Background: an optimization exercise with open tools, aiming at small area. Do not read the settings as production practice.
At most, simulation tests tie the RTL to the original design; equivalence was not proved.
Some runs may be left out. An edit can pass the tests and still lose a function that they never use.
No functional check of the RTL was part of runs 9 and 10.
The clock cells of runs 7 to 10 come from the design's own scripts or RTL, not from TritonCTS.
The clock input has no modelled driver; a real chip could not lean on it and would need a root buffer or a full tree.

<file path="flow/config.mk">
export PLATFORM = sky130hd
export DESIGN_NAME = top
export DESIGN_NICKNAME = top
export VERILOG_FILES = /design/flow/design.v
export SDC_FILE = /design/flow/constraint.sdc
export NUM_CORES = 4
export LEC_CHECK = 0
export CAP_MARGIN = 20
export CORE_MARGIN = 2
export CORE_UTILIZATION = 40
export SLEW_MARGIN = 20
</file>
<file path="flow/constraint.sdc">
create_clock -name core_clock -period 10.0 [get_ports {clk}]
set_input_delay 2.0000 -clock core_clock [delete_from_list [all_inputs] [get_ports {clk}]]
set_output_delay 2.0000 -clock core_clock [all_outputs]
set_load 0.01 [all_outputs]
</file>
<file path="flow/design.v">
module top (
    input  clk,
    input  rst,
    input  sw1,
    input  sw2,
    input  sw3,
    input  sensor,
    output [6:0] salidaSieteSeg,
    output [4:0] Leds,
    output [3:0] SalidaMotor
  );
reg [1:0] m4;
reg [2:0] m7;
reg [3:0] m13;
reg [7:0] m251;
reg s5;
wire e7   = m7[1] & m7[0];
wire e13  = ~m13[3] & ~m13[1] & ~m13[0];
wire e251 = ~m251[7] & ~m251[6] & ~m251[4] & m251[3] & ~m251[2] & ~m251[1] & m251[0];
wire tick200 = e7 & ~m4[0];
wire tick50  = e13 & ~m4[1] & m4[0];
wire tick5   = e251 & ~s5;
always @(posedge clk) begin
  if (rst) begin
    m4 <= 2'd0; m7 <= 3'd6; m13 <= 4'd1; m251 <= 8'd18; s5 <= 1'b0;
  end else begin
    m4   <= {m4[1] ^ m4[0], ~m4[0]};
    m7   <= {m7[1:0], ~(m7[2] ^ m7[0])};
    m13  <= {m13[2:0], ~(m13[3] ^ (~m13[0] & m13[1]))};
    m251 <= {m251[6:0], m251[7] ^ m251[2] ^ (~m251[0] & ~m251[3])};
    if (e251) s5 <= ~s5;
  end
end
wire p1 = ~sw1, p2 = ~sw2, p3 = ~sw3;
reg [2:0] pc;          
reg setTime, op;
reg [5:0] setSeg, setMin;
wire [5:0] selSet = op ? setMin : setSeg;
reg  [5:0] adjSet;
always @(*) begin
  if (p1) adjSet = (selSet == 6'd59) ? 6'd0 : selSet + 1'b1;
  else    adjSet = (selSet == 6'd0) ? 6'd59 : selSet - 1'b1;
end
wire adj = setTime & (p1 | p2);
always @(posedge clk) begin
  if (rst) begin
    pc <= 0; setTime <= 0; op <= 0; setSeg <= 6'd30; setMin <= 0;
  end else if (tick5) begin
    pc <= p3 ? {pc[1:0], ~pc[2]} : 3'b000;
    if (pc[2] & ~pc[1]) setTime <= ~setTime;
    if (p3) op <= ~op;
    if (adj & ~op) setSeg <= adjSet;
    if (adj & op)  setMin <= adjSet;
  end
end
reg [1:0] st;
reg [9:0] cnt;
reg [5:0] cSeg, cMin;
reg [1:0] ph;           
wire zero = (cSeg == 0) & (cMin == 0);
wire sec  = cnt[5] & cnt[0];                                             
wire full = cnt[9] & cnt[7] & cnt[6] & cnt[4] & ~cnt[3] & ~cnt[2] & cnt[0];  
wire [9:0] cntInc = {cnt[8:0], cnt[9] ^ cnt[0]};
localparam [9:0] CLR = 10'd34, INIT = 10'd814;    
always @(posedge clk) begin
  if (rst) begin
    st <= 2'b01; cnt <= INIT; cSeg <= 0; cMin <= 0; ph <= 0;
  end else if (tick50) begin
    if (st == 2'b11) ph <= {ph[0], ~ph[1]};
    if (st == 2'b10) begin
      if (~setTime) st <= 2'b00;
      cSeg <= setSeg; cMin <= setMin;
    end else if (st[0]) begin
      if (sensor) st <= 2'b01;
      else if (full) begin
        cnt <= CLR; cSeg <= setSeg; cMin <= setMin; st <= 2'b00;
      end else begin
        st <= 2'b11; cnt <= cntInc;
      end
    end else begin
      if (setTime) begin st <= 2'b10; cnt <= CLR; end
      else if (zero) begin st <= 2'b01; cnt <= CLR; end
      else if (sec) begin
        cnt <= CLR;
        if (cSeg == 0) begin cSeg <= 6'd59; cMin <= cMin - 1'b1; end
        else cSeg <= cSeg - 1'b1;
      end else cnt <= cntInc;
    end
  end
end
wire run = st[1] & st[0];
assign SalidaMotor[0] = run & ~ph[1] & ~ph[0];
assign SalidaMotor[1] = run & ~ph[1] &  ph[0];
assign SalidaMotor[2] = run &  ph[1] &  ph[0];
assign SalidaMotor[3] = run &  ph[1] & ~ph[0];
reg [1:0] sc; reg started;
reg [5:0] P;       
reg [3:0] dig;     
wire [5:0] vSeg = setTime ? setSeg : cSeg;
wire [5:0] vMin = setTime ? setMin : cMin;
wire [2:0] tens = (P >= 50) ? 3'd5 : (P >= 40) ? 3'd4 : (P >= 30) ? 3'd3 :
                  (P >= 20) ? 3'd2 : (P >= 10) ? 3'd1 : 3'd0;
wire [5:0] unit6 = P - tens * 4'd10;
always @(posedge clk) begin
  if (rst) begin
    sc <= 0; started <= 0; P <= 0; dig <= 0;
  end else if (tick200) begin
    sc <= {sc[0], ~sc[1]};
    started <= 1;
    if (sc[1] ^ sc[0]) P <= sc[1] ? vSeg : vMin;
    dig <= sc[0] ? {1'b0, tens} : unit6[3:0];
  end
end
wire L1 = ~sc[1] & sc[0];
wire L2 = sc[1] & sc[0];
wire L3 = sc[1] & ~sc[0];
wire L4 = ~sc[1] & ~sc[0] & started;
wire bS = setTime & ~op & ~s5;
wire bM = setTime & op & ~s5;
assign Leds[0] = L1 & ~bS;
assign Leds[1] = L2 & ~bS;
assign Leds[2] = L3 & ~bM;
assign Leds[3] = L4 & ~bM;
assign Leds[4] = ~L4;
wire A = dig[3], B = dig[2], C = dig[1], D = dig[0];
assign salidaSieteSeg[6] = ~(A | (~B & ~D) | (B & D) | C);
assign salidaSieteSeg[5] = ~(~B | (~C & ~D) | (C & D));
assign salidaSieteSeg[4] = ~(B | ~C | D);
assign salidaSieteSeg[3] = ~(A | (~B & ~D) | (~B & C) | (B & ~C & D) | (C & ~D));
assign salidaSieteSeg[2] = ~((~B & ~D) | (C & ~D));
assign salidaSieteSeg[1] = ~(A | (B & ~C) | (B & ~D) | (~C & ~D));
assign salidaSieteSeg[0] = ~(A | (~B & C) | (B & ~C) | (C & ~D));
endmodule
</file>
<file path="flow/run.sh">
#!/bin/bash
# synth_recipe.tcl (not shown) runs the flow's synth.tcl, then flattens the netlist and writes it again
# the make line also repeats each setting of config.mk as NAME=value (left out here)
make -C /OpenROAD-flow-scripts/flow DESIGN_CONFIG=/design/flow/config.mk WORK_HOME=/design/flow/orfs CLKGATE_MAP_FILE= SYNTH_SCRIPT=/design/flow/synth_recipe.tcl finish
</file>
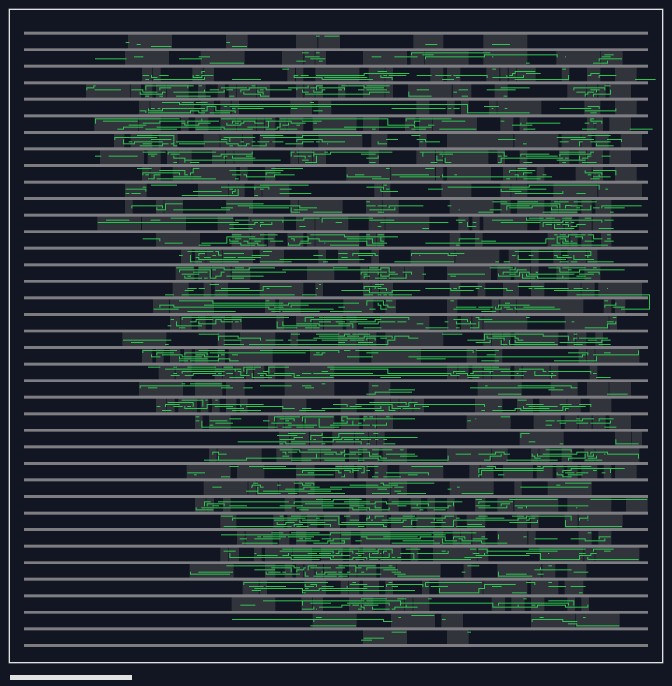
Run 1: M1 wires
Bar = 20 um. Supply wires on this layer in gray. Cells faint in the background.
wire length on this layer	4810 um
share of all routed wire	48%
vias after detailed routing: 3778
met1 Usage GRT: 0.246
total length of routed wires: 9950 um

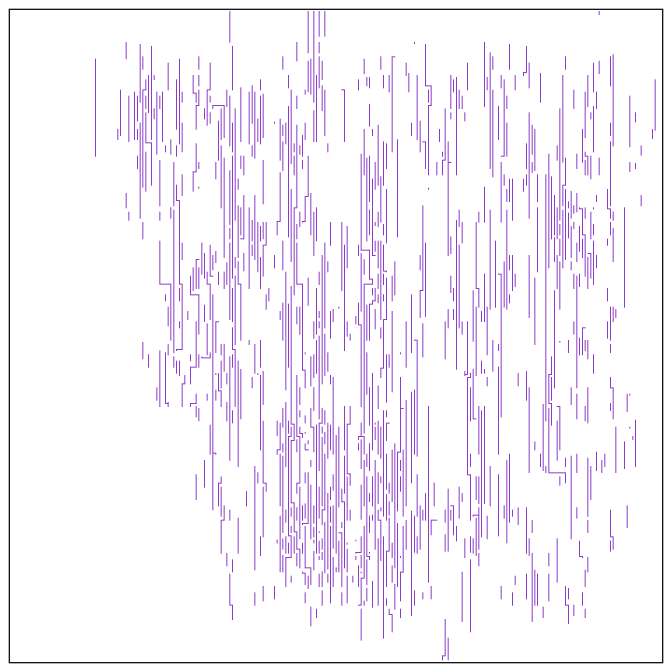
Run 1: metal 2
main direction	vertical
nets with wire on the layer	436
wire length on this layer	4450 um
share of all routed wire	45%
GR Layer Usage met2: 0.281

==> summary.txt, run 1 <==
| Result | This run |
|---|---|
| Vias in the first global route | 3441 |
| Synth Register Bits | 74 |
| Utilization after layout | 0.457 |
| Final setup violating endpoints | 0 |
| Reg2Reg Depth | 8 |
| DP Wirelength | 6970 um |
| Detailed Routing Iterations Pass 1 | 5 |
| Timing-limited maximum frequency | 234 MHz |
| Hold crit path type | flop to flop |
| Worst r2r dst | setSeg[1]$_SDFFE_PP1P_ |
| Number of warnings reported in the yosys synthesis log | 1 |
| Sequential fraction of the synthesis area | 0.348 |
| Tightest Pin Transition | 0.906 ns |
| Buffer count from post-CTS setup fixing | 0 |
| Synthesized instance count | 519 |
| Final RePlAce weighted congestion | 0.843 |
| Worst-case register-to-register setup slack | 7.31 ns |
| Vertical die dimension | 107 um |
| Die boundary width | 107 um |
| DRC | 0 |
| Most common flop cell mapped by yosys | sky130_fd_sc_hd__dfxtp_1 |
| Area of the multi-input gates | 2560 sq um |
| Maximum fanout along the worst path | 27 |
| Asr flop ratio synth | 0 |
| Result of the run | finished clean |
| Clock transition at the registers of the reported paths | 0.08 ns |
| Required @ worst endpoint | 8.00 ns |
| Syn nets | 536 |
| Kind of end point of the critical path | primary output |
| Quantity of I/O buffers inserted on ports | 21 |
| Share of layout cells above drive strength 1 | 0.0852 |
| Worst Setup Slack, final | 5.73 ns |
| GR Util All Layers | 0.182 |
| Core Area | 10300 sq um |
| Count of flip-flops with a built-in enable after synthesis | 0 |
| Post-synthesis to final-layout area growth | 10.9% |
| Number of placed instances, taps included | 648 |
| Effective utilization at floorplan | 0.412 |
| Hold Crit Endpoint | m251[6]$_SDFF_PP0_ |
| Count of antenna diodes in the layout | 0 |
| Average instance area after synthesis | 8.20 sq um |
| Reg area | 1480 sq um |
| Via-to-Cell Ratio | 5.69 |
| Filler Cell Count | 1018 |
| Total global routing overflow | 0 |
| Post-Route Setup TNS | 0 ns |
| Die footprint | 11500 sq um |
| MaxCap Viol Count | 0 |
| Post-synth design cell area | 4260 sq um |
| Crit share post-route | 0.427 |
| Row cnt | 37 |
| Setup repair after global routing missed its margin | no |
| Skew final | 0.00565 ns |
| Global-route wire length before repair | 16700 um |
| Clock tree from TritonCTS | built |
| Post-route cell area | 4720 sq um |
| Clock insertion delay at the later pin of the skew report | 0.36 ns |
| Worst slack on hold paths | 0.454 ns |
| Mean routed wirelength per cell | 15.0 um |
| Worst Min Path Start | m251[5]$_SDFF_PP0_ |
| Post-CTS Hold Buffers | 0 |
| Total number of clock tree sinks | 74 |
| CTS buffer count | 9 |
| Number of max-slew violations in the final report | 0 |
| Data arrival at the endpoint of the critical path | 2.27 ns |
| Slew HR | 0.394 |
| Number of DRC violations after detailed-routing iteration 0 | 315 |
| Launch point of the worst reg-to-reg path | op$_SDFFE_PP0P_ |
| Post-layout nets | 540 |
| Number of placed I/O pins | 22 |
| Number of cells traversed by the worst hold path | 1 |
| Clock tree buffer depth | 2 |
| Largest net degree at the start of global routing | 68 |
| Kind of start point of the critical path | flop |
| Final standard cell count with taps included and fillers excluded | 664 |
| Setup Slack @ Placement | 5.92 ns |
| Gates resized, CTS repair | 0 |
| Placed inst area | 4500 sq um |
| Count of cell types in the netlist | 73 |
| Total number of H-tree levels | 3 |
| Final antenna-violating net count | 0 |
| Category of the most critical setup path | flop to primary output |
| Initial antenna violation count | 0 |
| Count of endpoints failing hold in the final timing report | 0 |
| Minimum clock period | 4.27 ns |
| Root Buffer Master | sky130_fd_sc_hd__clkbuf_8 |
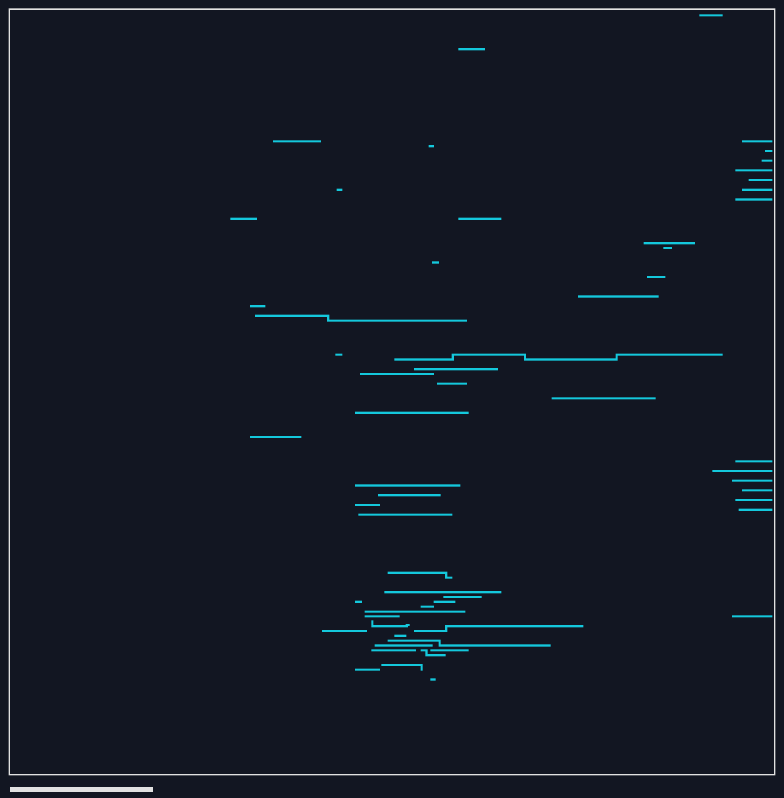
Run 1: signal wires on met3
Bar = 20 um.
longest straight run	19.3 um
main direction	horizontal
grt met3 use: 0.0389

run 1: state kept, by name, indices dropped and copies added (netlist names):
register,cells
P,6
cMin,6
cSeg,6
cnt,10
dig,4
m13,4
m251,8
m4,2
m7,3
op,1
pc,3
ph,2
s5,1
sc,2
setMin,6
setSeg,6
setTime,1
st,2
started,1
run 1: worst max-delay path, cell delays in order, from the launching register on:
cell,delay (ns)
sky130_fd_sc_hd__dfxtp_1,0.89
sky130_fd_sc_hd__nand3b_1,0.30
sky130_fd_sc_hd__and2_1,0.25
sky130_fd_sc_hd__clkdlybuf4s50_1,0.47
run 1: metal layers:
layer  vias up  routed length, um  global-route usage
met5         -                  0                   0
met4         0                257              0.0733
met3        21                432              0.0389
met2        94               4450               0.281
met1      1771               4810               0.246
li1       1892                  -                   -
run 1: layout by cell type (no fill, tap or decap), drive strengths merged, types with 15 or more instances in the layout:
master          n
o21ai          22
clkdlybuf4s50  20
dfxtp          74
nor2b          15
a21oi          42
nand2          45
nor3           18
inv            20
nor2           63
nand3          20
run 1: cells in the mapped netlist, drive strengths merged (9+ instances only):
cell | n | area [sq um]
mux2i | 10 | 100
ha | 10 | 125
nor2 | 63 | 236
or2 | 9 | 56.3
nand3 | 20 | 100
nor2b | 15 | 93.8
inv | 20 | 75.1
dfxtp | 74 | 1480
buf | 13 | 78.8
nand2 | 45 | 169
clkbuf | 16 | 60.1
o21ai | 22 | 110
nor3 | 18 | 101
a211oi | 10 | 75.1
a21oi | 42 | 214
run 1: cells by family after synthesis:
kind of cell / synth area share
buf+inv: 0.0503
xor+xnor: 0.0206
flops: 0.348
mux: 0.0667
simple gates: 0.263
fa+ha+maj: 0.0341
compound gates: 0.217
run 1: layout make-up:
cell class	instances	area share
repair buffers	22	0.0451
multi-input cells	396	0.543
clock buffers	10	0.0270
flip-flops and latches	74	0.314
clock inverters	6	0.0194
inverters	20	0.0159
well taps	136	0.0361
run 1: how the worst max path moves through the flow:
stage | to | depth (start not counted) | from | slack (ns)
3_5_place_dp | setMin[5]$_SDFFE_PP0P_ | 6 | sw1 | 5.92
3_3_place_gp | setMin[5]$_SDFFE_PP0P_ | 6 | sw1 | 5.98
2_1_floorplan | Leds[3] | 5 | sc[1]$_SDFFE_PP0P_ | 6.84
4_1_cts | Leds[2] | 3 | op$_SDFFE_PP0P_ | 5.71
6_report | Leds[2] | 3 | op$_SDFFE_PP0P_ | 5.73
5_1_grt | Leds[2] | 3 | op$_SDFFE_PP0P_ | 5.53
==> run 2, diff against run 1 <==
==> flow/flow/run.sh (new file) <==
#!/bin/bash
# Own layout flow: the standard ORFS flow with three changes:
#  - synthesis maps logic with an area-oriented ABC script (flow/abc_area.script),
#    registers are mapped by the unchanged standard steps;
#  - input/output ports get the smallest buffer cell;
#  - clock tree synthesis inserts no dummy load cells.
set -euo pipefail
W=$PWD
mkdir -p scripts_area
for f in "$FLOW_HOME"/scripts/*; do ln -sf "$f" scripts_area/; done
rm -f scripts_area/abc_area.script
cp flow/abc_area.script scripts_area/abc_area.script
SCRIPTS_DIR=$W/scripts_area bash standard.sh synth > synth.log 2>&1
export BUFFER_PORTS_ARGS="-buffer_cell sky130_fd_sc_hd__buf_1"
export CTS_ARGS="-sink_clustering_enable -repair_clock_nets -dont_use_dummy_load"
[ -f flow/knobs.sh ] && source flow/knobs.sh
bash standard.sh > layout.log 2>&1
==> flow/flow/abc_area.script (new file) <==
strash
&get -n
&deepsyn -T 30
&put
dch -f
amap -m
==> flow/standard.sh (new file) <==
#!/bin/bash
# synth_recipe.tcl (not shown) runs the flow's synth.tcl, then flattens the netlist and writes it again
# the make line also repeats each setting of config.mk as NAME=value (left out here)
make -C /OpenROAD-flow-scripts/flow DESIGN_CONFIG=/design/flow/config.mk WORK_HOME=/design/flow/orfs CLKGATE_MAP_FILE= SYNTH_SCRIPT=/design/flow/synth_recipe.tcl "${@:-finish}"
--- a/flow/config.mk
+++ b/flow/config.mk
@@ -6,4 +6,5 @@
 export NUM_CORES = 4
 export LEC_CHECK = 0
+export ABC_AREA = 1
 export CAP_MARGIN = 20
 export CORE_MARGIN = 2
removed: flow/run.sh
==> summary.txt, run 2 <==
| Result | This run |
|---|---|
| Result of the run | finished clean |
| Clock tree from TritonCTS | built |
| Count leader, synth | sky130_fd_sc_hd__clkinv_1 |
| Total number of clock tree sinks | 74 |
| Die boundary width | 96.5 um |
| Count of flip-flops with a built-in enable after synthesis | 0 |
| Initial antenna violation count | 0 |
| Clock tree buffer depth | 2 |
| Slowest-stage cell, CP | sky130_fd_sc_hd__dfxtp_1 |
| MaxCap Viol Count | 0 |
| Number of cells traversed by the worst hold path | 2 |
| Post-route cell area | 3760 sq um |
| Syn nets | 455 |
| Count of cell types in the netlist | 37 |
| Root Buffer Master | sky130_fd_sc_hd__clkbuf_8 |
| CTS buffer count | 9 |
| Effective utilization at floorplan | 0.414 |
| Reg2Reg Depth | 14 |
| Core Area | 8260 sq um |
| Ordered cell list for the critical path | clkinv_1 -> or2_0 -> nor2_1 -> nor2_1 -> buf_1 |
| Biggest regs | cnt: 10 flops, m251: 8 flops |
| GR Util All Layers | 0.179 |
| Maximum fanout along the worst path | 6 |
| Share of layout cells above drive strength 1 | 0.0213 |
| Worst-case register-to-register setup slack | 6.70 ns |
| Worst r2r dst | cMin[1]$_SDFFE_PP0P_ |
| Via-to-Cell Ratio | 5.42 |
| Placed inst area | 3640 sq um |
| List of most frequent post-synthesis cells | sky130_fd_sc_hd__clkinv_1, sky130_fd_sc_hd__dfxtp_1, sky130_fd_sc_hd__nor2_1 |
| Hold crit path type | flop to flop |
| Post-layout nets | 488 |
| Clock insertion delay at the later pin of the skew report | 0.35 ns |
| Count of antenna diodes in the layout | 0 |
| GRT busiest layer | met2 |
| Slew HR | 0.516 |
| Data arrival at the endpoint of the critical path | 1.82 ns |
| Hold Crit Endpoint | m251[2]$_SDFF_PP0_ |
| DP Wirelength | 5910 um |
| Gates resized, CTS repair | 0 |
| Sequential fraction of the synthesis area | 0.433 |
| Largest register by flop count | cnt |
| Category of the most critical setup path | flop to primary output |
| Met1 Usage GRT | 0.249 |
| Number of warnings reported in the yosys synthesis log | 1 |
| Kind of end point of the critical path | primary output |
| Tightest Pin Transition | 0.718 ns |
| Largest net degree at the start of global routing | 31 |
| Vias in the first global route | 2712 |
| Final RePlAce weighted congestion | 0.910 |
| Average instance area after synthesis | 7.81 sq um |
| GR Layer Usage met2 | 0.274 |
| Row cnt | 33 |
| Total global routing overflow | 0 |
| Timing-limited maximum frequency | 262 MHz |
| Crit share post-route | 0.382 |
| Share of the synthesized area in the top cell type | 0.433 |
| Asr flop ratio synth | 0 |
| Count of endpoints failing hold in the final timing report | 0 |
| Sum of buffers and inverters on the critical path | 2 |
| Number of max-slew violations in the final report | 0 |
| Most Frequent Cell on Critical Path | sky130_fd_sc_hd__nor2_1 |
| Global-route wire length before repair | 12700 um |
| Cell family contributing the most delay on the critical path | simple AND/OR/NAND/NOR gates |
| Synthesized instance count | 438 |
| Most common flop cell mapped by yosys | sky130_fd_sc_hd__dfxtp_1 |
| Required @ worst endpoint | 8.00 ns |
| Area leader, netlist | sky130_fd_sc_hd__dfxtp_1 |
| Synth Register Bits | 74 |
| Vertical die dimension | 96.5 um |
## run 2: final cells by class
| class | count | area, sq um |
|---|---|---|
| Inverter | 85 | 319 |
| Tap cell | 105 | 131 |
| Fill cell | 855 | 4490 |
| Sequential cell | 74 | 1480 |
| Clock buffer | 9 | 124 |
| Timing Repair Buffer | 22 | 86.3 |
| Multi-Input combinational cell | 279 | 1620 |
## run 2: worst max path at each step
stage | start | slack, ns | endpoint
floorplan | dig[2]$_SDFFE_PP0P_ | 6.65 | salidaSieteSeg[0]
global placement | rst | 6.01 | cMin[0]$_SDFFE_PP0P_
CTS | setTime$_SDFFE_PP0P_ | 6.17 | Leds[3]
global route | rst | 6.02 | cMin[0]$_SDFFE_PP0P_
detailed placement | rst | 5.97 | cMin[0]$_SDFFE_PP0P_
finish | setTime$_SDFFE_PP0P_ | 6.18 | Leds[3]
## run 2: cell families (layout without fill, tap and decap cells)
kind of cell             Yosys count  after routing  share of synthesized area
flip-flops                        74             74                      0.433
buffers and inverters             85            116                     0.0932
multiplexers                       1              1                    0.00293
AO/OA/AOI/OAI                    119            119                      0.236
adder cells (fa/ha/maj)           11             11                     0.0424
AND/OR/NAND/NOR                  148            148                      0.192
## run 2: stage by stage
stage                     hold WS, ns  cells   util  worst slack (ns)
after global placement          0.409    565  0.441              6.01
final                           0.423    574  0.456              6.18
after floorplan                 0.401    438      -              6.65
after detailed placement        0.414    565  0.441              5.97
after global routing            0.448    574  0.456              6.02
after CTS                       0.427    574  0.456              6.17
## run 2: worst reg2reg max path, cell delays in order (launching register included)
cell and delay (ns):
sky130_fd_sc_hd__dfxtp_1 0.34, sky130_fd_sc_hd__clkinv_1 0.10, sky130_fd_sc_hd__ha_1 0.17, sky130_fd_sc_hd__clkinv_1 0.08
sky130_fd_sc_hd__nor3_1 0.26, sky130_fd_sc_hd__clkinv_1 0.13, sky130_fd_sc_hd__nor4_1 0.56, sky130_fd_sc_hd__nor2_1 0.11
sky130_fd_sc_hd__a31oi_1 0.20, sky130_fd_sc_hd__nor3_1 0.08, sky130_fd_sc_hd__nor2_1 0.30, sky130_fd_sc_hd__nand2_1 0.21
sky130_fd_sc_hd__o21ai_0 0.25, sky130_fd_sc_hd__clkinv_1 0.25, sky130_fd_sc_hd__o21ai_0 0.19
## run 2: layer usage
metal	wire length, um	up-vias
li1	-	1606
met1	3980	1424
met2	3380	74
met3	291	9
met4	119	0
met5	0	-
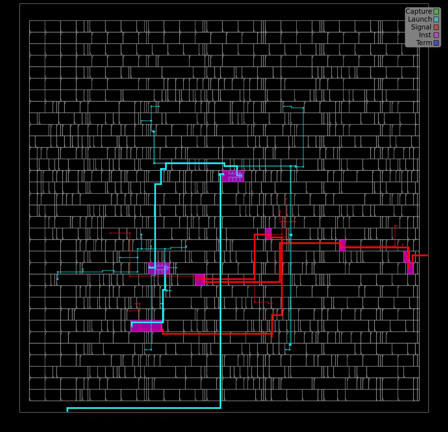
Run 2: critical path on the layout
Post-Route Setup TNS: 0 ns
Worst Setup Slack, final: 6.18 ns
utilization after layout: 0.456
final standard cell count with taps included and fillers excluded: 574
minimum clock period: 3.82 ns

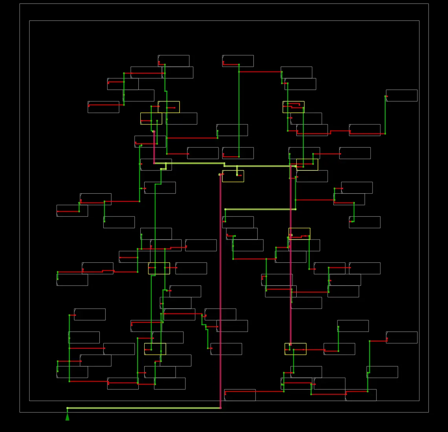
Run 2: clock routing
clock buf count: 9
num sequential: 74

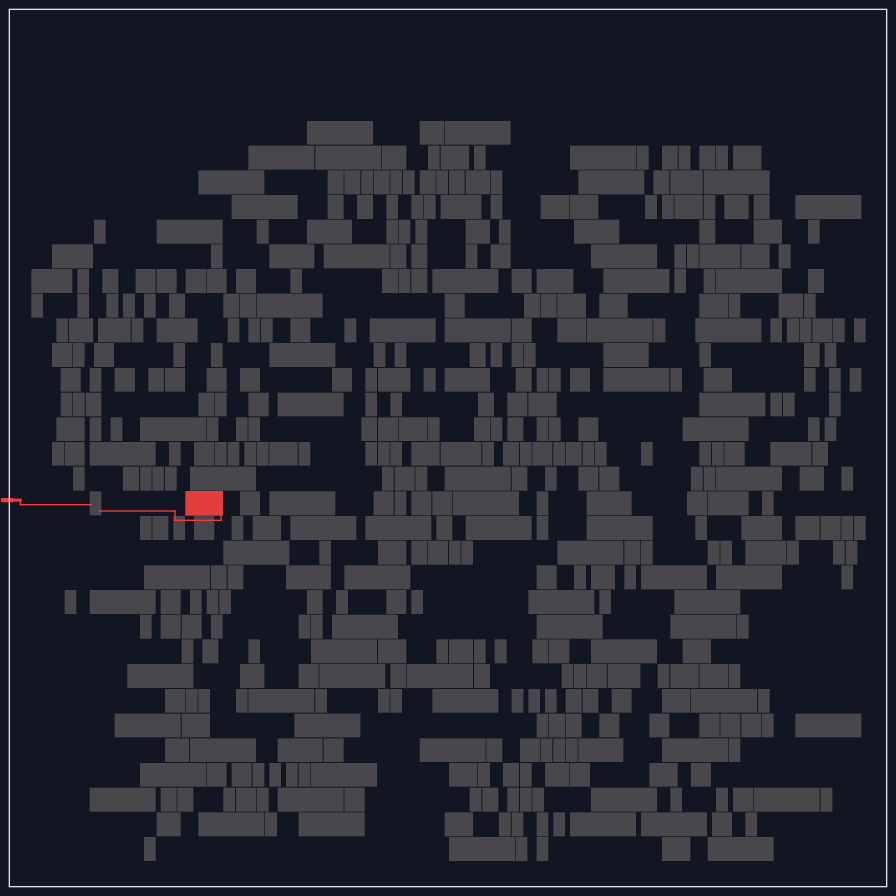
Run 2: wires at chosen ports, followed through buffers
color	port	bits	direction	edge	end cells	buffers	wire
red	sw2	1	input	left	1	1	25.1 um
quantity of I/O buffers inserted on ports: 21
number of placed I/O pins: 22

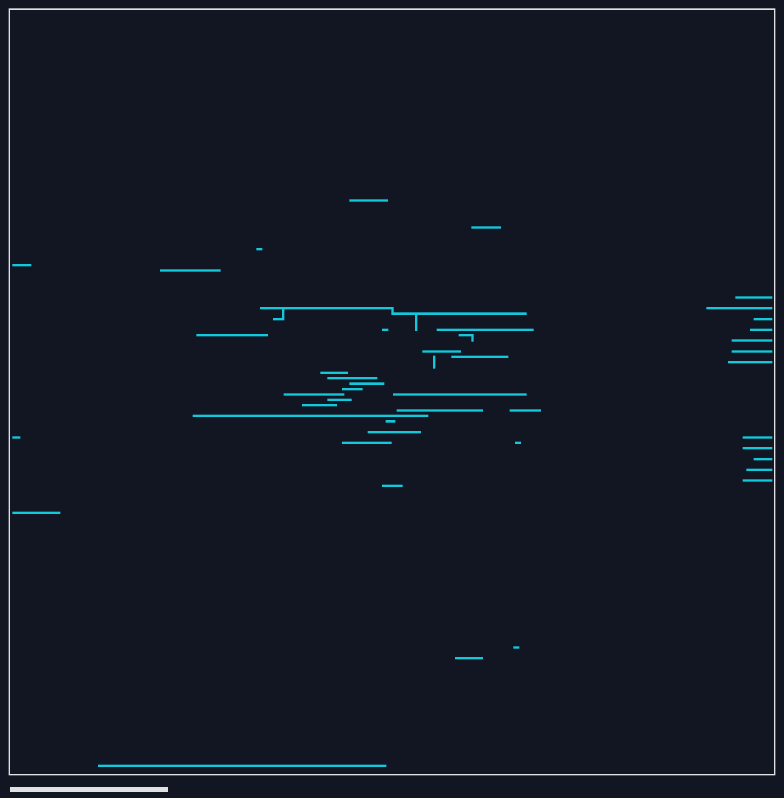
Run 2: signal wires on met3
Bar = 20 um.
nets with wire on the layer	36
wire length on this layer	292 um
main direction	horizontal
longest straight run	36.1 um
share of all routed wire	3.8%
vias after detailed routing: 3113
grt met3 use: 0.0233
total length of routed wires: 7760 um

==> run 3, diff against run 2 <==
--- a/flow/design.v
+++ b/flow/design.v
@@ -64,15 +64,24 @@
 localparam [9:0] CLR = 10'd34, INIT = 10'd814;    
 always @(posedge clk) begin
+  if (tick50) begin
+    if (st != 2'b00) begin
+      cSeg <= setSeg; cMin <= setMin;
+    end else if (~setTime & ~zero & sec) begin
+      if (cSeg == 0) begin cSeg <= 6'd59; cMin <= cMin - 1'b1; end
+      else cSeg <= cSeg - 1'b1;
+    end
+  end
+end
+always @(posedge clk) begin
   if (rst) begin
-    st <= 2'b01; cnt <= INIT; cSeg <= 0; cMin <= 0; ph <= 0;
+    st <= 2'b01; cnt <= INIT; ph <= 0;
   end else if (tick50) begin
     if (st == 2'b11) ph <= {ph[0], ~ph[1]};
     if (st == 2'b10) begin
       if (~setTime) st <= 2'b00;
-      cSeg <= setSeg; cMin <= setMin;
     end else if (st[0]) begin
       if (sensor) st <= 2'b01;
       else if (full) begin
-        cnt <= CLR; cSeg <= setSeg; cMin <= setMin; st <= 2'b00;
+        cnt <= CLR; st <= 2'b00;
       end else begin
         st <= 2'b11; cnt <= cntInc;
@@ -81,9 +90,6 @@
       if (setTime) begin st <= 2'b10; cnt <= CLR; end
       else if (zero) begin st <= 2'b01; cnt <= CLR; end
-      else if (sec) begin
-        cnt <= CLR;
-        if (cSeg == 0) begin cSeg <= 6'd59; cMin <= cMin - 1'b1; end
-        else cSeg <= cSeg - 1'b1;
-      end else cnt <= cntInc;
+      else if (sec) cnt <= CLR;
+      else cnt <= cntInc;
     end
   end
@@ -108,5 +114,5 @@
     sc <= {sc[0], ~sc[1]};
     started <= 1;
-    if (sc[1] ^ sc[0]) P <= sc[1] ? vSeg : vMin;
+    if (sc[1] ^ sc[0]) P <= (st[0] & ~setTime) ? 6'd0 : sc[1] ? vSeg : vMin;
     dig <= sc[0] ? {1'b0, tens} : unit6[3:0];
   end
==> summary.txt, run 3 <==
| Result | This run |
|---|---|
| Result of the run | finished clean |
| Crit share post-route | 0.386 |
| Synthesized instance count | 416 |
| DP Wirelength | 5790 um |
| Quantity of I/O buffers inserted on ports | 21 |
| Final setup violating endpoints | 0 |
| Clock tree buffer depth | 2 |
| Detailed Routing Iterations Pass 1 | 4 |
| Filler Cell Count | 818 |
| Asr flop ratio synth | 0 |
| Area leader, netlist | sky130_fd_sc_hd__dfxtp_1 |
| Biggest regs | cnt: 10 flops, m251: 8 flops |
| Slowest-stage cell, CP | sky130_fd_sc_hd__dfxtp_1 |
| Syn nets | 434 |
| Sequential fraction of the synthesis area | 0.463 |
| Clock transition at the registers of the reported paths | 0.08 ns |
| Reg2Reg Depth | 8 |
| Number of cells traversed by the worst hold path | 2 |
| CTS buffer count | 9 |
| Maximum fanout along the worst path | 9 |
| Count of cell instances traversed by the critical path | 5 |
| Slew HR | 0.535 |
| Hold Crit Endpoint | m251[5]$_SDFF_PP0_ |
| Share of the synthesized area in the top cell type | 0.359 |
| Vertical die dimension | 97.0 um |
| Synth Register Bits | 74 |
| Clock tree from TritonCTS | built |
| Average instance area after synthesis | 8.31 sq um |
| Data arrival at the endpoint of the critical path | 1.86 ns |
| Largest net degree at the start of global routing | 31 |
| Cell family contributing the most delay on the critical path | simple AND/OR/NAND/NOR gates |
| MaxCap Viol Count | 0 |
| DRT met1 WL | 3860 um |
| Most common flop cell mapped by yosys | sky130_fd_sc_hd__dfxtp_1 |
| Via-to-Cell Ratio | 5.45 |
| Number of DRC violations after detailed-routing iteration 0 | 187 |
| List of most frequent post-synthesis cells | sky130_fd_sc_hd__clkinv_1, sky130_fd_sc_hd__dfxtp_1, sky130_fd_sc_hd__nor2_1 |
| Max reg flops | 10 |
| Global-route wire length before repair | 13200 um |
| Kind of end point of the critical path | primary output |
| Ordered cell list for the critical path | clkinv_1 -> or2_0 -> nor2_1 -> nor2b_1 -> buf_1 |
| Commonest non-fill, non-tap cell in the layout | sky130_fd_sc_hd__clkinv_1 |
| Number of placed I/O pins | 22 |
| Post-Route Setup TNS | 0 ns |
| Post-CTS Hold Buffers | 0 |
| Post-layout nets | 467 |
| Post-route cell area | 3800 sq um |
| Sum of buffers and inverters on the critical path | 2 |
| Buffer count from post-CTS setup fixing | 0 |
| Die boundary width | 97.0 um |
| Minimum clock period | 3.86 ns |
| Highest metal layer with signal wires | met4 |
| GR Util All Layers | 0.170 |
| Worst-case register-to-register setup slack | 6.82 ns |
| Row cnt | 33 |
| Required @ worst endpoint | 8.00 ns |
| Die footprint | 9400 sq um |
| Category of the most critical setup path | flop to primary output |
| Count of endpoints failing hold in the final timing report | 0 |
| Leading cell types in the layout, fill and taps excluded | sky130_fd_sc_hd__clkinv_1, sky130_fd_sc_hd__dfxtp_1, sky130_fd_sc_hd__nor2_1, sky130_fd_sc_hd__o22ai_1, sky130_fd_sc_hd__nand2_1 |
| Largest stage delay on the critical path | 0.50 ns |
| Root Buffer Master | sky130_fd_sc_hd__clkbuf_8 |
| Core Area | 8300 sq um |
| Post-synthesis to final-layout area growth | 9.88% |
| Final RePlAce weighted congestion | 0.843 |
| Worst r2r dst | cnt[7]$_SDFFE_PP0P_ |
| Number of max-slew violations in the final report | 0 |
| Number of warnings reported in the yosys synthesis log | 1 |
| Total number of H-tree levels | 3 |
| Cells taking the most area after synthesis | sky130_fd_sc_hd__dfxtp_1, sky130_fd_sc_hd__edfxtp_1, sky130_fd_sc_hd__clkinv_1, sky130_fd_sc_hd__o22ai_1, sky130_fd_sc_hd__nor2_1 |
| Tightest Pin Transition | 0.691 ns |
| Placed inst area | 3670 sq um |
| Count of cell types in the netlist | 38 |
| Gates resized, CTS repair | 0 |
| Final antenna-violating net count | 0 |
| DRC | 0 |
| Largest register by flop count | cnt |
| Launch point of the worst reg-to-reg path | st[0]$_SDFFE_PP1P_ |
| Post-synth design cell area | 3460 sq um |
| Count leader, synth | sky130_fd_sc_hd__clkinv_1 |
| Total number of clock tree sinks | 74 |
| Count of antenna diodes in the layout | 0 |
| Mean routed wirelength per cell | 13.9 um |
| Share of layout cells above drive strength 1 | 0.0224 |
| Routed met2 length | 3380 um |
| Hold crit path type | flop to flop |
| Effective utilization at floorplan | 0.416 |
| Worst Min Path Start | m251[4]$_SDFF_PP1_ |
| Clock insertion delay at the later pin of the skew report | 0.33 ns |
| Skew final | 0.0221 ns |
| Vias in the first global route | 2805 |
| Initial antenna violation count | 0 |
| Kind of start point of the critical path | flop |
| Count of flip-flops with a built-in enable after synthesis | 12 |
| Total global routing overflow | 0 |
| Total length of routed met3 wires | 356 um |
| Setup repair after global routing missed its margin | no |
| Timing-limited maximum frequency | 259 MHz |
## run 3: changes by cell type in the layout (fill, tap and decap cells not counted), moves of 3 or more
cell                       change
sky130_fd_sc_hd__clkinv_1     -13
sky130_fd_sc_hd__dfxtp_1      -12
sky130_fd_sc_hd__edfxtp_1     +12
sky130_fd_sc_hd__o221ai_1      -9
sky130_fd_sc_hd__nand2_1       -8
sky130_fd_sc_hd__o22ai_1       +8
sky130_fd_sc_hd__nor2_1        -7
sky130_fd_sc_hd__o21a_1        +4
sky130_fd_sc_hd__nand4_1       -3
sky130_fd_sc_hd__o21bai_1      +3
## run 3: cell type report
| cell class | count | area [sq um] | area share |
|---|---|---|---|
| clock buffer | 9 | 124 | 0.0326 |
| sequential | 74 | 1600 | 0.422 |
| timing repair buffer | 22 | 86.3 | 0.0227 |
| multi-input combinational | 270 | 1580 | 0.417 |
| tap | 105 | 131 | 0.0346 |
| inverter | 72 | 270 | 0.0712 |
## run 3: cells by family after synthesis
group | Yosys count | share of synthesized area
fa+ha+maj | 12 | 0.0456
compound gates | 126 | 0.241
flops | 74 | 0.463
simple gates | 132 | 0.172
buf+inv | 72 | 0.0782
## run 3: stage by stage
step / hold slack, ns / utilization / setup slack (ns) / std cells
3_3_place_gp: 0.413 / 0.443 / 6.13 / 543
2_1_floorplan: 0.401 / - / 6.51 / 416
6_report: 0.427 / 0.458 / 6.14 / 552
3_5_place_dp: 0.415 / 0.443 / 6.08 / 543
5_1_grt: 0.449 / 0.458 / 5.94 / 552
4_1_cts: 0.428 / 0.458 / 6.10 / 552
## run 3: worst min-delay path, cell delays in order (launching register included)
cell and delay (ns):
sky130_fd_sc_hd__dfxtp_1 0.31, sky130_fd_sc_hd__clkinv_1 0.05, sky130_fd_sc_hd__nor2_1 0.04
## run 3: how the worst max path moves through the flow
stage                                        end  slack, ns                  from
after floorplan           setMin[5]$_SDFFE_PP0P_       6.51                   sw1
after global routing                     Leds[2]       5.94  setTime$_SDFFE_PP0P_
after global placement    setMin[5]$_SDFFE_PP0P_       6.13                   sw1
after CTS                                Leds[2]       6.10  setTime$_SDFFE_PP0P_
after detailed placement  setMin[5]$_SDFFE_PP0P_       6.08                   sw1
final                                    Leds[2]       6.14  setTime$_SDFFE_PP0P_
## run 3: metal layers
metal  vias up  track usage
met5         -            0
met2        71        0.271
li1       1552            -
met4         0       0.0509
met1      1379        0.236
met3         6       0.0303
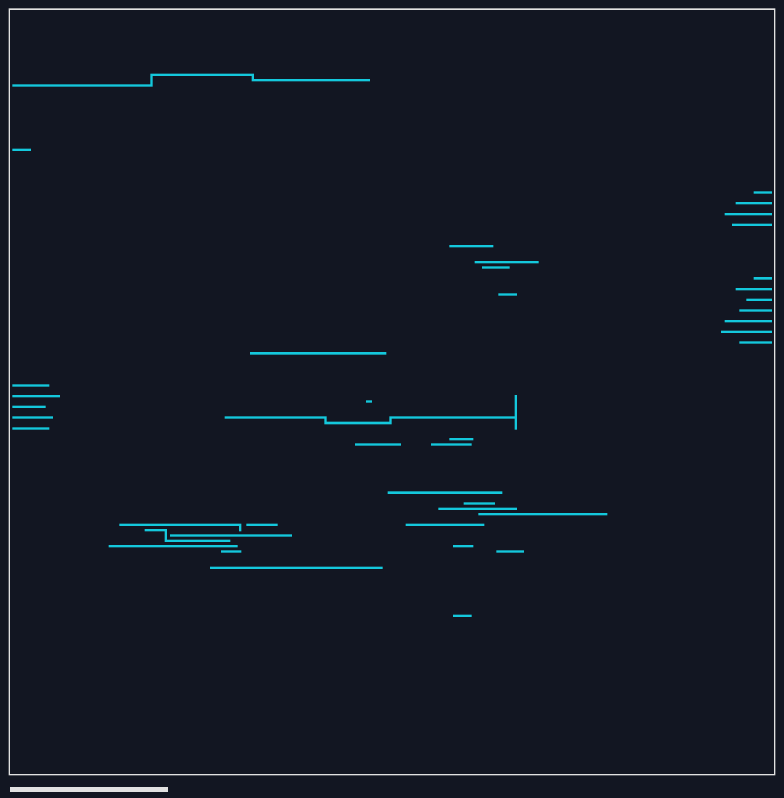
Run 3: signal wires on met3
Bar = 20 um.
longest straight run	21.6 um
nets with wire on the layer	39
wire length on this layer	357 um
vias after detailed routing: 3008
grt met3 use: 0.0303
total length of routed wires: 7670 um

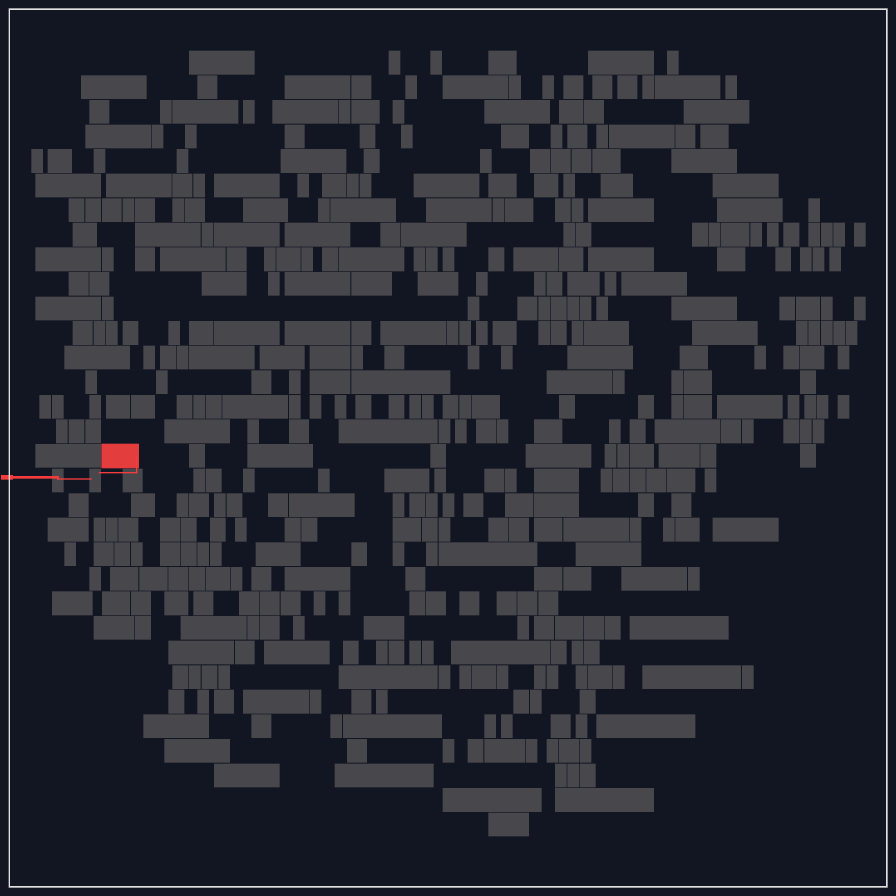
Run 3: wires at chosen ports, followed through buffers
color	port	bits	direction	edge	end cells	buffers	wire
red	sw2	1	input	left	1	1	14.5 um

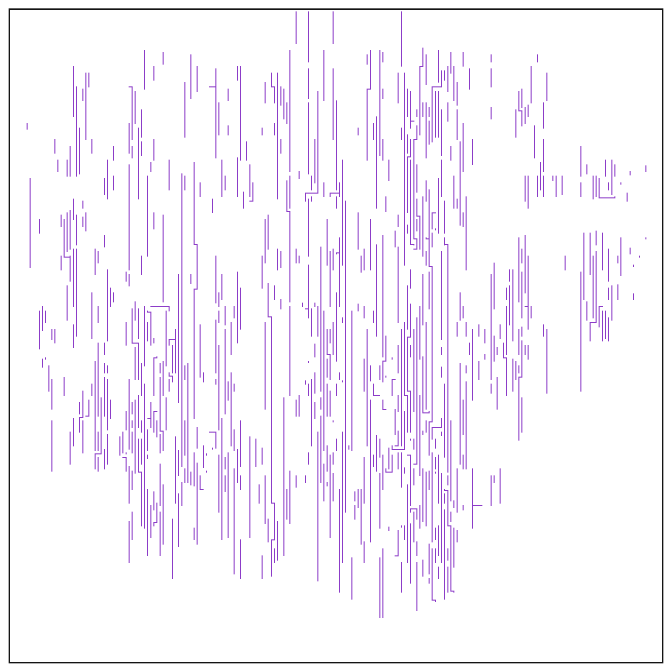
Run 3: metal 2
longest straight run	46.2 um
nets with wire on the layer	380
GR Layer Usage met2: 0.271

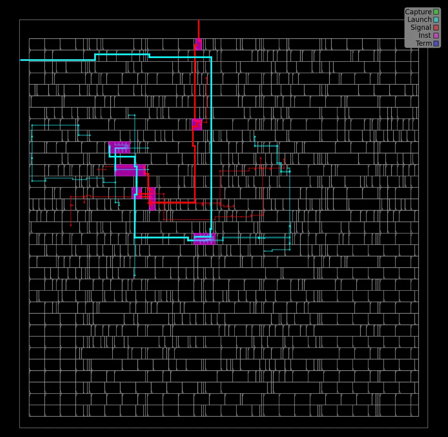
Run 3: critical path on the layout
utilization after layout: 0.458
Worst Setup Slack, final: 6.14 ns

==> run 4, diff against run 3 <==
==> flow/flow/knobs.sh (new file) <==
export CTS_ARGS="-sink_clustering_enable -sink_clustering_size 80 -sink_clustering_max_diameter 300 -repair_clock_nets -dont_use_dummy_load -buf_list sky130_fd_sc_hd__clkbuf_16"
==> summary.txt, run 4 <==
| Result | This run |
|---|---|
| Die boundary width | 97.0 um |
| Post-route cell area | 3900 sq um |
| Kind of end point of the critical path | primary output |
| Post-layout nets | 467 |
| Count leader, synth | sky130_fd_sc_hd__clkinv_1 |
| Cell family contributing the most delay on the critical path | simple AND/OR/NAND/NOR gates |
| Result of the run | finished clean |
| Number of placed I/O pins | 22 |
| CTS buffer count | 9 |
| Global-route wire length before repair | 13200 um |
| Placed inst area | 3670 sq um |
| Worst r2r dst | cnt[7]$_SDFFE_PP0P_ |
| Slew HR | 0.540 |
| Largest net degree at the start of global routing | 31 |
| Hold crit path type | flop to flop |
| Initial antenna violation count | 0 |
| Count of flip-flops with a built-in enable after synthesis | 12 |
| Die footprint | 9400 sq um |
| Required @ worst endpoint | 8.00 ns |
| Number of max-slew violations in the final report | 0 |
| Post-CTS Hold Buffers | 0 |
| Slowest-stage cell, CP | sky130_fd_sc_hd__dfxtp_1 |
| Largest register by flop count | cnt |
| Clock transition at the registers of the reported paths | 0.06 ns |
| Commonest non-fill, non-tap cell in the layout | sky130_fd_sc_hd__clkinv_1 |
| Data arrival at the endpoint of the critical path | 1.90 ns |
| Kind of start point of the critical path | flop |
| Hold Crit Endpoint | m251[5]$_SDFF_PP0_ |
| Number of warnings reported in the yosys synthesis log | 1 |
| DP Wirelength | 5790 um |
| List of most frequent post-synthesis cells | sky130_fd_sc_hd__clkinv_1, sky130_fd_sc_hd__dfxtp_1, sky130_fd_sc_hd__nor2_1 |
| Final RePlAce weighted congestion | 0.843 |
| Average instance area after synthesis | 8.31 sq um |
| Category of the most critical setup path | flop to primary output |
| Cells taking the most area after synthesis | sky130_fd_sc_hd__dfxtp_1, sky130_fd_sc_hd__edfxtp_1, sky130_fd_sc_hd__clkinv_1, sky130_fd_sc_hd__o22ai_1, sky130_fd_sc_hd__nor2_1 |
| Vias in the first global route | 2804 |
| Root Buffer Master | sky130_fd_sc_hd__clkbuf_16 |
| Via-to-Cell Ratio | 5.54 |
| Tightest Pin Transition | 0.684 ns |
| Area leader, netlist | sky130_fd_sc_hd__dfxtp_1 |
| Ordered cell list for the critical path | clkinv_1 -> or2_0 -> nor2_1 -> nor2b_1 -> buf_1 |
| Post-synthesis to final-layout area growth | 12.8% |
| Number of DRC violations after detailed-routing iteration 0 | 156 |
| Clock insertion delay at the later pin of the skew report | 0.33 ns |
| Post-Route Setup TNS | 0 ns |
| Largest stage delay on the critical path | 0.50 ns |
| Gates resized, CTS repair | 0 |
| Total global routing overflow | 0 |
| Post-synth design cell area | 3460 sq um |
| MaxCap Viol Count | 0 |
| Reg2Reg Depth | 8 |
| Count of endpoints failing hold in the final timing report | 0 |
| Row cnt | 33 |
| Share of the synthesized area in the top cell type | 0.359 |
| Syn nets | 434 |
| Worst-case register-to-register setup slack | 6.77 ns |
| Worst Min Path Start | m251[4]$_SDFF_PP1_ |
| Max reg flops | 10 |
| Quantity of I/O buffers inserted on ports | 21 |
| Vertical die dimension | 97.0 um |
| Sequential fraction of the synthesis area | 0.463 |
| Synth Register Bits | 74 |
| Effective utilization at floorplan | 0.416 |
| Setup repair after global routing missed its margin | no |
| Core Area | 8300 sq um |
| Asr flop ratio synth | 0 |
| Final antenna-violating net count | 0 |
| Launch point of the worst reg-to-reg path | st[0]$_SDFFE_PP1P_ |
| DRC | 0 |
| Sum of buffers and inverters on the critical path | 2 |
| GR Util All Layers | 0.170 |
| Mean routed wirelength per cell | 13.9 um |
| Number of cells traversed by the worst hold path | 2 |
| Clock tree from TritonCTS | built |
| Synthesized instance count | 416 |
## run 4: cell counts after synthesis
No cell type changed its count.
## run 4: final cells by class
class	instances	area (sq um)
Tap cell	105	131
Multi-Input combinational cell	270	1580
Timing Repair Buffer	22	86.3
Fill cell	798	4400
Clock buffer	9	225
Sequential cell	74	1600
Inverter	72	270
## run 4: worst min-delay path: stages, from the launching register on
cell                       delay (ns)
sky130_fd_sc_hd__dfxtp_1         0.30
sky130_fd_sc_hd__clkinv_1        0.05
sky130_fd_sc_hd__nor2_1          0.04
## run 4: routing by layer
layer	global-route usage	wire length, um	part of all wire	up-vias
li1	-	-	-	1558
met1	0.235	3820	0.50	1418
met2	0.271	3450	0.45	75
met3	0.0260	321	0.042	9
met4	0.0607	108	0.014	0
met5	0	0	0	-
## run 4: through the flow
step / hold slack (ns) / utilization / setup WS (ns) / std cells
finish: 0.422 / 0.470 / 6.10 / 552
global route: 0.446 / 0.470 / 5.97 / 552
CTS: 0.424 / 0.470 / 6.11 / 552
detailed placement: 0.415 / 0.443 / 6.08 / 543
global placement: 0.413 / 0.443 / 6.13 / 543
floorplan: 0.401 / - / 6.51 / 416
## run 4: worst max-delay path by stage
stage | cells after the start | from | endpoint | slack [ns]
2_1_floorplan | 8 | sw1 | setMin[5]$_SDFFE_PP0P_ | 6.51
3_3_place_gp | 9 | sw1 | setMin[5]$_SDFFE_PP0P_ | 6.13
3_5_place_dp | 9 | sw1 | setMin[5]$_SDFFE_PP0P_ | 6.08
4_1_cts | 5 | setTime$_SDFFE_PP0P_ | Leds[2] | 6.11
5_1_grt | 5 | setTime$_SDFFE_PP0P_ | Leds[2] | 5.97
6_report | 5 | setTime$_SDFFE_PP0P_ | Leds[2] | 6.10
## run 4: cells by family after synthesis
logic type	after synthesis	share of synthesized area
compound gates	126	0.241
flops	74	0.463
simple gates	132	0.172
fa+ha+maj	12	0.0456
buf+inv	72	0.0782
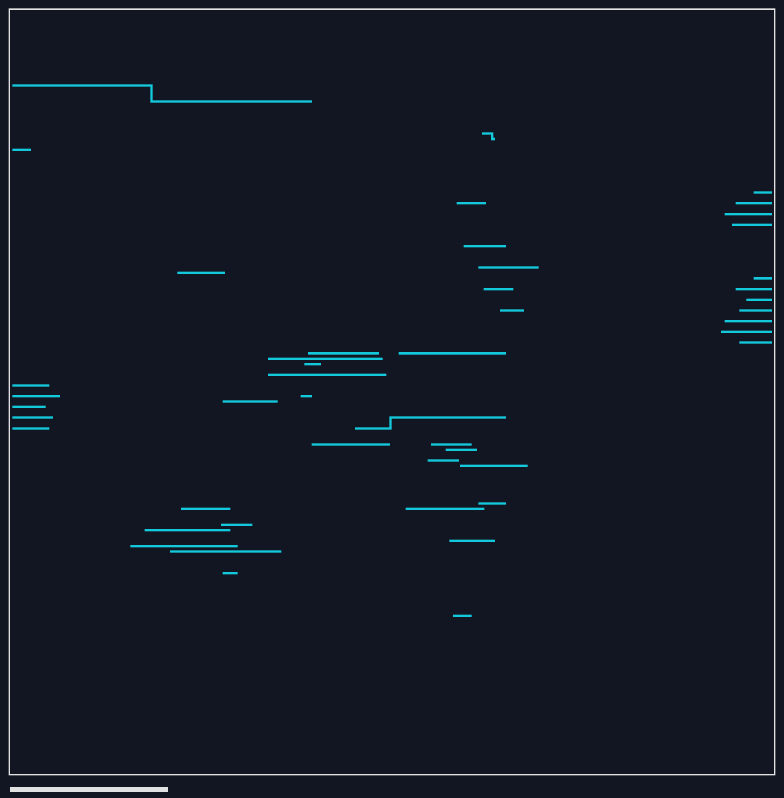
Run 4: signal wires on met3
Bar = 20 um.
share of all routed wire	4.2%
wire length on this layer	321 um
grt met3 use: 0.0260
total length of routed wires: 7690 um

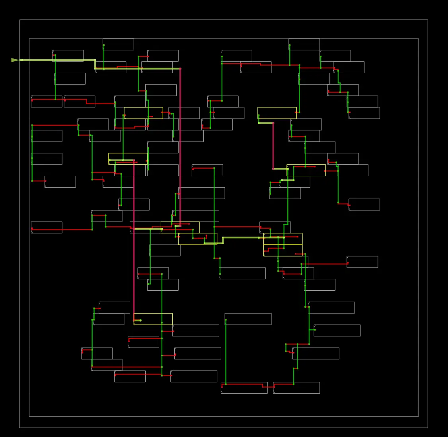
Run 4: clock routing
total number of clock tree sinks: 74
skew final: 0.0139 ns

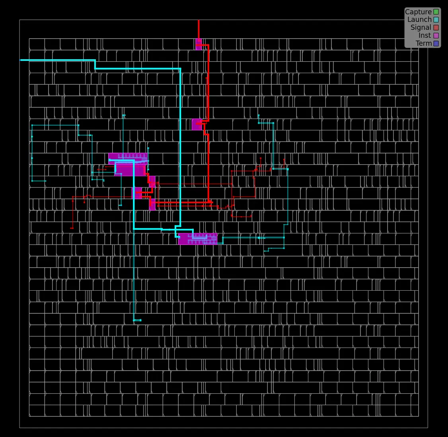
Run 4: critical path on the layout
utilization after layout: 0.470
minimum clock period: 3.90 ns
final standard cell count with taps included and fillers excluded: 552
Worst Setup Slack, final: 6.10 ns

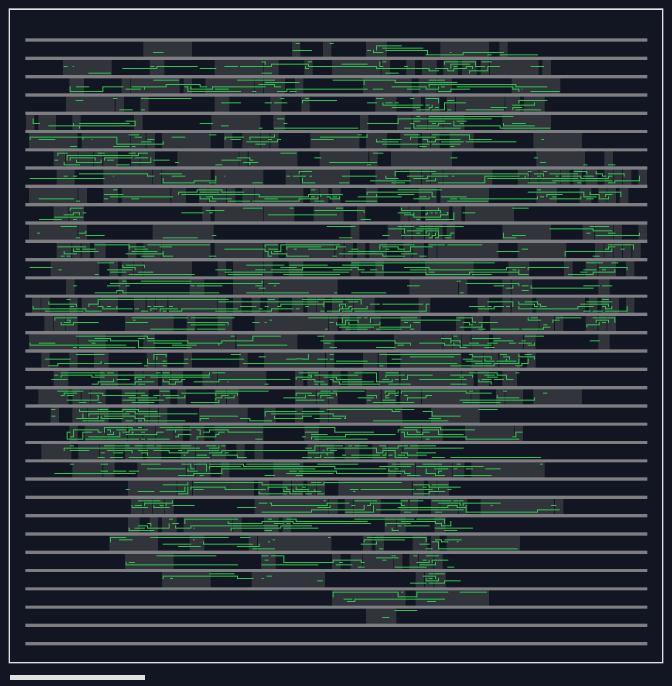
Run 4: M1 wires
Bar = 20 um. Supply wires on this layer in gray. Cells faint in the background.
longest straight run	31.7 um
wire length on this layer	3820 um
nets with wire on the layer	439
met1 Usage GRT: 0.235
vias after detailed routing: 3060

==> run 5, diff against run 4 <==
==> flow/flow/run.sh (replaced) <==
#!/bin/bash
# Own layout flow: the standard ORFS flow (standard.sh) with these changes:
#  - synthesis maps logic with an area-oriented ABC script (flow/abc_area.script);
#    registers are mapped by the unchanged standard steps;
#  - input/output ports get the smallest buffer cell;
#  - the clock is distributed by one clock buffer (flow/cts.tcl) instead of a tree.
# Each step's full log is in orfs/logs/; make's output is in synth.log and layout.log.
set -euo pipefail
W=$PWD
mkdir -p scripts_own
for f in "$FLOW_HOME"/scripts/*; do ln -sf "$f" scripts_own/; done
rm -f scripts_own/abc_area.script scripts_own/cts.tcl
cp flow/abc_area.script scripts_own/abc_area.script
cp flow/cts.tcl scripts_own/cts.tcl
export SCRIPTS_DIR=$W/scripts_own
export BUFFER_PORTS_ARGS="-buffer_cell sky130_fd_sc_hd__buf_1"
export CLOCK_BUFFER_CELL=sky130_fd_sc_hd__clkbuf_16
[ -f flow/knobs.sh ] && source flow/knobs.sh
bash standard.sh synth > synth.log 2>&1
bash standard.sh > layout.log 2>&1
==> flow/flow/cts.tcl (new file) <==
# Clock distribution for this small design: one clock buffer, placed at the
# centre of the registers, drives every register clock pin (replaces the
# clock tree that TritonCTS would build). The rest follows ORFS's cts.tcl.
utl::set_metrics_stage "cts__{}"
source $::env(SCRIPTS_DIR)/load.tcl
erase_non_stage_variables cts
load_design 3_place.odb 3_place.sdc

set block [ord::get_db_block]
set clk_port [lindex [get_ports -quiet clk] 0]
set net [$block findNet clk]
set sx 0.0
set sy 0.0
set n 0
foreach it [$net getITerms] {
  set bb [[$it getInst] getBBox]
  set sx [expr { $sx + ([$bb xMin] + [$bb xMax]) / 2.0 }]
  set sy [expr { $sy + ([$bb yMin] + [$bb yMax]) / 2.0 }]
  incr n
}
set dbu [$block getDbUnitsPerMicron]
set cx [expr { $sx / $n / $dbu }]
set cy [expr { $sy / $n / $dbu }]
puts "clock sinks: $n, buffer at ($cx, $cy)"
log_cmd insert_buffer -buffer_cell $::env(CLOCK_BUFFER_CELL) -net clk \
  -location [list $cx $cy] -buffer_name clkbuf_0_clk -net_name clknet_0_clk
[$block findNet clknet_0_clk] setSigType CLOCK

set_propagated_clock [all_clocks]
set_dont_use $::env(DONT_USE_CELLS)
estimate_parasitics -placement

set_placement_padding -global \
  -left $::env(CELL_PAD_IN_SITES_DETAIL_PLACEMENT) \
  -right $::env(CELL_PAD_IN_SITES_DETAIL_PLACEMENT)
detailed_placement
estimate_parasitics -placement

repair_timing_helper
detailed_placement
check_placement -verbose

report_metrics 4 "cts final"
orfs_write_db $::env(RESULTS_DIR)/4_1_cts.odb
orfs_write_sdc $::env(RESULTS_DIR)/4_cts.sdc
==> flow/flow/knobs.sh (replaced) <==
export CLOCK_BUFFER_CELL=sky130_fd_sc_hd__clkbuf_8
==> summary.txt, run 5 <==
| Result | This run |
|---|---|
| Result of the run | stopped before the end |
| Last stage | clock tree synthesis (4_1_cts) |
| Error msg | Error: cts.tcl, 27 invalid command name "NULL" |
| Asr flop ratio synth | 0 |
| Synth Register Bits | 74 |
| Share of the synthesized area in the top cell type | 0.359 |
| Synthesized instance count | 416 |
| Count of cell types in the netlist | 38 |
| Die boundary width | 97.0 um |
| Area leader, netlist | sky130_fd_sc_hd__dfxtp_1 |
| List of most frequent post-synthesis cells | sky130_fd_sc_hd__clkinv_1, sky130_fd_sc_hd__dfxtp_1, sky130_fd_sc_hd__nor2_1 |
| Number of warnings reported in the yosys synthesis log | 1 |
| Sequential fraction of the synthesis area | 0.463 |
| Quantity of I/O buffers inserted on ports | 21 |
| Vertical die dimension | 97.0 um |
| Post-synth design cell area | 3460 sq um |
| Setup Slack @ Placement | 6.08 ns |
| Average instance area after synthesis | 8.31 sq um |
| Final RePlAce weighted congestion | 0.843 |
| Number of placed I/O pins | 22 |
| Count leader, synth | sky130_fd_sc_hd__clkinv_1 |
| Row cnt | 33 |
| Cells taking the most area after synthesis | sky130_fd_sc_hd__dfxtp_1, sky130_fd_sc_hd__edfxtp_1, sky130_fd_sc_hd__clkinv_1, sky130_fd_sc_hd__o22ai_1, sky130_fd_sc_hd__nor2_1 |
| DP Wirelength | 5790 um |
| Syn nets | 434 |
| Effective utilization at floorplan | 0.416 |
| Most common flop cell mapped by yosys | sky130_fd_sc_hd__dfxtp_1 |
| Placed inst area | 3670 sq um |
| Count of flip-flops with a built-in enable after synthesis | 12 |
run 5: cell counts after synthesis:
No cell type changed its count.
run 5: cell families after synthesis:
family | synth area share
compound gates | 0.241
simple gates | 0.172
buf+inv | 0.0782
flops | 0.463
fa+ha+maj | 0.0456
run 5: how the worst max path moves through the flow:
stage,from,end,depth (start not counted)
after floorplan,sw1,setMin[5]$_SDFFE_PP0P_,8
after global placement,sw1,setMin[5]$_SDFFE_PP0P_,9
after detailed placement,sw1,setMin[5]$_SDFFE_PP0P_,9
run 5: metrics by stage:
stage	hold slack, ns	cells
after detailed placement	0.415	543
after global placement	0.413	543
after floorplan	0.401	416
==> run 6, diff against run 5 <==
removed: flow/flow/knobs.sh
==> summary.txt, run 6 <==
| Result | This run |
|---|---|
| Result of the run | stopped before the end |
| Last stage | clock tree synthesis (4_1_cts) |
| Error msg | Error: cts.tcl, 27 invalid command name "NULL" |
| Count leader, synth | sky130_fd_sc_hd__clkinv_1 |
| Effective utilization at floorplan | 0.416 |
| Vertical die dimension | 97.0 um |
| Area leader, netlist | sky130_fd_sc_hd__dfxtp_1 |
| Most common flop cell mapped by yosys | sky130_fd_sc_hd__dfxtp_1 |
| Share of the synthesized area in the top cell type | 0.359 |
| Row cnt | 33 |
| Final RePlAce weighted congestion | 0.843 |
| Die boundary width | 97.0 um |
| Count of cell types in the netlist | 38 |
| Post-synth design cell area | 3460 sq um |
| Quantity of I/O buffers inserted on ports | 21 |
| Sequential fraction of the synthesis area | 0.463 |
| Setup Slack @ Placement | 6.08 ns |
| Cells taking the most area after synthesis | sky130_fd_sc_hd__dfxtp_1, sky130_fd_sc_hd__edfxtp_1, sky130_fd_sc_hd__clkinv_1, sky130_fd_sc_hd__o22ai_1, sky130_fd_sc_hd__nor2_1 |
| Number of warnings reported in the yosys synthesis log | 1 |
| List of most frequent post-synthesis cells | sky130_fd_sc_hd__clkinv_1, sky130_fd_sc_hd__dfxtp_1, sky130_fd_sc_hd__nor2_1 |
| Count of flip-flops with a built-in enable after synthesis | 12 |
| Placed inst area | 3670 sq um |
| Average instance area after synthesis | 8.31 sq um |
| Asr flop ratio synth | 0 |
| DP Wirelength | 5790 um |
| Number of placed instances, taps included | 543 |
| Syn nets | 434 |
| Number of placed I/O pins | 22 |
| Synth Register Bits | 74 |
| Synthesized instance count | 416 |
-- run 6: cell counts after synthesis --
No cell type changed its count.
-- run 6: logic make-up after synthesis --
logic type,count (synthesis),synth area share
AO/OA/AOI/OAI,126,0.241
adder cells (fa/ha/maj),12,0.0456
buffers and inverters,72,0.0782
flip-flops,74,0.463
AND/OR/NAND/NOR,132,0.172
-- run 6: how the worst min path moves through the flow --
stage | from | to | cells past startpoint
2_1_floorplan | m251[4]$_SDFF_PP1_ | m251[5]$_SDFF_PP0_ | 2
3_3_place_gp | m251[4]$_SDFF_PP1_ | m251[5]$_SDFF_PP0_ | 2
3_5_place_dp | m251[4]$_SDFF_PP1_ | m251[5]$_SDFF_PP0_ | 2
==> run 7, diff against run 6 <==
--- a/flow/flow/run.sh
+++ b/flow/flow/run.sh
@@ -4,5 +4,6 @@
 #    registers are mapped by the unchanged standard steps;
 #  - input/output ports get the smallest buffer cell;
-#  - the clock is distributed by one clock buffer (flow/cts.tcl) instead of a tree.
+#  - the clock is distributed by four buffers fed by the clock port (flow/cts.tcl)
+#    instead of a TritonCTS tree.
 # Each step's full log is in orfs/logs/; make's output is in synth.log and layout.log.
 set -euo pipefail
@@ -15,5 +16,5 @@
 export SCRIPTS_DIR=$W/scripts_own
 export BUFFER_PORTS_ARGS="-buffer_cell sky130_fd_sc_hd__buf_1"
-export CLOCK_BUFFER_CELL=sky130_fd_sc_hd__clkbuf_16
+export CLOCK_BUFFER_CELL=sky130_fd_sc_hd__buf_12
 [ -f flow/knobs.sh ] && source flow/knobs.sh
 bash standard.sh synth > synth.log 2>&1
==> flow/flow/cts.tcl (replaced) <==
# Clock distribution for this small design, in place of the TritonCTS tree:
# the registers are split into four balanced groups by position (halves by x,
# then halves by y) and each group gets one clock buffer at its centre, driven
# straight from the clock port (four loads on the port). The rest of the step
# follows ORFS's cts.tcl (placement legalisation, timing repair, outputs).
utl::set_metrics_stage "cts__{}"
source $::env(SCRIPTS_DIR)/load.tcl
erase_non_stage_variables cts
load_design 3_place.odb 3_place.sdc

set block [ord::get_db_block]
set dbu [$block getDbUnitsPerMicron]
set sinks {}
foreach pin [get_pins -of_objects [get_nets clk]] {
  set bb [[[sta::sta_to_db_pin $pin] getInst] getBBox]
  lappend sinks [list $pin \
    [expr { ([$bb xMin] + [$bb xMax]) / 2.0 / $dbu }] \
    [expr { ([$bb yMin] + [$bb yMax]) / 2.0 / $dbu }]]
}
set byx [lsort -real -index 1 $sinks]
set h [expr { [llength $byx] / 2 }]
set groups {}
foreach half [list [lrange $byx 0 [expr { $h - 1 }]] [lrange $byx $h end]] {
  set byy [lsort -real -index 2 $half]
  set q [expr { [llength $byy] / 2 }]
  lappend groups [lrange $byy 0 [expr { $q - 1 }]] [lrange $byy $q end]
}
set k 0
foreach g $groups {
  set sx 0.0
  set sy 0.0
  set pins {}
  foreach s $g {
    lappend pins [lindex $s 0]
    set sx [expr { $sx + [lindex $s 1] }]
    set sy [expr { $sy + [lindex $s 2] }]
  }
  set n [llength $g]
  set loc [list [expr { $sx / $n }] [expr { $sy / $n }]]
  puts "clock group $k: $n registers, buffer at $loc"
  log_cmd insert_buffer -buffer_cell $::env(CLOCK_BUFFER_CELL) -net clk -load_pins $pins \
    -location $loc -buffer_name clkbuf_$k -net_name clknet_$k
  incr k
}
foreach it [[$block findNet clk] getITerms] {
  [[[$it getInst] findITerm X] getNet] setSigType CLOCK
}

set_propagated_clock [all_clocks]
set_dont_use $::env(DONT_USE_CELLS)
estimate_parasitics -placement

set_placement_padding -global \
  -left $::env(CELL_PAD_IN_SITES_DETAIL_PLACEMENT) \
  -right $::env(CELL_PAD_IN_SITES_DETAIL_PLACEMENT)
detailed_placement
estimate_parasitics -placement

repair_timing_helper
detailed_placement
check_placement -verbose

report_metrics 4 "cts final"
orfs_write_db $::env(RESULTS_DIR)/4_1_cts.odb
orfs_write_sdc $::env(RESULTS_DIR)/4_cts.sdc
==> summary.txt, run 7 <==
| Result | This run |
|---|---|
| Result of the run | finished clean |
| Commonest non-fill, non-tap cell in the layout | sky130_fd_sc_hd__clkinv_1 |
| Final RePlAce weighted congestion | 0.843 |
| Total global routing overflow | 0 |
| Slowest-stage cell, CP | sky130_fd_sc_hd__nor4_1 |
| Sequential fraction of the synthesis area | 0.463 |
| DP Wirelength | 5790 um |
| Vias in the first global route | 2772 |
| Most common flop cell mapped by yosys | sky130_fd_sc_hd__dfxtp_1 |
| Via-to-Cell Ratio | 5.49 |
| Data arrival at the endpoint of the critical path | 3.88 ns |
| Share of the synthesized area in the top cell type | 0.359 |
| Worst setup endpoint | setMin[5]$_SDFFE_PP0P_ |
| Vertical die dimension | 97.0 um |
| Setup repair after global routing missed its margin | no |
| Final setup violating endpoints | 0 |
| Average instance area after synthesis | 8.31 sq um |
| Post-synthesis to final-layout area growth | 8.62% |
| Worst r2r dst | cnt[7]$_SDFFE_PP0P_ |
| Die boundary width | 97.0 um |
| Synthesized instance count | 416 |
| Sum of buffers and inverters on the critical path | 1 |
| Biggest regs | cnt: 10 flops, m251: 8 flops |
| Cells taking the most area after synthesis | sky130_fd_sc_hd__dfxtp_1, sky130_fd_sc_hd__edfxtp_1, sky130_fd_sc_hd__clkinv_1, sky130_fd_sc_hd__o22ai_1, sky130_fd_sc_hd__nor2_1 |
| Final antenna-violating net count | 0 |
| Slew HR | 0.529 |
| Kind of end point of the critical path | flop |
| Number of DRC violations after detailed-routing iteration 0 | 112 |
| Die footprint | 9400 sq um |
| MaxCap Viol Count | 0 |
| List of most frequent post-synthesis cells | sky130_fd_sc_hd__clkinv_1, sky130_fd_sc_hd__dfxtp_1, sky130_fd_sc_hd__nor2_1 |
| Tightest Pin Transition | 0.703 ns |
| Number of max-slew violations in the final report | 0 |
| Count of cell types in the netlist | 38 |
| Synth Register Bits | 74 |
| Maximum fanout along the worst path | 9 |
| Post-CTS Hold Buffers | 0 |
| Skew final | 0.0110 ns |
| Share of layout cells above drive strength 1 | 0.0113 |
| Minimum clock period | 3.83 ns |
| Reg2Reg Depth | 8 |
| Utilization after layout | 0.452 |
| Kind of start point of the critical path | input port |
| Crit share post-route | 0.383 |
| Number of cells traversed by the worst hold path | 2 |
| Count of cell instances traversed by the critical path | 9 |
| Hold crit path type | flop to flop |
| Launch point of the worst reg-to-reg path | st[0]$_SDFFE_PP1P_ |
| Effective utilization at floorplan | 0.416 |
| Count leader, synth | sky130_fd_sc_hd__clkinv_1 |
| Category of the most critical setup path | input port to flop |
| Post-layout nets | 462 |
| Core Area | 8300 sq um |
| Final standard cell count with taps included and fillers excluded | 547 |
| Global-route wire length before repair | 13100 um |
| Leading cell types in the layout, fill and taps excluded | sky130_fd_sc_hd__clkinv_1, sky130_fd_sc_hd__dfxtp_1, sky130_fd_sc_hd__nor2_1, sky130_fd_sc_hd__o22ai_1, sky130_fd_sc_hd__nand2_1 |
| Detailed Routing Iterations Pass 1 | 5 |
| Number of placed instances, taps included | 543 |
| GR Util All Layers | 0.160 |
| Timing-limited maximum frequency | 261 MHz |
| Buffer count from post-CTS setup fixing | 0 |
| Largest net degree at the start of global routing | 31 |
| Initial antenna violation count | 0 |
| Post-Route Setup TNS | 0 ns |
| CP startpoint | sw1 |
| Number of placed I/O pins | 22 |
| Gates resized, CTS repair | 0 |
| Largest stage delay on the critical path | 0.54 ns |
| Number of warnings reported in the yosys synthesis log | 1 |
| Ordered cell list for the critical path | buf_1 -> or2_0 -> nand2b_1 -> nor4_1 -> nand2b_1 -> a21oi_1 -> nor3_1 -> nor2_1 -> a21oi_1 |
| Max reg flops | 10 |
| Largest register by flop count | cnt |
| Area leader, netlist | sky130_fd_sc_hd__dfxtp_1 |
| Mean routed wirelength per cell | 13.9 um |
| DRC | 0 |
| Worst-case register-to-register setup slack | 6.77 ns |
| Post-synth design cell area | 3460 sq um |
| Quantity of I/O buffers inserted on ports | 21 |
| Asr flop ratio synth | 0 |
| Clock transition at the registers of the reported paths | 0.08 ns |
| Count of antenna diodes in the layout | 0 |
| Syn nets | 434 |
| Count of endpoints failing hold in the final timing report | 0 |
| Cell family contributing the most delay on the critical path | simple AND/OR/NAND/NOR gates |
| Row cnt | 33 |
| Worst slack on hold paths | 0.425 ns |
| Count of flip-flops with a built-in enable after synthesis | 12 |
| Required @ worst endpoint | 10.06 ns |
run 7: logic make-up (layout without fill, tap and decap cells):
logic type | after synthesis | count (layout) | share of synthesized area
fa+ha+maj | 12 | 12 | 0.0456
simple gates | 132 | 132 | 0.172
buf+inv | 72 | 98 | 0.0782
flops | 74 | 74 | 0.463
compound gates | 126 | 126 | 0.241
run 7: worst min-delay path by stage:
stage	from	end	slack [ns]
2_1_floorplan	m251[4]$_SDFF_PP1_	m251[5]$_SDFF_PP0_	0.40
3_3_place_gp	m251[4]$_SDFF_PP1_	m251[5]$_SDFF_PP0_	0.41
3_5_place_dp	m251[4]$_SDFF_PP1_	m251[5]$_SDFF_PP0_	0.42
4_1_cts	m251[4]$_SDFF_PP1_	m251[5]$_SDFF_PP0_	0.43
5_1_grt	m251[4]$_SDFF_PP1_	m251[5]$_SDFF_PP0_	0.45
6_report	m251[4]$_SDFF_PP1_	m251[5]$_SDFF_PP0_	0.43
run 7: cell type report:
cell class,count,area (sq um)
Fill cell,818,4550
Sequential cell,74,1600
Multi-Input combinational cell,270,1580
Inverter,72,270
Tap cell,105,131
Timing Repair Buffer,22,86.3
Clock buffer,4,80.1
run 7: stage by stage:
stage                     worst slack (ns)  area, sq um
after detailed placement              6.08         3670
after CTS                             6.21         3750
after global placement                6.13         3670
after global routing                  5.98         3750
final                                 6.17         3750
after floorplan                       6.51         3460
run 7: worst register-to-register path: stages (launching register included):
cell and delay, ns:
sky130_fd_sc_hd__dfxtp_1 0.38, sky130_fd_sc_hd__nor2_1 0.58, sky130_fd_sc_hd__clkinv_1 0.61, sky130_fd_sc_hd__o21bai_1 0.53
sky130_fd_sc_hd__o21ai_0 0.21, sky130_fd_sc_hd__a31o_1 0.25, sky130_fd_sc_hd__o21bai_1 0.21, sky130_fd_sc_hd__or2_0 0.24
sky130_fd_sc_hd__o22ai_1 0.14
run 7: routing by layer:
metal  vias to the layer above  track usage  share of wire
met2                        64        0.272           0.44
met5                         -            0              0
met4                         0       0.0141         0.0097
met1                      1390        0.233           0.50
li1                       1545            -              -
met3                         5       0.0137          0.051
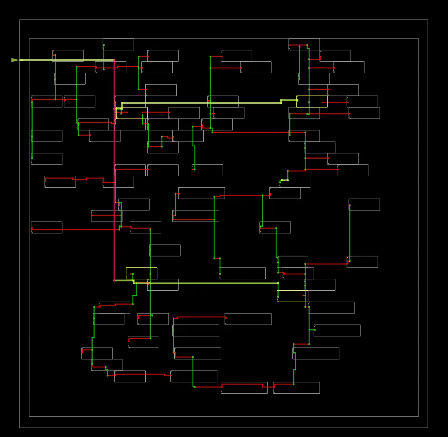
Run 7: clock routing
clock insertion delay at the later pin of the skew report: 0.12 ns
clock buf count: 4

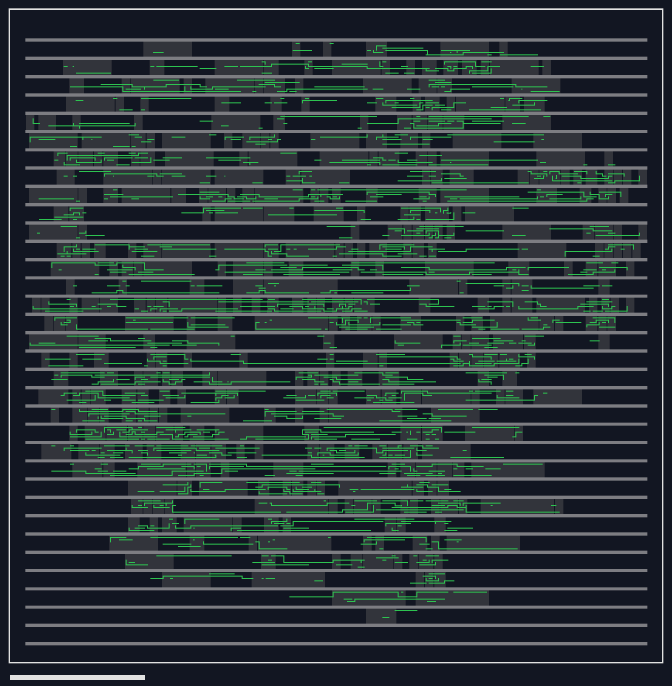
Run 7: M1 wires
Bar = 20 um. Supply wires on this layer in gray. Cells faint in the background.
wire length on this layer	3820 um
main direction	horizontal
total length of routed wires: 7630 um
met1 Usage GRT: 0.233
vias after detailed routing: 3004

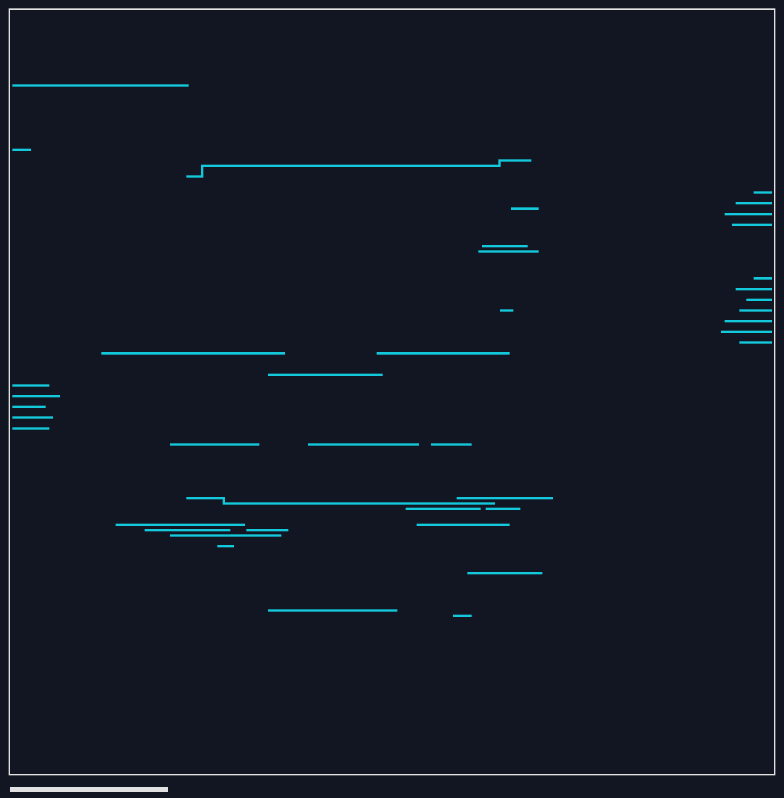
Run 7: signal wires on met3
Bar = 20 um.
nets with wire on the layer	36
main direction	horizontal
share of all routed wire	5.1%
grt met3 use: 0.0137

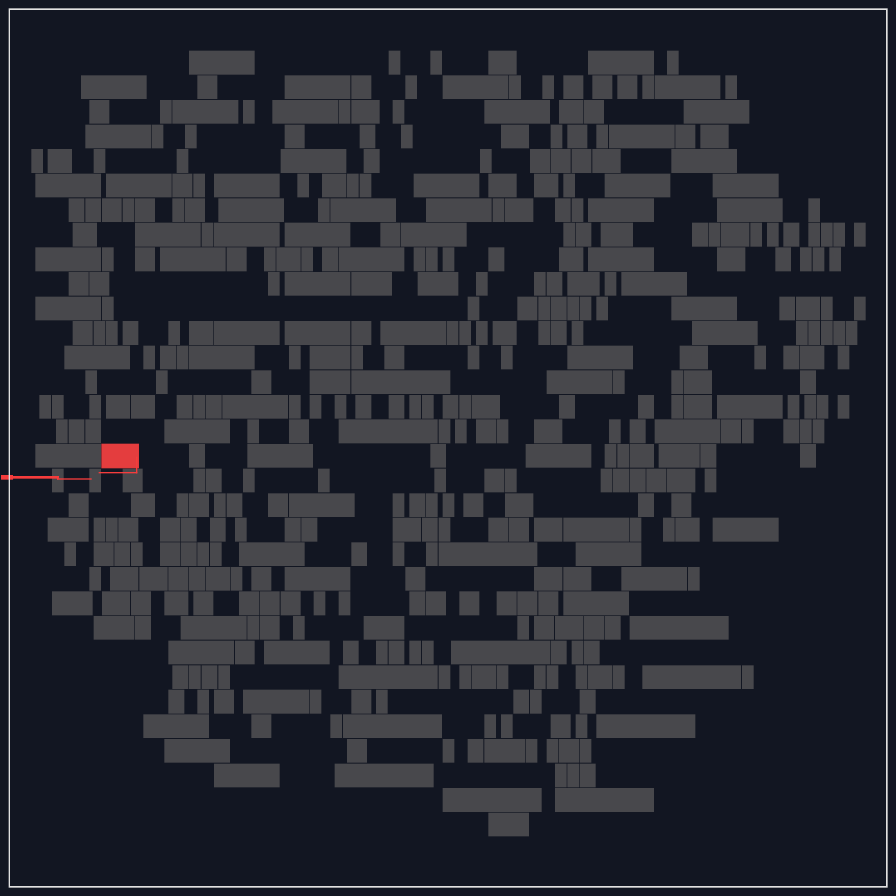
Run 7: wires at chosen ports, followed through buffers
color	port	bits	direction	edge	end cells	buffers	wire
red	sw2	1	input	left	1	1	14.5 um

==> run 8, diff against run 7 <==
==> flow/flow/knobs.sh (new file) <==
export CLOCK_BUFFER_CELL=sky130_fd_sc_hd__buf_8
==> summary.txt, run 8 <==
| Result | This run |
|---|---|
| Result of the run | finished clean |
| Most common flop cell mapped by yosys | sky130_fd_sc_hd__dfxtp_1 |
| Post-CTS Hold Buffers | 0 |
| Timing-limited maximum frequency | 262 MHz |
| Launch point of the worst reg-to-reg path | st[0]$_SDFFE_PP1P_ |
| Post-layout nets | 462 |
| Kind of end point of the critical path | flop |
| Count of antenna diodes in the layout | 0 |
| Leading cell types in the layout, fill and taps excluded | sky130_fd_sc_hd__clkinv_1, sky130_fd_sc_hd__dfxtp_1, sky130_fd_sc_hd__nor2_1, sky130_fd_sc_hd__o22ai_1, sky130_fd_sc_hd__nand2_1 |
| GR Util All Layers | 0.160 |
| Maximum fanout along the worst path | 9 |
| Largest stage delay on the critical path | 0.54 ns |
| Count of flip-flops with a built-in enable after synthesis | 12 |
| Die boundary width | 97.0 um |
| Vias in the first global route | 2771 |
| Number of cells traversed by the worst hold path | 2 |
| Commonest non-fill, non-tap cell in the layout | sky130_fd_sc_hd__clkinv_1 |
| Largest net degree at the start of global routing | 31 |
| Ordered cell list for the critical path | buf_1 -> or2_0 -> nand2b_1 -> nor4_1 -> nand2b_1 -> a21oi_1 -> nor3_1 -> nor2_1 -> a21oi_1 |
| Post-route cell area | 3730 sq um |
| Synthesized instance count | 416 |
| Sequential fraction of the synthesis area | 0.463 |
| Share of layout cells above drive strength 1 | 0.0113 |
| Number of placed I/O pins | 22 |
| Count of cell instances traversed by the critical path | 9 |
| Placed inst area | 3670 sq um |
| Sum of buffers and inverters on the critical path | 1 |
| Cell family contributing the most delay on the critical path | simple AND/OR/NAND/NOR gates |
| Buffer count from post-CTS setup fixing | 0 |
| Final RePlAce weighted congestion | 0.843 |
| Initial antenna violation count | 0 |
| Worst setup endpoint | setMin[5]$_SDFFE_PP0P_ |
| Detailed Routing Iterations Pass 1 | 4 |
| Count leader, synth | sky130_fd_sc_hd__clkinv_1 |
| Post-synth design cell area | 3460 sq um |
| Minimum clock period | 3.81 ns |
| Synth Register Bits | 74 |
| Clock transition at the registers of the reported paths | 0.10 ns |
| Area leader, netlist | sky130_fd_sc_hd__dfxtp_1 |
| Number of max-slew violations in the final report | 0 |
| Post-synthesis to final-layout area growth | 8.04% |
| Mean routed wirelength per cell | 13.9 um |
| Largest register by flop count | cnt |
| DRC | 0 |
| Cells taking the most area after synthesis | sky130_fd_sc_hd__dfxtp_1, sky130_fd_sc_hd__edfxtp_1, sky130_fd_sc_hd__clkinv_1, sky130_fd_sc_hd__o22ai_1, sky130_fd_sc_hd__nor2_1 |
| Tightest Pin Transition | 0.694 ns |
| Gates resized, CTS repair | 0 |
| Total global routing overflow | 0 |
| Die footprint | 9400 sq um |
| Global-route wire length before repair | 13100 um |
| Final setup violating endpoints | 0 |
| Count of endpoints failing hold in the final timing report | 0 |
| Core Area | 8300 sq um |
| Via-to-Cell Ratio | 5.45 |
| Biggest regs | cnt: 10 flops, m251: 8 flops |
| CP startpoint | sw1 |
| Share of the synthesized area in the top cell type | 0.359 |
| DP Wirelength | 5790 um |
| Category of the most critical setup path | input port to flop |
| Hold crit path type | flop to flop |
| Syn nets | 434 |
| Slowest-stage cell, CP | sky130_fd_sc_hd__nor4_1 |
| Final antenna-violating net count | 0 |
| Asr flop ratio synth | 0 |
| Vertical die dimension | 97.0 um |
| Max reg flops | 10 |
| Count of cell types in the netlist | 38 |
| Average instance area after synthesis | 8.31 sq um |
| Effective utilization at floorplan | 0.416 |
| Worst r2r dst | cnt[7]$_SDFFE_PP0P_ |
| Slew HR | 0.533 |
| Reg2Reg Depth | 8 |
| Number of warnings reported in the yosys synthesis log | 1 |
| Quantity of I/O buffers inserted on ports | 21 |
| Worst-case register-to-register setup slack | 6.81 ns |
| Row cnt | 33 |
| Number of DRC violations after detailed-routing iteration 0 | 118 |
| Required @ worst endpoint | 10.07 ns |
| Post-Route Setup TNS | 0 ns |
| Kind of start point of the critical path | input port |
| Data arrival at the endpoint of the critical path | 3.89 ns |
| List of most frequent post-synthesis cells | sky130_fd_sc_hd__clkinv_1, sky130_fd_sc_hd__dfxtp_1, sky130_fd_sc_hd__nor2_1 |
| MaxCap Viol Count | 0 |
| Crit share post-route | 0.381 |
| Setup repair after global routing missed its margin | no |
run 8: cell families (layout without fill, tap and decap cells):
logic type | count (synthesis) | after routing | synth area share
AO/OA/AOI/OAI | 126 | 126 | 0.241
flip-flops | 74 | 74 | 0.463
AND/OR/NAND/NOR | 132 | 132 | 0.172
buffers and inverters | 72 | 98 | 0.0782
adder cells (fa/ha/maj) | 12 | 12 | 0.0456
run 8: how the worst min path moves through the flow:
| stage | to | start | slack (ns) |
|---|---|---|---|
| 2_1_floorplan | m251[5]$_SDFF_PP0_ | m251[4]$_SDFF_PP1_ | 0.40 |
| 3_3_place_gp | m251[5]$_SDFF_PP0_ | m251[4]$_SDFF_PP1_ | 0.41 |
| 3_5_place_dp | m251[5]$_SDFF_PP0_ | m251[4]$_SDFF_PP1_ | 0.42 |
| 4_1_cts | m251[5]$_SDFF_PP0_ | m251[4]$_SDFF_PP1_ | 0.43 |
| 5_1_grt | m251[5]$_SDFF_PP0_ | m251[4]$_SDFF_PP1_ | 0.45 |
| 6_report | m251[5]$_SDFF_PP0_ | m251[4]$_SDFF_PP1_ | 0.43 |
run 8: final cells by class:
type	instances	area [sq um]
Tap cell	105	131
Multi-Input combinational cell	270	1580
Clock buffer	4	60.1
Inverter	72	270
Timing Repair Buffer	22	86.3
Fill cell	823	4570
Sequential cell	74	1600
run 8: metrics by stage:
| step | setup WS [ns] | std cells | hold slack, ns | utilization |
|---|---|---|---|---|
| floorplan | 6.51 | 416 | 0.401 | - |
| global placement | 6.13 | 543 | 0.413 | 0.443 |
| detailed placement | 6.08 | 543 | 0.415 | 0.443 |
| CTS | 6.23 | 547 | 0.430 | 0.450 |
| global route | 6.00 | 547 | 0.452 | 0.450 |
| finish | 6.19 | 547 | 0.427 | 0.450 |
run 8: routing by layer:
metal / wire length [um] / up-vias / GRT usage
met5: 0 / - / 0
met3: 355 / 4 / 0.0137
met1: 3800 / 1370 / 0.233
li1: - / 1541 / -
met4: 67 / 0 / 0.0141
met2: 3350 / 68 / 0.272
run 8: worst register-to-register path: stages, from the launching register on:
cell                       delay [ns]
sky130_fd_sc_hd__dfxtp_1         0.39
sky130_fd_sc_hd__nor2_1          0.57
sky130_fd_sc_hd__clkinv_1        0.59
sky130_fd_sc_hd__o21bai_1        0.51
sky130_fd_sc_hd__o21ai_0         0.21
sky130_fd_sc_hd__a31o_1          0.24
sky130_fd_sc_hd__o21bai_1        0.21
sky130_fd_sc_hd__or2_0           0.24
sky130_fd_sc_hd__o22ai_1         0.14
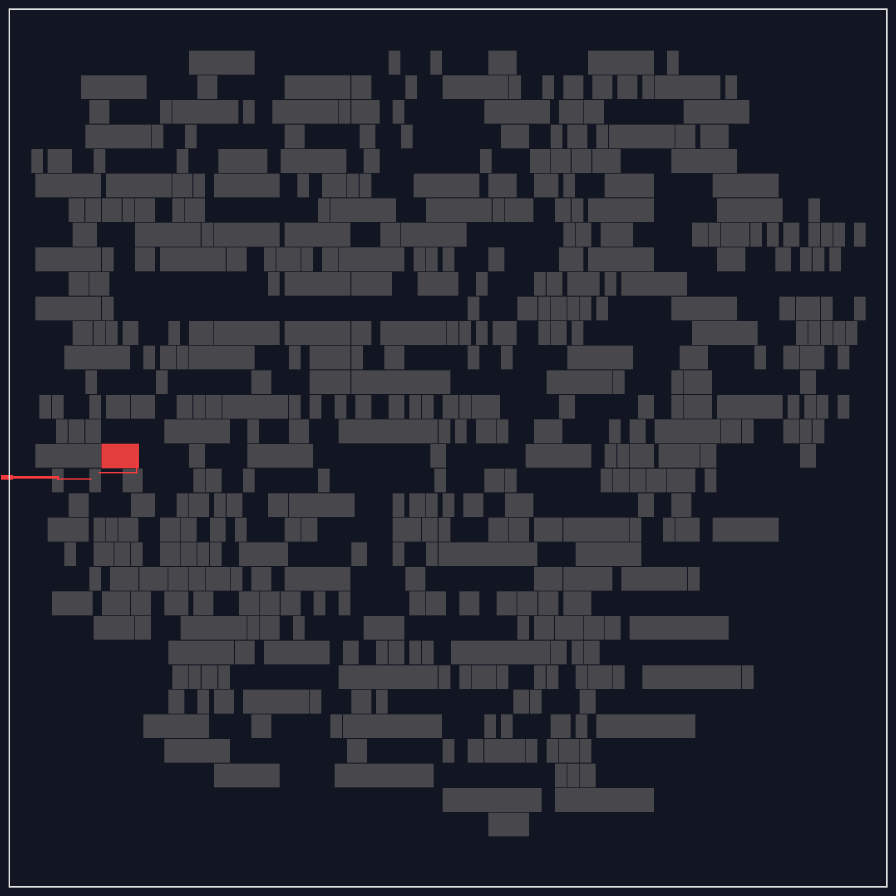
Run 8: wires at chosen ports, followed through buffers
color	port	bits	direction	edge	end cells	buffers	wire
red	sw2	1	input	left	1	1	14.5 um

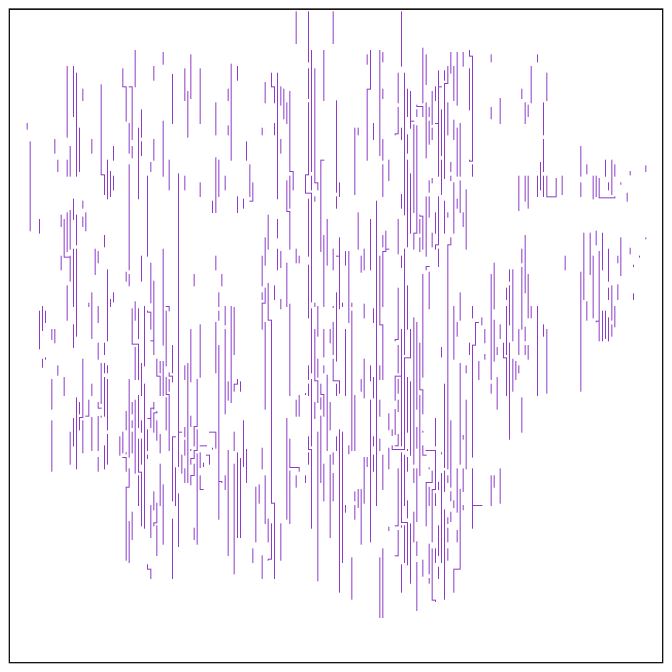
Run 8: metal 2
longest straight run	45.2 um
wire length on this layer	3350 um
nets with wire on the layer	377
main direction	vertical
total length of routed wires: 7580 um
vias after detailed routing: 2983
GR Layer Usage met2: 0.272

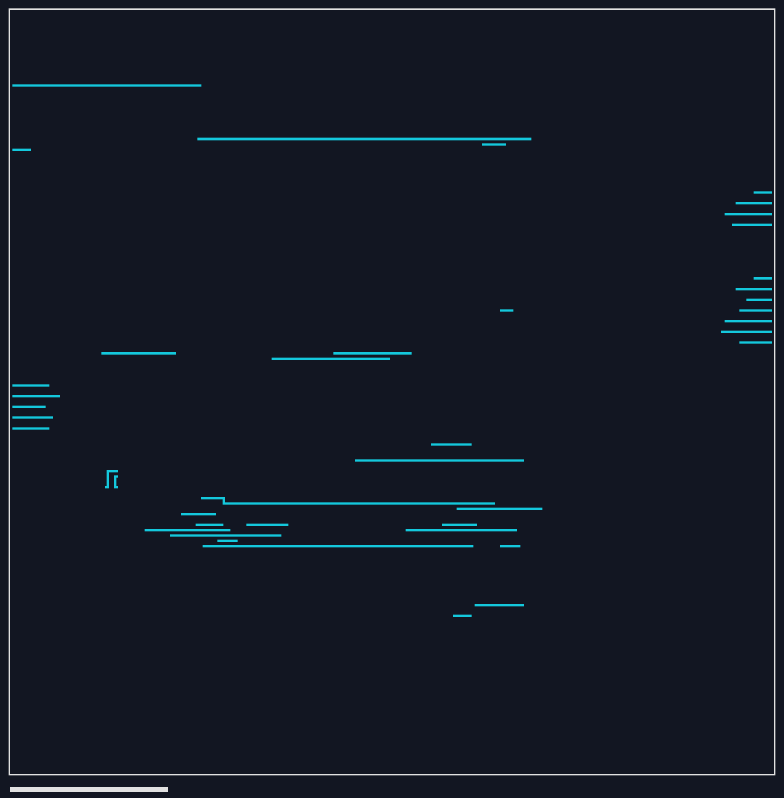
Run 8: signal wires on met3
Bar = 20 um.
longest straight run	42.1 um
nets with wire on the layer	39
main direction	horizontal
share of all routed wire	4.7%

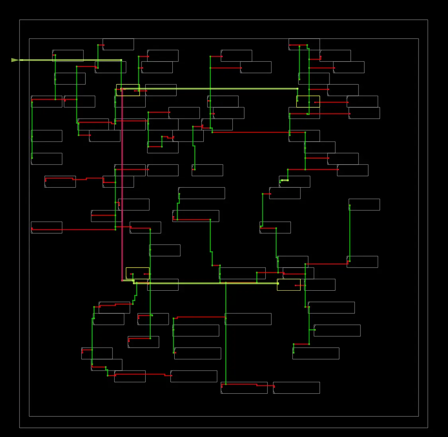
Run 8: clock routing
skew final: 0.0139 ns
clock insertion delay at the later pin of the skew report: 0.14 ns

==> run 9, diff against run 8 <==
--- a/flow/design.v
+++ b/flow/design.v
@@ -64,11 +64,9 @@
 localparam [9:0] CLR = 10'd34, INIT = 10'd814;    
 always @(posedge clk) begin
-  if (tick50) begin
-    if (st != 2'b00) begin
-      cSeg <= setSeg; cMin <= setMin;
-    end else if (~setTime & ~zero & sec) begin
-      if (cSeg == 0) begin cSeg <= 6'd59; cMin <= cMin - 1'b1; end
-      else cSeg <= cSeg - 1'b1;
-    end
+  if (setTime | (tick50 & (st != 2'b00))) begin
+    cSeg <= setSeg; cMin <= setMin;
+  end else if (tick50 & ~zero & sec) begin
+    if (cSeg == 0) begin cSeg <= 6'd59; cMin <= cMin - 1'b1; end
+    else cSeg <= cSeg - 1'b1;
   end
 end
@@ -103,6 +101,4 @@
 reg [5:0] P;       
 reg [3:0] dig;     
-wire [5:0] vSeg = setTime ? setSeg : cSeg;
-wire [5:0] vMin = setTime ? setMin : cMin;
 wire [2:0] tens = (P >= 50) ? 3'd5 : (P >= 40) ? 3'd4 : (P >= 30) ? 3'd3 :
                   (P >= 20) ? 3'd2 : (P >= 10) ? 3'd1 : 3'd0;
@@ -114,5 +110,5 @@
     sc <= {sc[0], ~sc[1]};
     started <= 1;
-    if (sc[1] ^ sc[0]) P <= (st[0] & ~setTime) ? 6'd0 : sc[1] ? vSeg : vMin;
+    if (sc[1] ^ sc[0]) P <= (st[0] & ~setTime) ? 6'd0 : sc[1] ? cSeg : cMin;
     dig <= sc[0] ? {1'b0, tens} : unit6[3:0];
   end
--- a/flow/flow/run.sh
+++ b/flow/flow/run.sh
@@ -16,5 +16,5 @@
 export SCRIPTS_DIR=$W/scripts_own
 export BUFFER_PORTS_ARGS="-buffer_cell sky130_fd_sc_hd__buf_1"
-export CLOCK_BUFFER_CELL=sky130_fd_sc_hd__buf_12
+export CLOCK_BUFFER_CELL=sky130_fd_sc_hd__buf_8
 [ -f flow/knobs.sh ] && source flow/knobs.sh
 bash standard.sh synth > synth.log 2>&1
--- a/flow/config.mk
+++ b/flow/config.mk
@@ -9,4 +9,4 @@
 export CAP_MARGIN = 20
 export CORE_MARGIN = 2
-export CORE_UTILIZATION = 40
+export CORE_UTILIZATION = 65
 export SLEW_MARGIN = 20
removed: flow/flow/knobs.sh
==> summary.txt, run 9 <==
| Result | This run |
|---|---|
| Die footprint | 5860 sq um |
| Average instance area after synthesis | 8.18 sq um |
| Result of the run | finished clean |
| Most common flop cell mapped by yosys | sky130_fd_sc_hd__dfxtp_1 |
| Synthesized instance count | 418 |
| Tightest Pin Transition | 0.843 ns |
| Buffer count from post-CTS setup fixing | 0 |
| Required @ worst endpoint | 10.06 ns |
| Category of the most critical setup path | input port to flop |
| DP Wirelength | 5320 um |
| DRC | 0 |
| Quantity of I/O buffers inserted on ports | 21 |
| Final RePlAce weighted congestion | 1.01 |
| Kind of end point of the critical path | flop |
| Gates resized, CTS repair | 0 |
| Number of max-slew violations in the final report | 0 |
| Via-to-Cell Ratio | 5.61 |
| Filler Cell Count | 449 |
| Area of the multi-input gates | 1500 sq um |
| MaxCap Viol Count | 0 |
| Initial antenna violation count | 0 |
| Commonest non-fill, non-tap cell in the layout | sky130_fd_sc_hd__clkinv_1 |
| Global-route wire length before repair | 12000 um |
| Number of warnings reported in the yosys synthesis log | 1 |
| Die boundary width | 76.5 um |
| Count of endpoints failing hold in the final timing report | 0 |
| Vias in the first global route | 2727 |
| Slowest-stage cell, CP | sky130_fd_sc_hd__nor4b_1 |
| Cells taking the most area after synthesis | sky130_fd_sc_hd__dfxtp_1, sky130_fd_sc_hd__edfxtp_1, sky130_fd_sc_hd__clkinv_1, sky130_fd_sc_hd__nor2_1, sky130_fd_sc_hd__o22ai_1 |
| Count of cell types in the netlist | 36 |
| Vertical die dimension | 76.5 um |
| Maximum fanout along the worst path | 6 |
| Post-synthesis to final-layout area growth | 7.06% |
| Crit share post-route | 0.421 |
| Mean routed wirelength per cell | 13.3 um |
| Ordered cell list for the critical path | buf_1 -> clkinv_1 -> or3_1 -> nor4b_1 -> nor4_1 -> nor3_1 -> nor2_1 -> a21oi_1 |
| Number of placed I/O pins | 22 |
| Count leader, synth | sky130_fd_sc_hd__clkinv_1 |
| Leading cell types in the layout, fill and taps excluded | sky130_fd_sc_hd__clkinv_1, sky130_fd_sc_hd__nor2_1, sky130_fd_sc_hd__dfxtp_1, sky130_fd_sc_hd__nand2_1, sky130_fd_sc_hd__o22ai_1 |
| Count of antenna diodes in the layout | 0 |
| Asr flop ratio synth | 0 |
| Slew HR | 0.430 |
| Largest stage delay on the critical path | 0.76 ns |
| Core Area | 5110 sq um |
| Max reg flops | 10 |
| Post-layout nets | 465 |
| Setup repair after global routing missed its margin | no |
| Kind of start point of the critical path | input port |
| Timing-limited maximum frequency | 237 MHz |
| Reg area | 1600 sq um |
| Data arrival at the endpoint of the critical path | 4.27 ns |
| Number of DRC violations after detailed-routing iteration 0 | 158 |
| Largest net degree at the start of global routing | 29 |
| Count of flip-flops with a built-in enable after synthesis | 12 |
| Total global routing overflow | 0 |
| Post-CTS Hold Buffers | 0 |
| Largest register by flop count | cnt |
| Syn nets | 436 |
| Utilization after layout | 0.717 |
| Clock transition at the registers of the reported paths | 0.09 ns |
| List of most frequent post-synthesis cells | sky130_fd_sc_hd__clkinv_1, sky130_fd_sc_hd__nor2_1, sky130_fd_sc_hd__dfxtp_1 |
| Biggest regs | cnt: 10 flops, m251: 8 flops |
| Final setup violating endpoints | 0 |
| Row cnt | 26 |
| Synth Register Bits | 74 |
| Sequential fraction of the synthesis area | 0.469 |
| Post-synth design cell area | 3420 sq um |
| Post-Route Setup TNS | 0 ns |
| Worst-case register-to-register setup slack | 6.88 ns |
| Detailed Routing Iterations Pass 1 | 4 |
| Area leader, netlist | sky130_fd_sc_hd__dfxtp_1 |
| Setup Slack @ Placement | 5.67 ns |
| Final antenna-violating net count | 0 |
| Share of the synthesized area in the top cell type | 0.363 |
| Share of layout cells above drive strength 1 | 0.0135 |
| Hold crit path type | flop to flop |
| Effective utilization at floorplan | 0.669 |
| GR Util All Layers | 0.237 |
-- run 9: changes by cell type after synthesis, moves of 3 or more --
cell / before / now
sky130_fd_sc_hd__o22ai_1: 40 / 25
sky130_fd_sc_hd__clkinv_1: 72 / 85
sky130_fd_sc_hd__nor2_1: 52 / 64
sky130_fd_sc_hd__o21ai_0: 17 / 11
sky130_fd_sc_hd__o221ai_1: 7 / 13
sky130_fd_sc_hd__o21a_1: 10 / 5
sky130_fd_sc_hd__a31oi_1: 4 / 1
sky130_fd_sc_hd__nor4_1: 2 / 5
sky130_fd_sc_hd__o21bai_1: 3 / 0
sky130_fd_sc_hd__o22a_1: 3 / 0
-- run 9: logic make-up (layout without fill, tap and decap cells) --
kind of cell / count (synthesis) / after routing / share of synthesized area
AND/OR/NAND/NOR: 145 / 145 / 0.189
AO/OA/AOI/OAI: 102 / 102 / 0.204
buffers and inverters: 85 / 112 / 0.0933
flip-flops: 74 / 74 / 0.469
adder cells (fa/ha/maj): 12 / 12 / 0.0461
-- run 9: routing by layer --
metal,up-vias,GRT usage,share of wire,wire (um)
met1,1302,0.322,0.47,3240
met4,0,0.0345,0.017,116
li1,1518,-,-,-
met2,58,0.429,0.47,3210
met3,11,0.0118,0.042,288
met5,-,0,0,0
-- run 9: path summary, 6_finish.rpt --
path	start	end	cells past startpoint
worst max-delay path	sw1	setMin[5]$_SDFFE_PP0P_	8
worst min register to register	m251[6]$_SDFF_PP0_	m251[7]$_SDFF_PP0_	2
worst min-delay path	m251[6]$_SDFF_PP0_	m251[7]$_SDFF_PP0_	2
worst max register to register	cMin[0]$_DFFE_PP_	cnt[0]$_SDFFE_PP0P_	11
-- run 9: layout make-up --
class / instances / share of cell area
Sequential cell: 74 / 0.438
Inverter: 85 / 0.0872
Clock buffer: 4 / 0.0164
Multi-Input combinational cell: 259 / 0.409
Timing Repair Buffer: 23 / 0.0256
Tap cell: 70 / 0.0239
-- run 9: worst max-delay path: cells and delay by family --
kind | cells | cell delay (ns)
AO/OA/AOI/OAI | 1 | 0.10
AND/OR/NAND/NOR | 5 | 1.77
buffers and inverters | 2 | 0.40
-- run 9: stage by stage --
step	instance area [sq um]	std cells	hold WS (ns)
floorplan	3420	418	0.401
global route	3660	515	0.458
finish	3660	515	0.425
global placement	3600	511	0.413
detailed placement	3600	511	0.417
CTS	3660	515	0.431
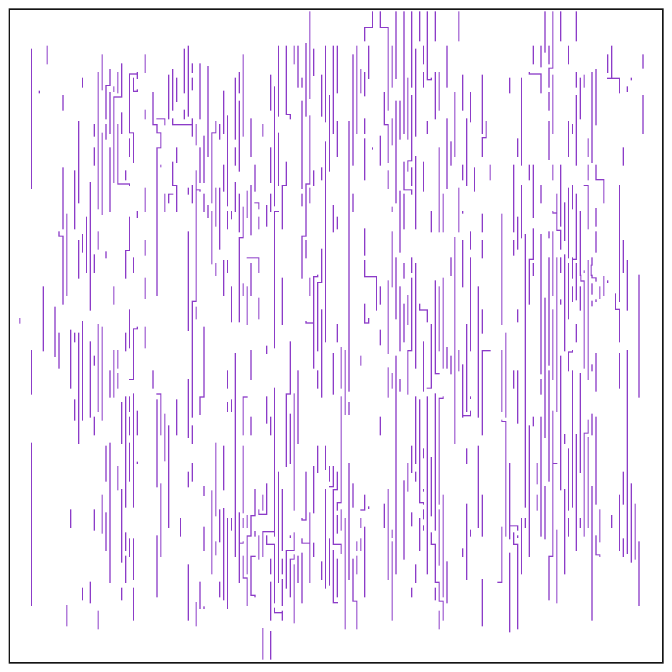
Run 9: metal 2
nets with wire on the layer	386
longest straight run	32.0 um
GR Layer Usage met2: 0.429
vias after detailed routing: 2889
total length of routed wires: 6850 um

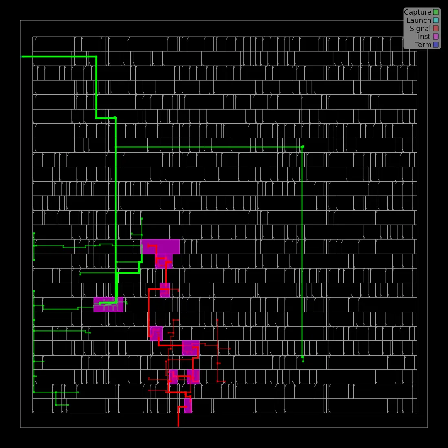
Run 9: critical path on the layout
Worst Setup Slack, final: 5.79 ns
minimum clock period: 4.21 ns

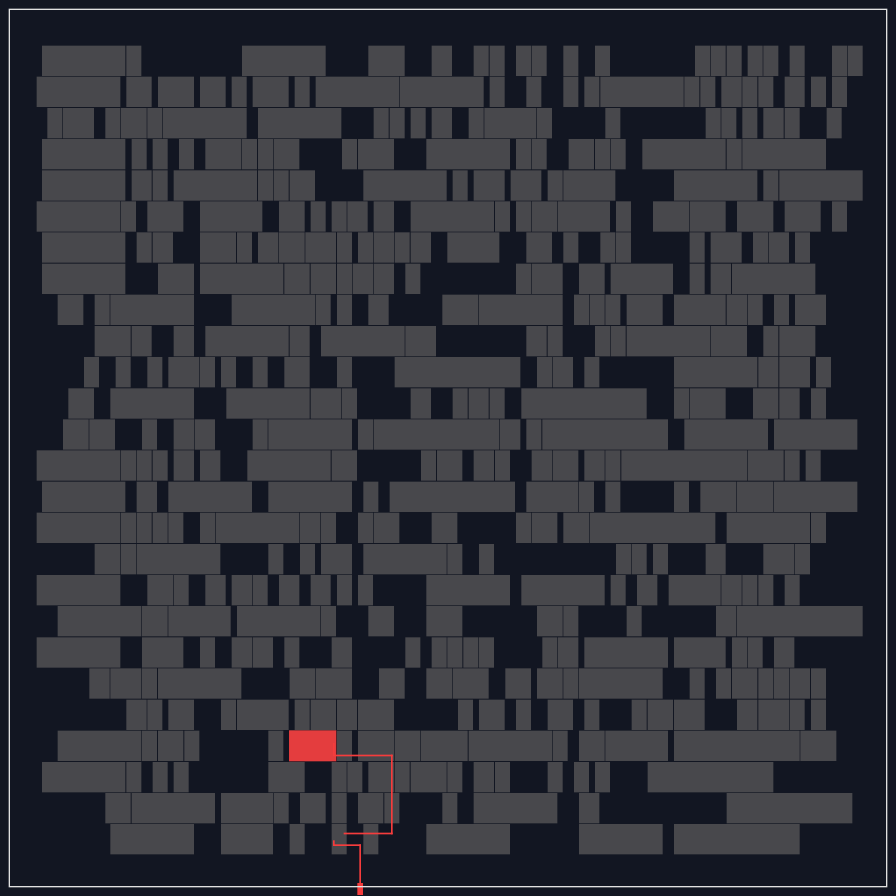
Run 9: wires at chosen ports, followed through buffers
color	port	bits	direction	edge	end cells	buffers	wire
red	sw2	1	input	bottom	1	1	22.9 um

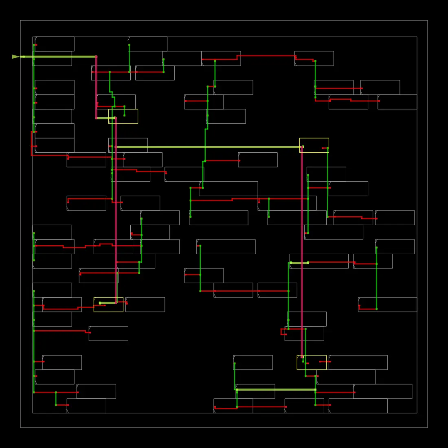
Run 9: clock routing
clock insertion delay at the later pin of the skew report: 0.13 ns
skew final: 0.00937 ns

==> run 10, diff against run 9 <==
--- a/flow/config.mk
+++ b/flow/config.mk
@@ -9,4 +9,4 @@
 export CAP_MARGIN = 20
 export CORE_MARGIN = 2
-export CORE_UTILIZATION = 65
+export CORE_UTILIZATION = 40
 export SLEW_MARGIN = 20
==> summary.txt, run 10 <==
| Result | This run |
|---|---|
| Hold Crit Endpoint | m251[7]$_SDFF_PP0_ |
| Worst slack on hold paths | 0.428 ns |
| Synth Register Bits | 74 |
| Leading cell types in the layout, fill and taps excluded | sky130_fd_sc_hd__clkinv_1, sky130_fd_sc_hd__nor2_1, sky130_fd_sc_hd__dfxtp_1, sky130_fd_sc_hd__nand2_1, sky130_fd_sc_hd__o22ai_1 |
| Worst Min Path Start | m251[6]$_SDFF_PP0_ |
| Vertical die dimension | 96.4 um |
| Global-route wire length before repair | 11900 um |
| Area leader, netlist | sky130_fd_sc_hd__dfxtp_1 |
| Required @ worst endpoint | 10.06 ns |
| Row cnt | 33 |
| Worst-case register-to-register setup slack | 6.90 ns |
| Slew HR | 0.470 |
| Kind of end point of the critical path | flop |
| Post-CTS Hold Buffers | 0 |
| Die boundary width | 96.4 um |
| Post-synth design cell area | 3420 sq um |
| Timing-limited maximum frequency | 239 MHz |
| Biggest regs | cnt: 10 flops, m251: 8 flops |
| Count of flip-flops with a built-in enable after synthesis | 12 |
| Clock transition at the registers of the reported paths | 0.09 ns |
| Data arrival at the endpoint of the critical path | 4.25 ns |
| Most common flop cell mapped by yosys | sky130_fd_sc_hd__dfxtp_1 |
| Maximum fanout along the worst path | 6 |
| Total global routing overflow | 0 |
| Hold crit path type | flop to flop |
| Post-Route Setup TNS | 0 ns |
| List of most frequent post-synthesis cells | sky130_fd_sc_hd__clkinv_1, sky130_fd_sc_hd__nor2_1, sky130_fd_sc_hd__dfxtp_1 |
| GR Util All Layers | 0.157 |
| Worst r2r dst | cnt[0]$_SDFFE_PP0P_ |
| Effective utilization at floorplan | 0.414 |
| Minimum clock period | 4.18 ns |
| Reg2Reg Depth | 9 |
| Post-synthesis to final-layout area growth | 8.35% |
| Via-to-Cell Ratio | 5.26 |
| Number of warnings reported in the yosys synthesis log | 1 |
| Detailed Routing Iterations Pass 1 | 4 |
| Mean routed wirelength per cell | 12.8 um |
| Category of the most critical setup path | input port to flop |
| Final antenna-violating net count | 0 |
| Post-layout nets | 465 |
| Largest net degree at the start of global routing | 29 |
| Count of antenna diodes in the layout | 0 |
| Count of cell types in the netlist | 36 |
| Setup repair after global routing missed its margin | no |
| Utilization after layout | 0.448 |
| Die footprint | 9300 sq um |
| Number of placed I/O pins | 22 |
| Worst Setup Slack, final | 5.82 ns |
| Number of max-slew violations in the final report | 0 |
| Launch point of the worst reg-to-reg path | m13[0]$_SDFF_PP1_ |
| Kind of start point of the critical path | input port |
| Number of cells traversed by the worst hold path | 2 |
| Setup Slack @ Placement | 5.64 ns |
| Asr flop ratio synth | 0 |
| Reg area | 1600 sq um |
| Syn nets | 436 |
| Max reg flops | 10 |
| MaxCap Viol Count | 0 |
| Share of layout cells above drive strength 1 | 0.0135 |
| Tightest Pin Transition | 0.784 ns |
| Quantity of I/O buffers inserted on ports | 21 |
| Filler Cell Count | 829 |
| Final RePlAce weighted congestion | 0.814 |
| Sequential fraction of the synthesis area | 0.469 |
| Share of the synthesized area in the top cell type | 0.363 |
| Commonest non-fill, non-tap cell in the layout | sky130_fd_sc_hd__clkinv_1 |
| Buffer count from post-CTS setup fixing | 0 |
| Crit share post-route | 0.418 |
| Number of DRC violations after detailed-routing iteration 0 | 131 |
| Cells taking the most area after synthesis | sky130_fd_sc_hd__dfxtp_1, sky130_fd_sc_hd__edfxtp_1, sky130_fd_sc_hd__clkinv_1, sky130_fd_sc_hd__nor2_1, sky130_fd_sc_hd__o22ai_1 |
| DRC | 0 |
| Result of the run | finished clean |
| Synthesized instance count | 418 |
| Average instance area after synthesis | 8.18 sq um |
| Count of endpoints failing hold in the final timing report | 0 |
| Gates resized, CTS repair | 0 |
| Final setup violating endpoints | 0 |
| Initial antenna violation count | 0 |
| Vias in the first global route | 2544 |
| Core Area | 8260 sq um |
| Count leader, synth | sky130_fd_sc_hd__clkinv_1 |
| Largest register by flop count | cnt |
| Area of the multi-input gates | 1500 sq um |
| Clock insertion delay at the later pin of the skew report | 0.13 ns |
| DP Wirelength | 5510 um |
[run 10: logic make-up after synthesis]
kind of cell | synth area share
adder cells (fa/ha/maj) | 0.0461
buffers and inverters | 0.0933
AO/OA/AOI/OAI | 0.204
AND/OR/NAND/NOR | 0.189
flip-flops | 0.469
[run 10: layout make-up]
cell class              count  area share
flip-flops and latches     74       0.432
multi-input cells         259       0.404
inverters                  85      0.0861
well taps                 105      0.0355
repair buffers             23      0.0253
clock buffers               4      0.0162
[run 10: worst max-delay path by stage]
stage,endpoint,cells past startpoint,slack [ns],from
5_1_grt,setSeg[5]$_SDFFE_PP0P_,8,5.50,sw1
2_1_floorplan,setMin[5]$_SDFFE_PP0P_,7,6.23,sw1
6_report,setMin[5]$_SDFFE_PP0P_,8,5.82,sw1
3_5_place_dp,setMin[5]$_SDFFE_PP0P_,8,5.64,sw1
4_1_cts,setMin[5]$_SDFFE_PP0P_,8,5.78,sw1
3_3_place_gp,setMin[5]$_SDFFE_PP0P_,8,5.67,sw1
[run 10: stage by stage]
stage / cells / cell area (sq um)
2_1_floorplan: 418 / 3420
3_3_place_gp: 546 / 3640
3_5_place_dp: 546 / 3640
4_1_cts: 550 / 3700
5_1_grt: 550 / 3700
6_report: 550 / 3700
[run 10: worst max-delay path: stages]
cell	delay (ns)
sky130_fd_sc_hd__buf_1	0.21
sky130_fd_sc_hd__clkinv_1	0.21
sky130_fd_sc_hd__or3_1	0.42
sky130_fd_sc_hd__nor4b_1	0.72
sky130_fd_sc_hd__nor4_1	0.21
sky130_fd_sc_hd__nor3_1	0.29
sky130_fd_sc_hd__nor2_1	0.08
sky130_fd_sc_hd__a21oi_1	0.11
[run 10: layer usage]
layer	share of wire	global-route usage	routed length (um)	up-vias
li1	-	-	-	1527
met1	0.49	0.230	3490	1320
met2	0.46	0.267	3250	43
met3	0.038	0.0116	269	4
met4	0.0071	0.00939	50	0
met5	0	0	0	-
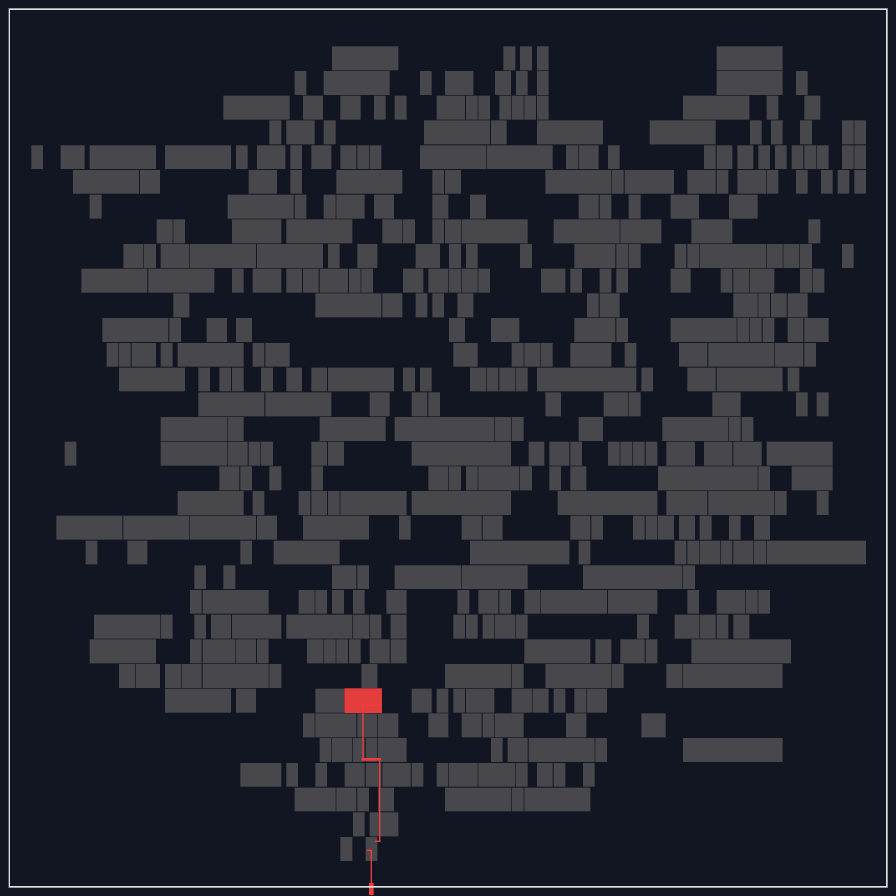
Run 10: wires at chosen ports, followed through buffers
color	port	bits	direction	edge	end cells	buffers	wire
red	sw2	1	input	bottom	1	1	23.5 um

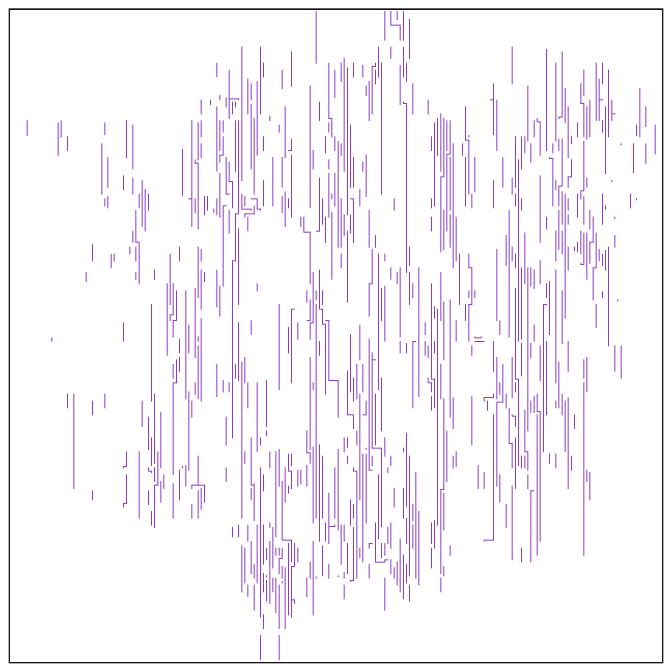
Run 10: metal 2
nets with wire on the layer	385
share of all routed wire	46%
wire length on this layer	3250 um
longest straight run	32.0 um
main direction	vertical
vias after detailed routing: 2894
GR Layer Usage met2: 0.267
total length of routed wires: 7060 um

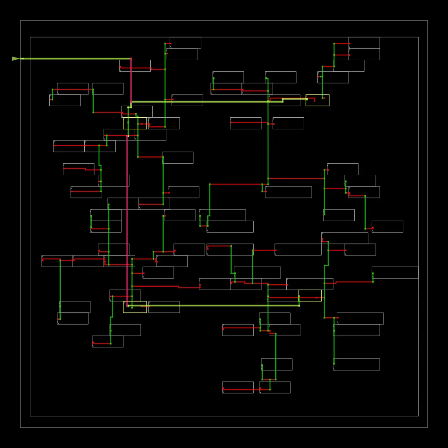
Run 10: clock routing
skew final: 0.00766 ns

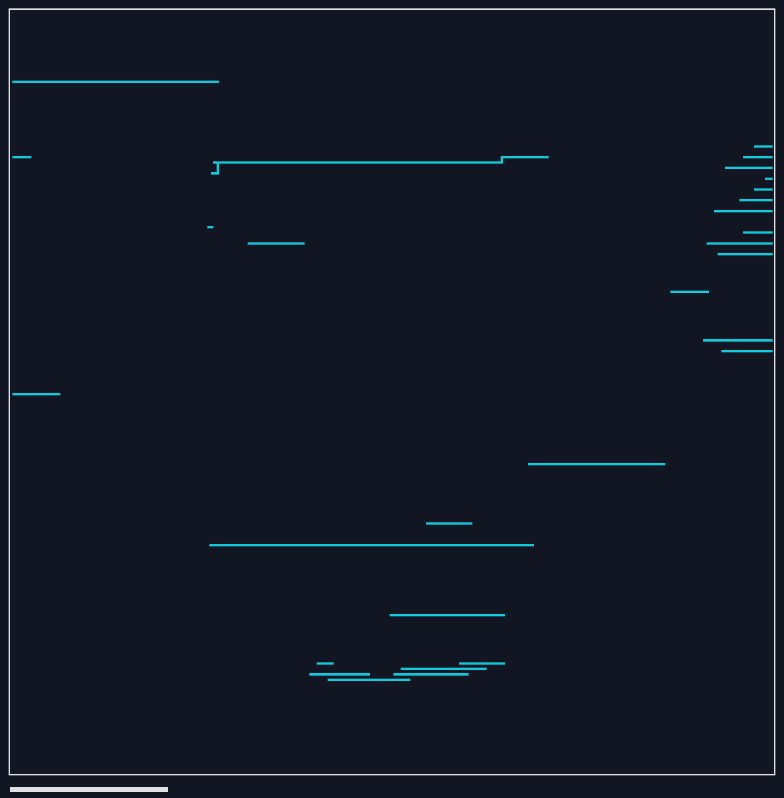
Run 10: signal wires on met3
Bar = 20 um.
share of all routed wire	3.8%
longest straight run	40.7 um
wire length on this layer	270 um
main direction	horizontal
nets with wire on the layer	26
grt met3 use: 0.0116


==> notes/layouts.md <==
Pictures saved along the way, in no particular order.

Critical path on the layout.
(a)
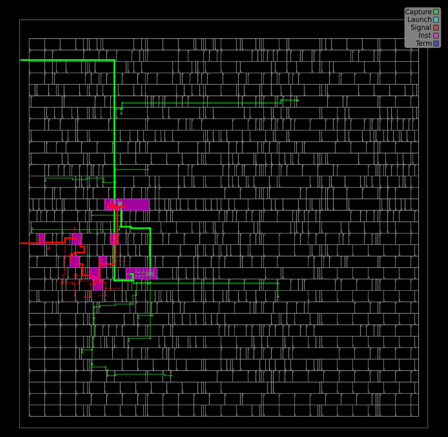
(b)
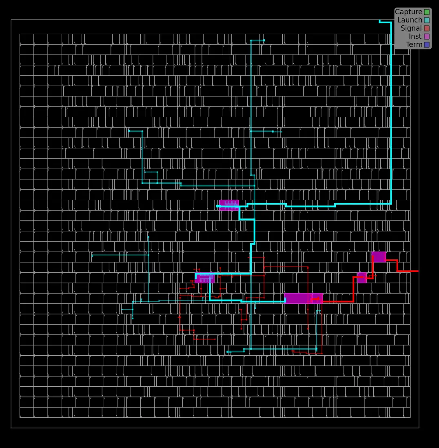
- (a) = run 7
- (b) = run 1


==> notes/layouts.md <==
Pictures saved along the way, in no particular order.

M1 wires.
Bar = 20 um. Supply wires on this layer in gray. Cells faint in the background.
shot_01.png
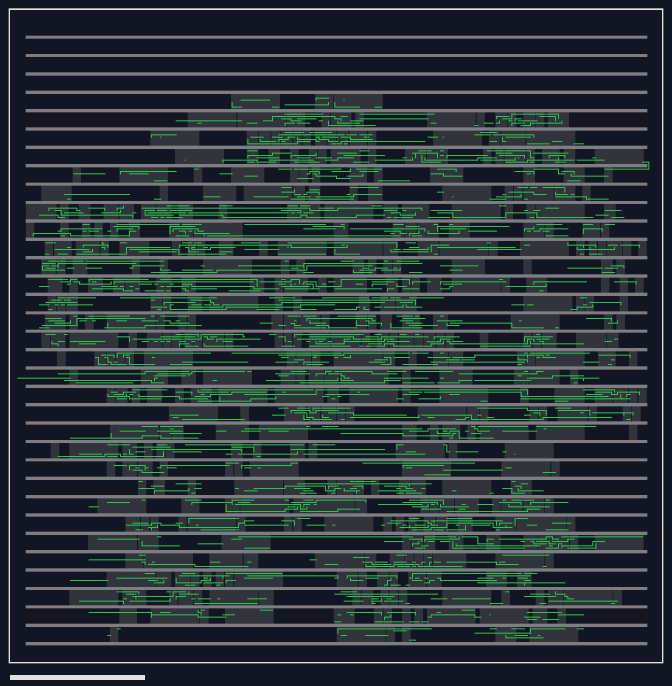
shot_02.png
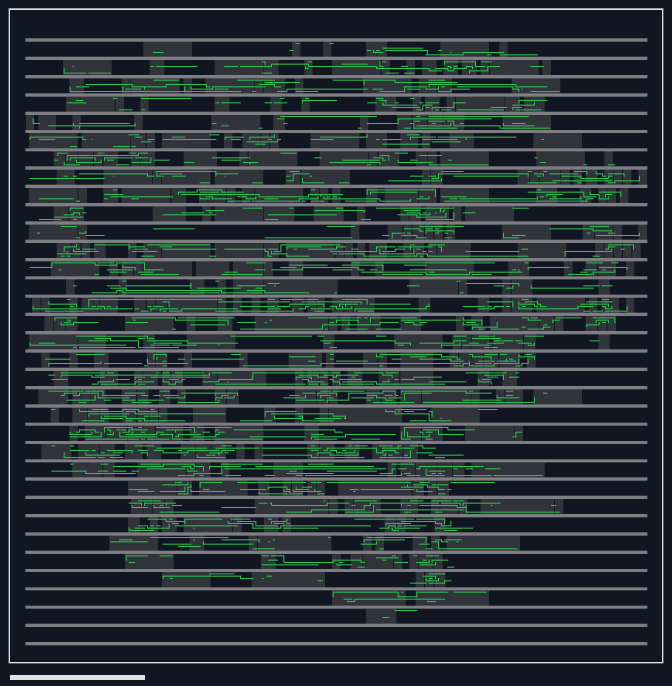
shot_03.png
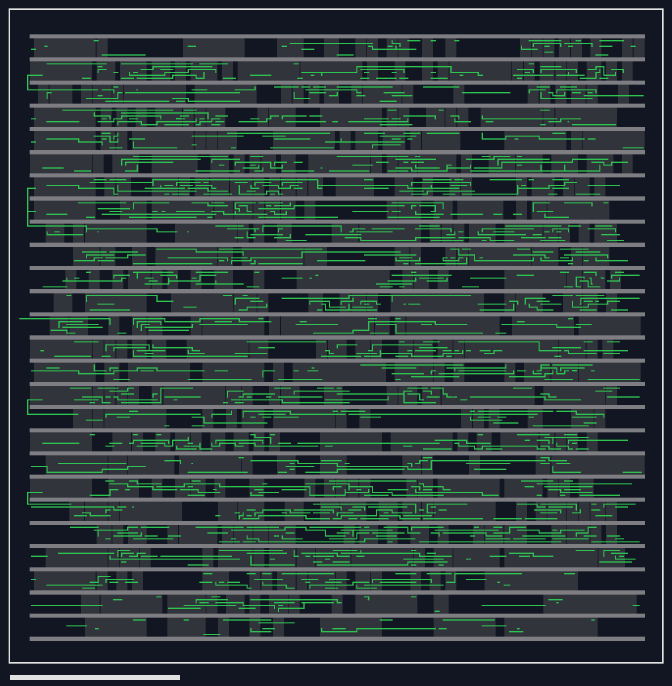
| from | picture |
|---|---|
| run 3 | shot_02.png |
| run 9 | shot_03.png |
| run 2 | shot_01.png |
The one with the smallest die is shot_03.png.

Key to shot_03.png:
longest straight run	22.1 um
main direction	horizontal
nets with wire on the layer	432
share of all routed wire	47%

[afterwards: timing with drivers on the ports]
The flow's constraints put no driver on any port. The routed layouts listed below were extracted and timed again, unchanged, in two steps. Step 1 assumes that a clkbuf_16 drives the clock port and a buf_2 every other input. Step 2, shift: input delay + t, output delay - t, t = (earliest + latest rising clock arrival at the registers) / 2. This alone moves slack from input paths to output paths. Three values: no drivers, after step 1, after step 2; two values: the first two.
run	t, ns	setup slack, ns	worst setup path after step 2
run 1	0.393	5.730 / 5.695 / 5.907	input to register
run 2	0.364	6.177 / 6.145 / 5.935	input to register
run 3	0.357	6.137 / 6.103 / 6.024	input to register
run 4	0.353	6.103 / 6.068 / 6.038	input to register
run 7	0.200	6.174 / 6.207 / 6.038	input to register
run 8	0.202	6.186 / 6.196 / 6.036	input to register
run 9	0.199	5.789 / 5.841 / 5.642	input to register
run 10	0.201	5.817 / 5.869 / 5.668	input to register
After both steps every run listed still meets setup and hold. The setup slack of run 2, which loses most, moves by -0.032 ns with the drivers and by -0.242 ns with both steps.
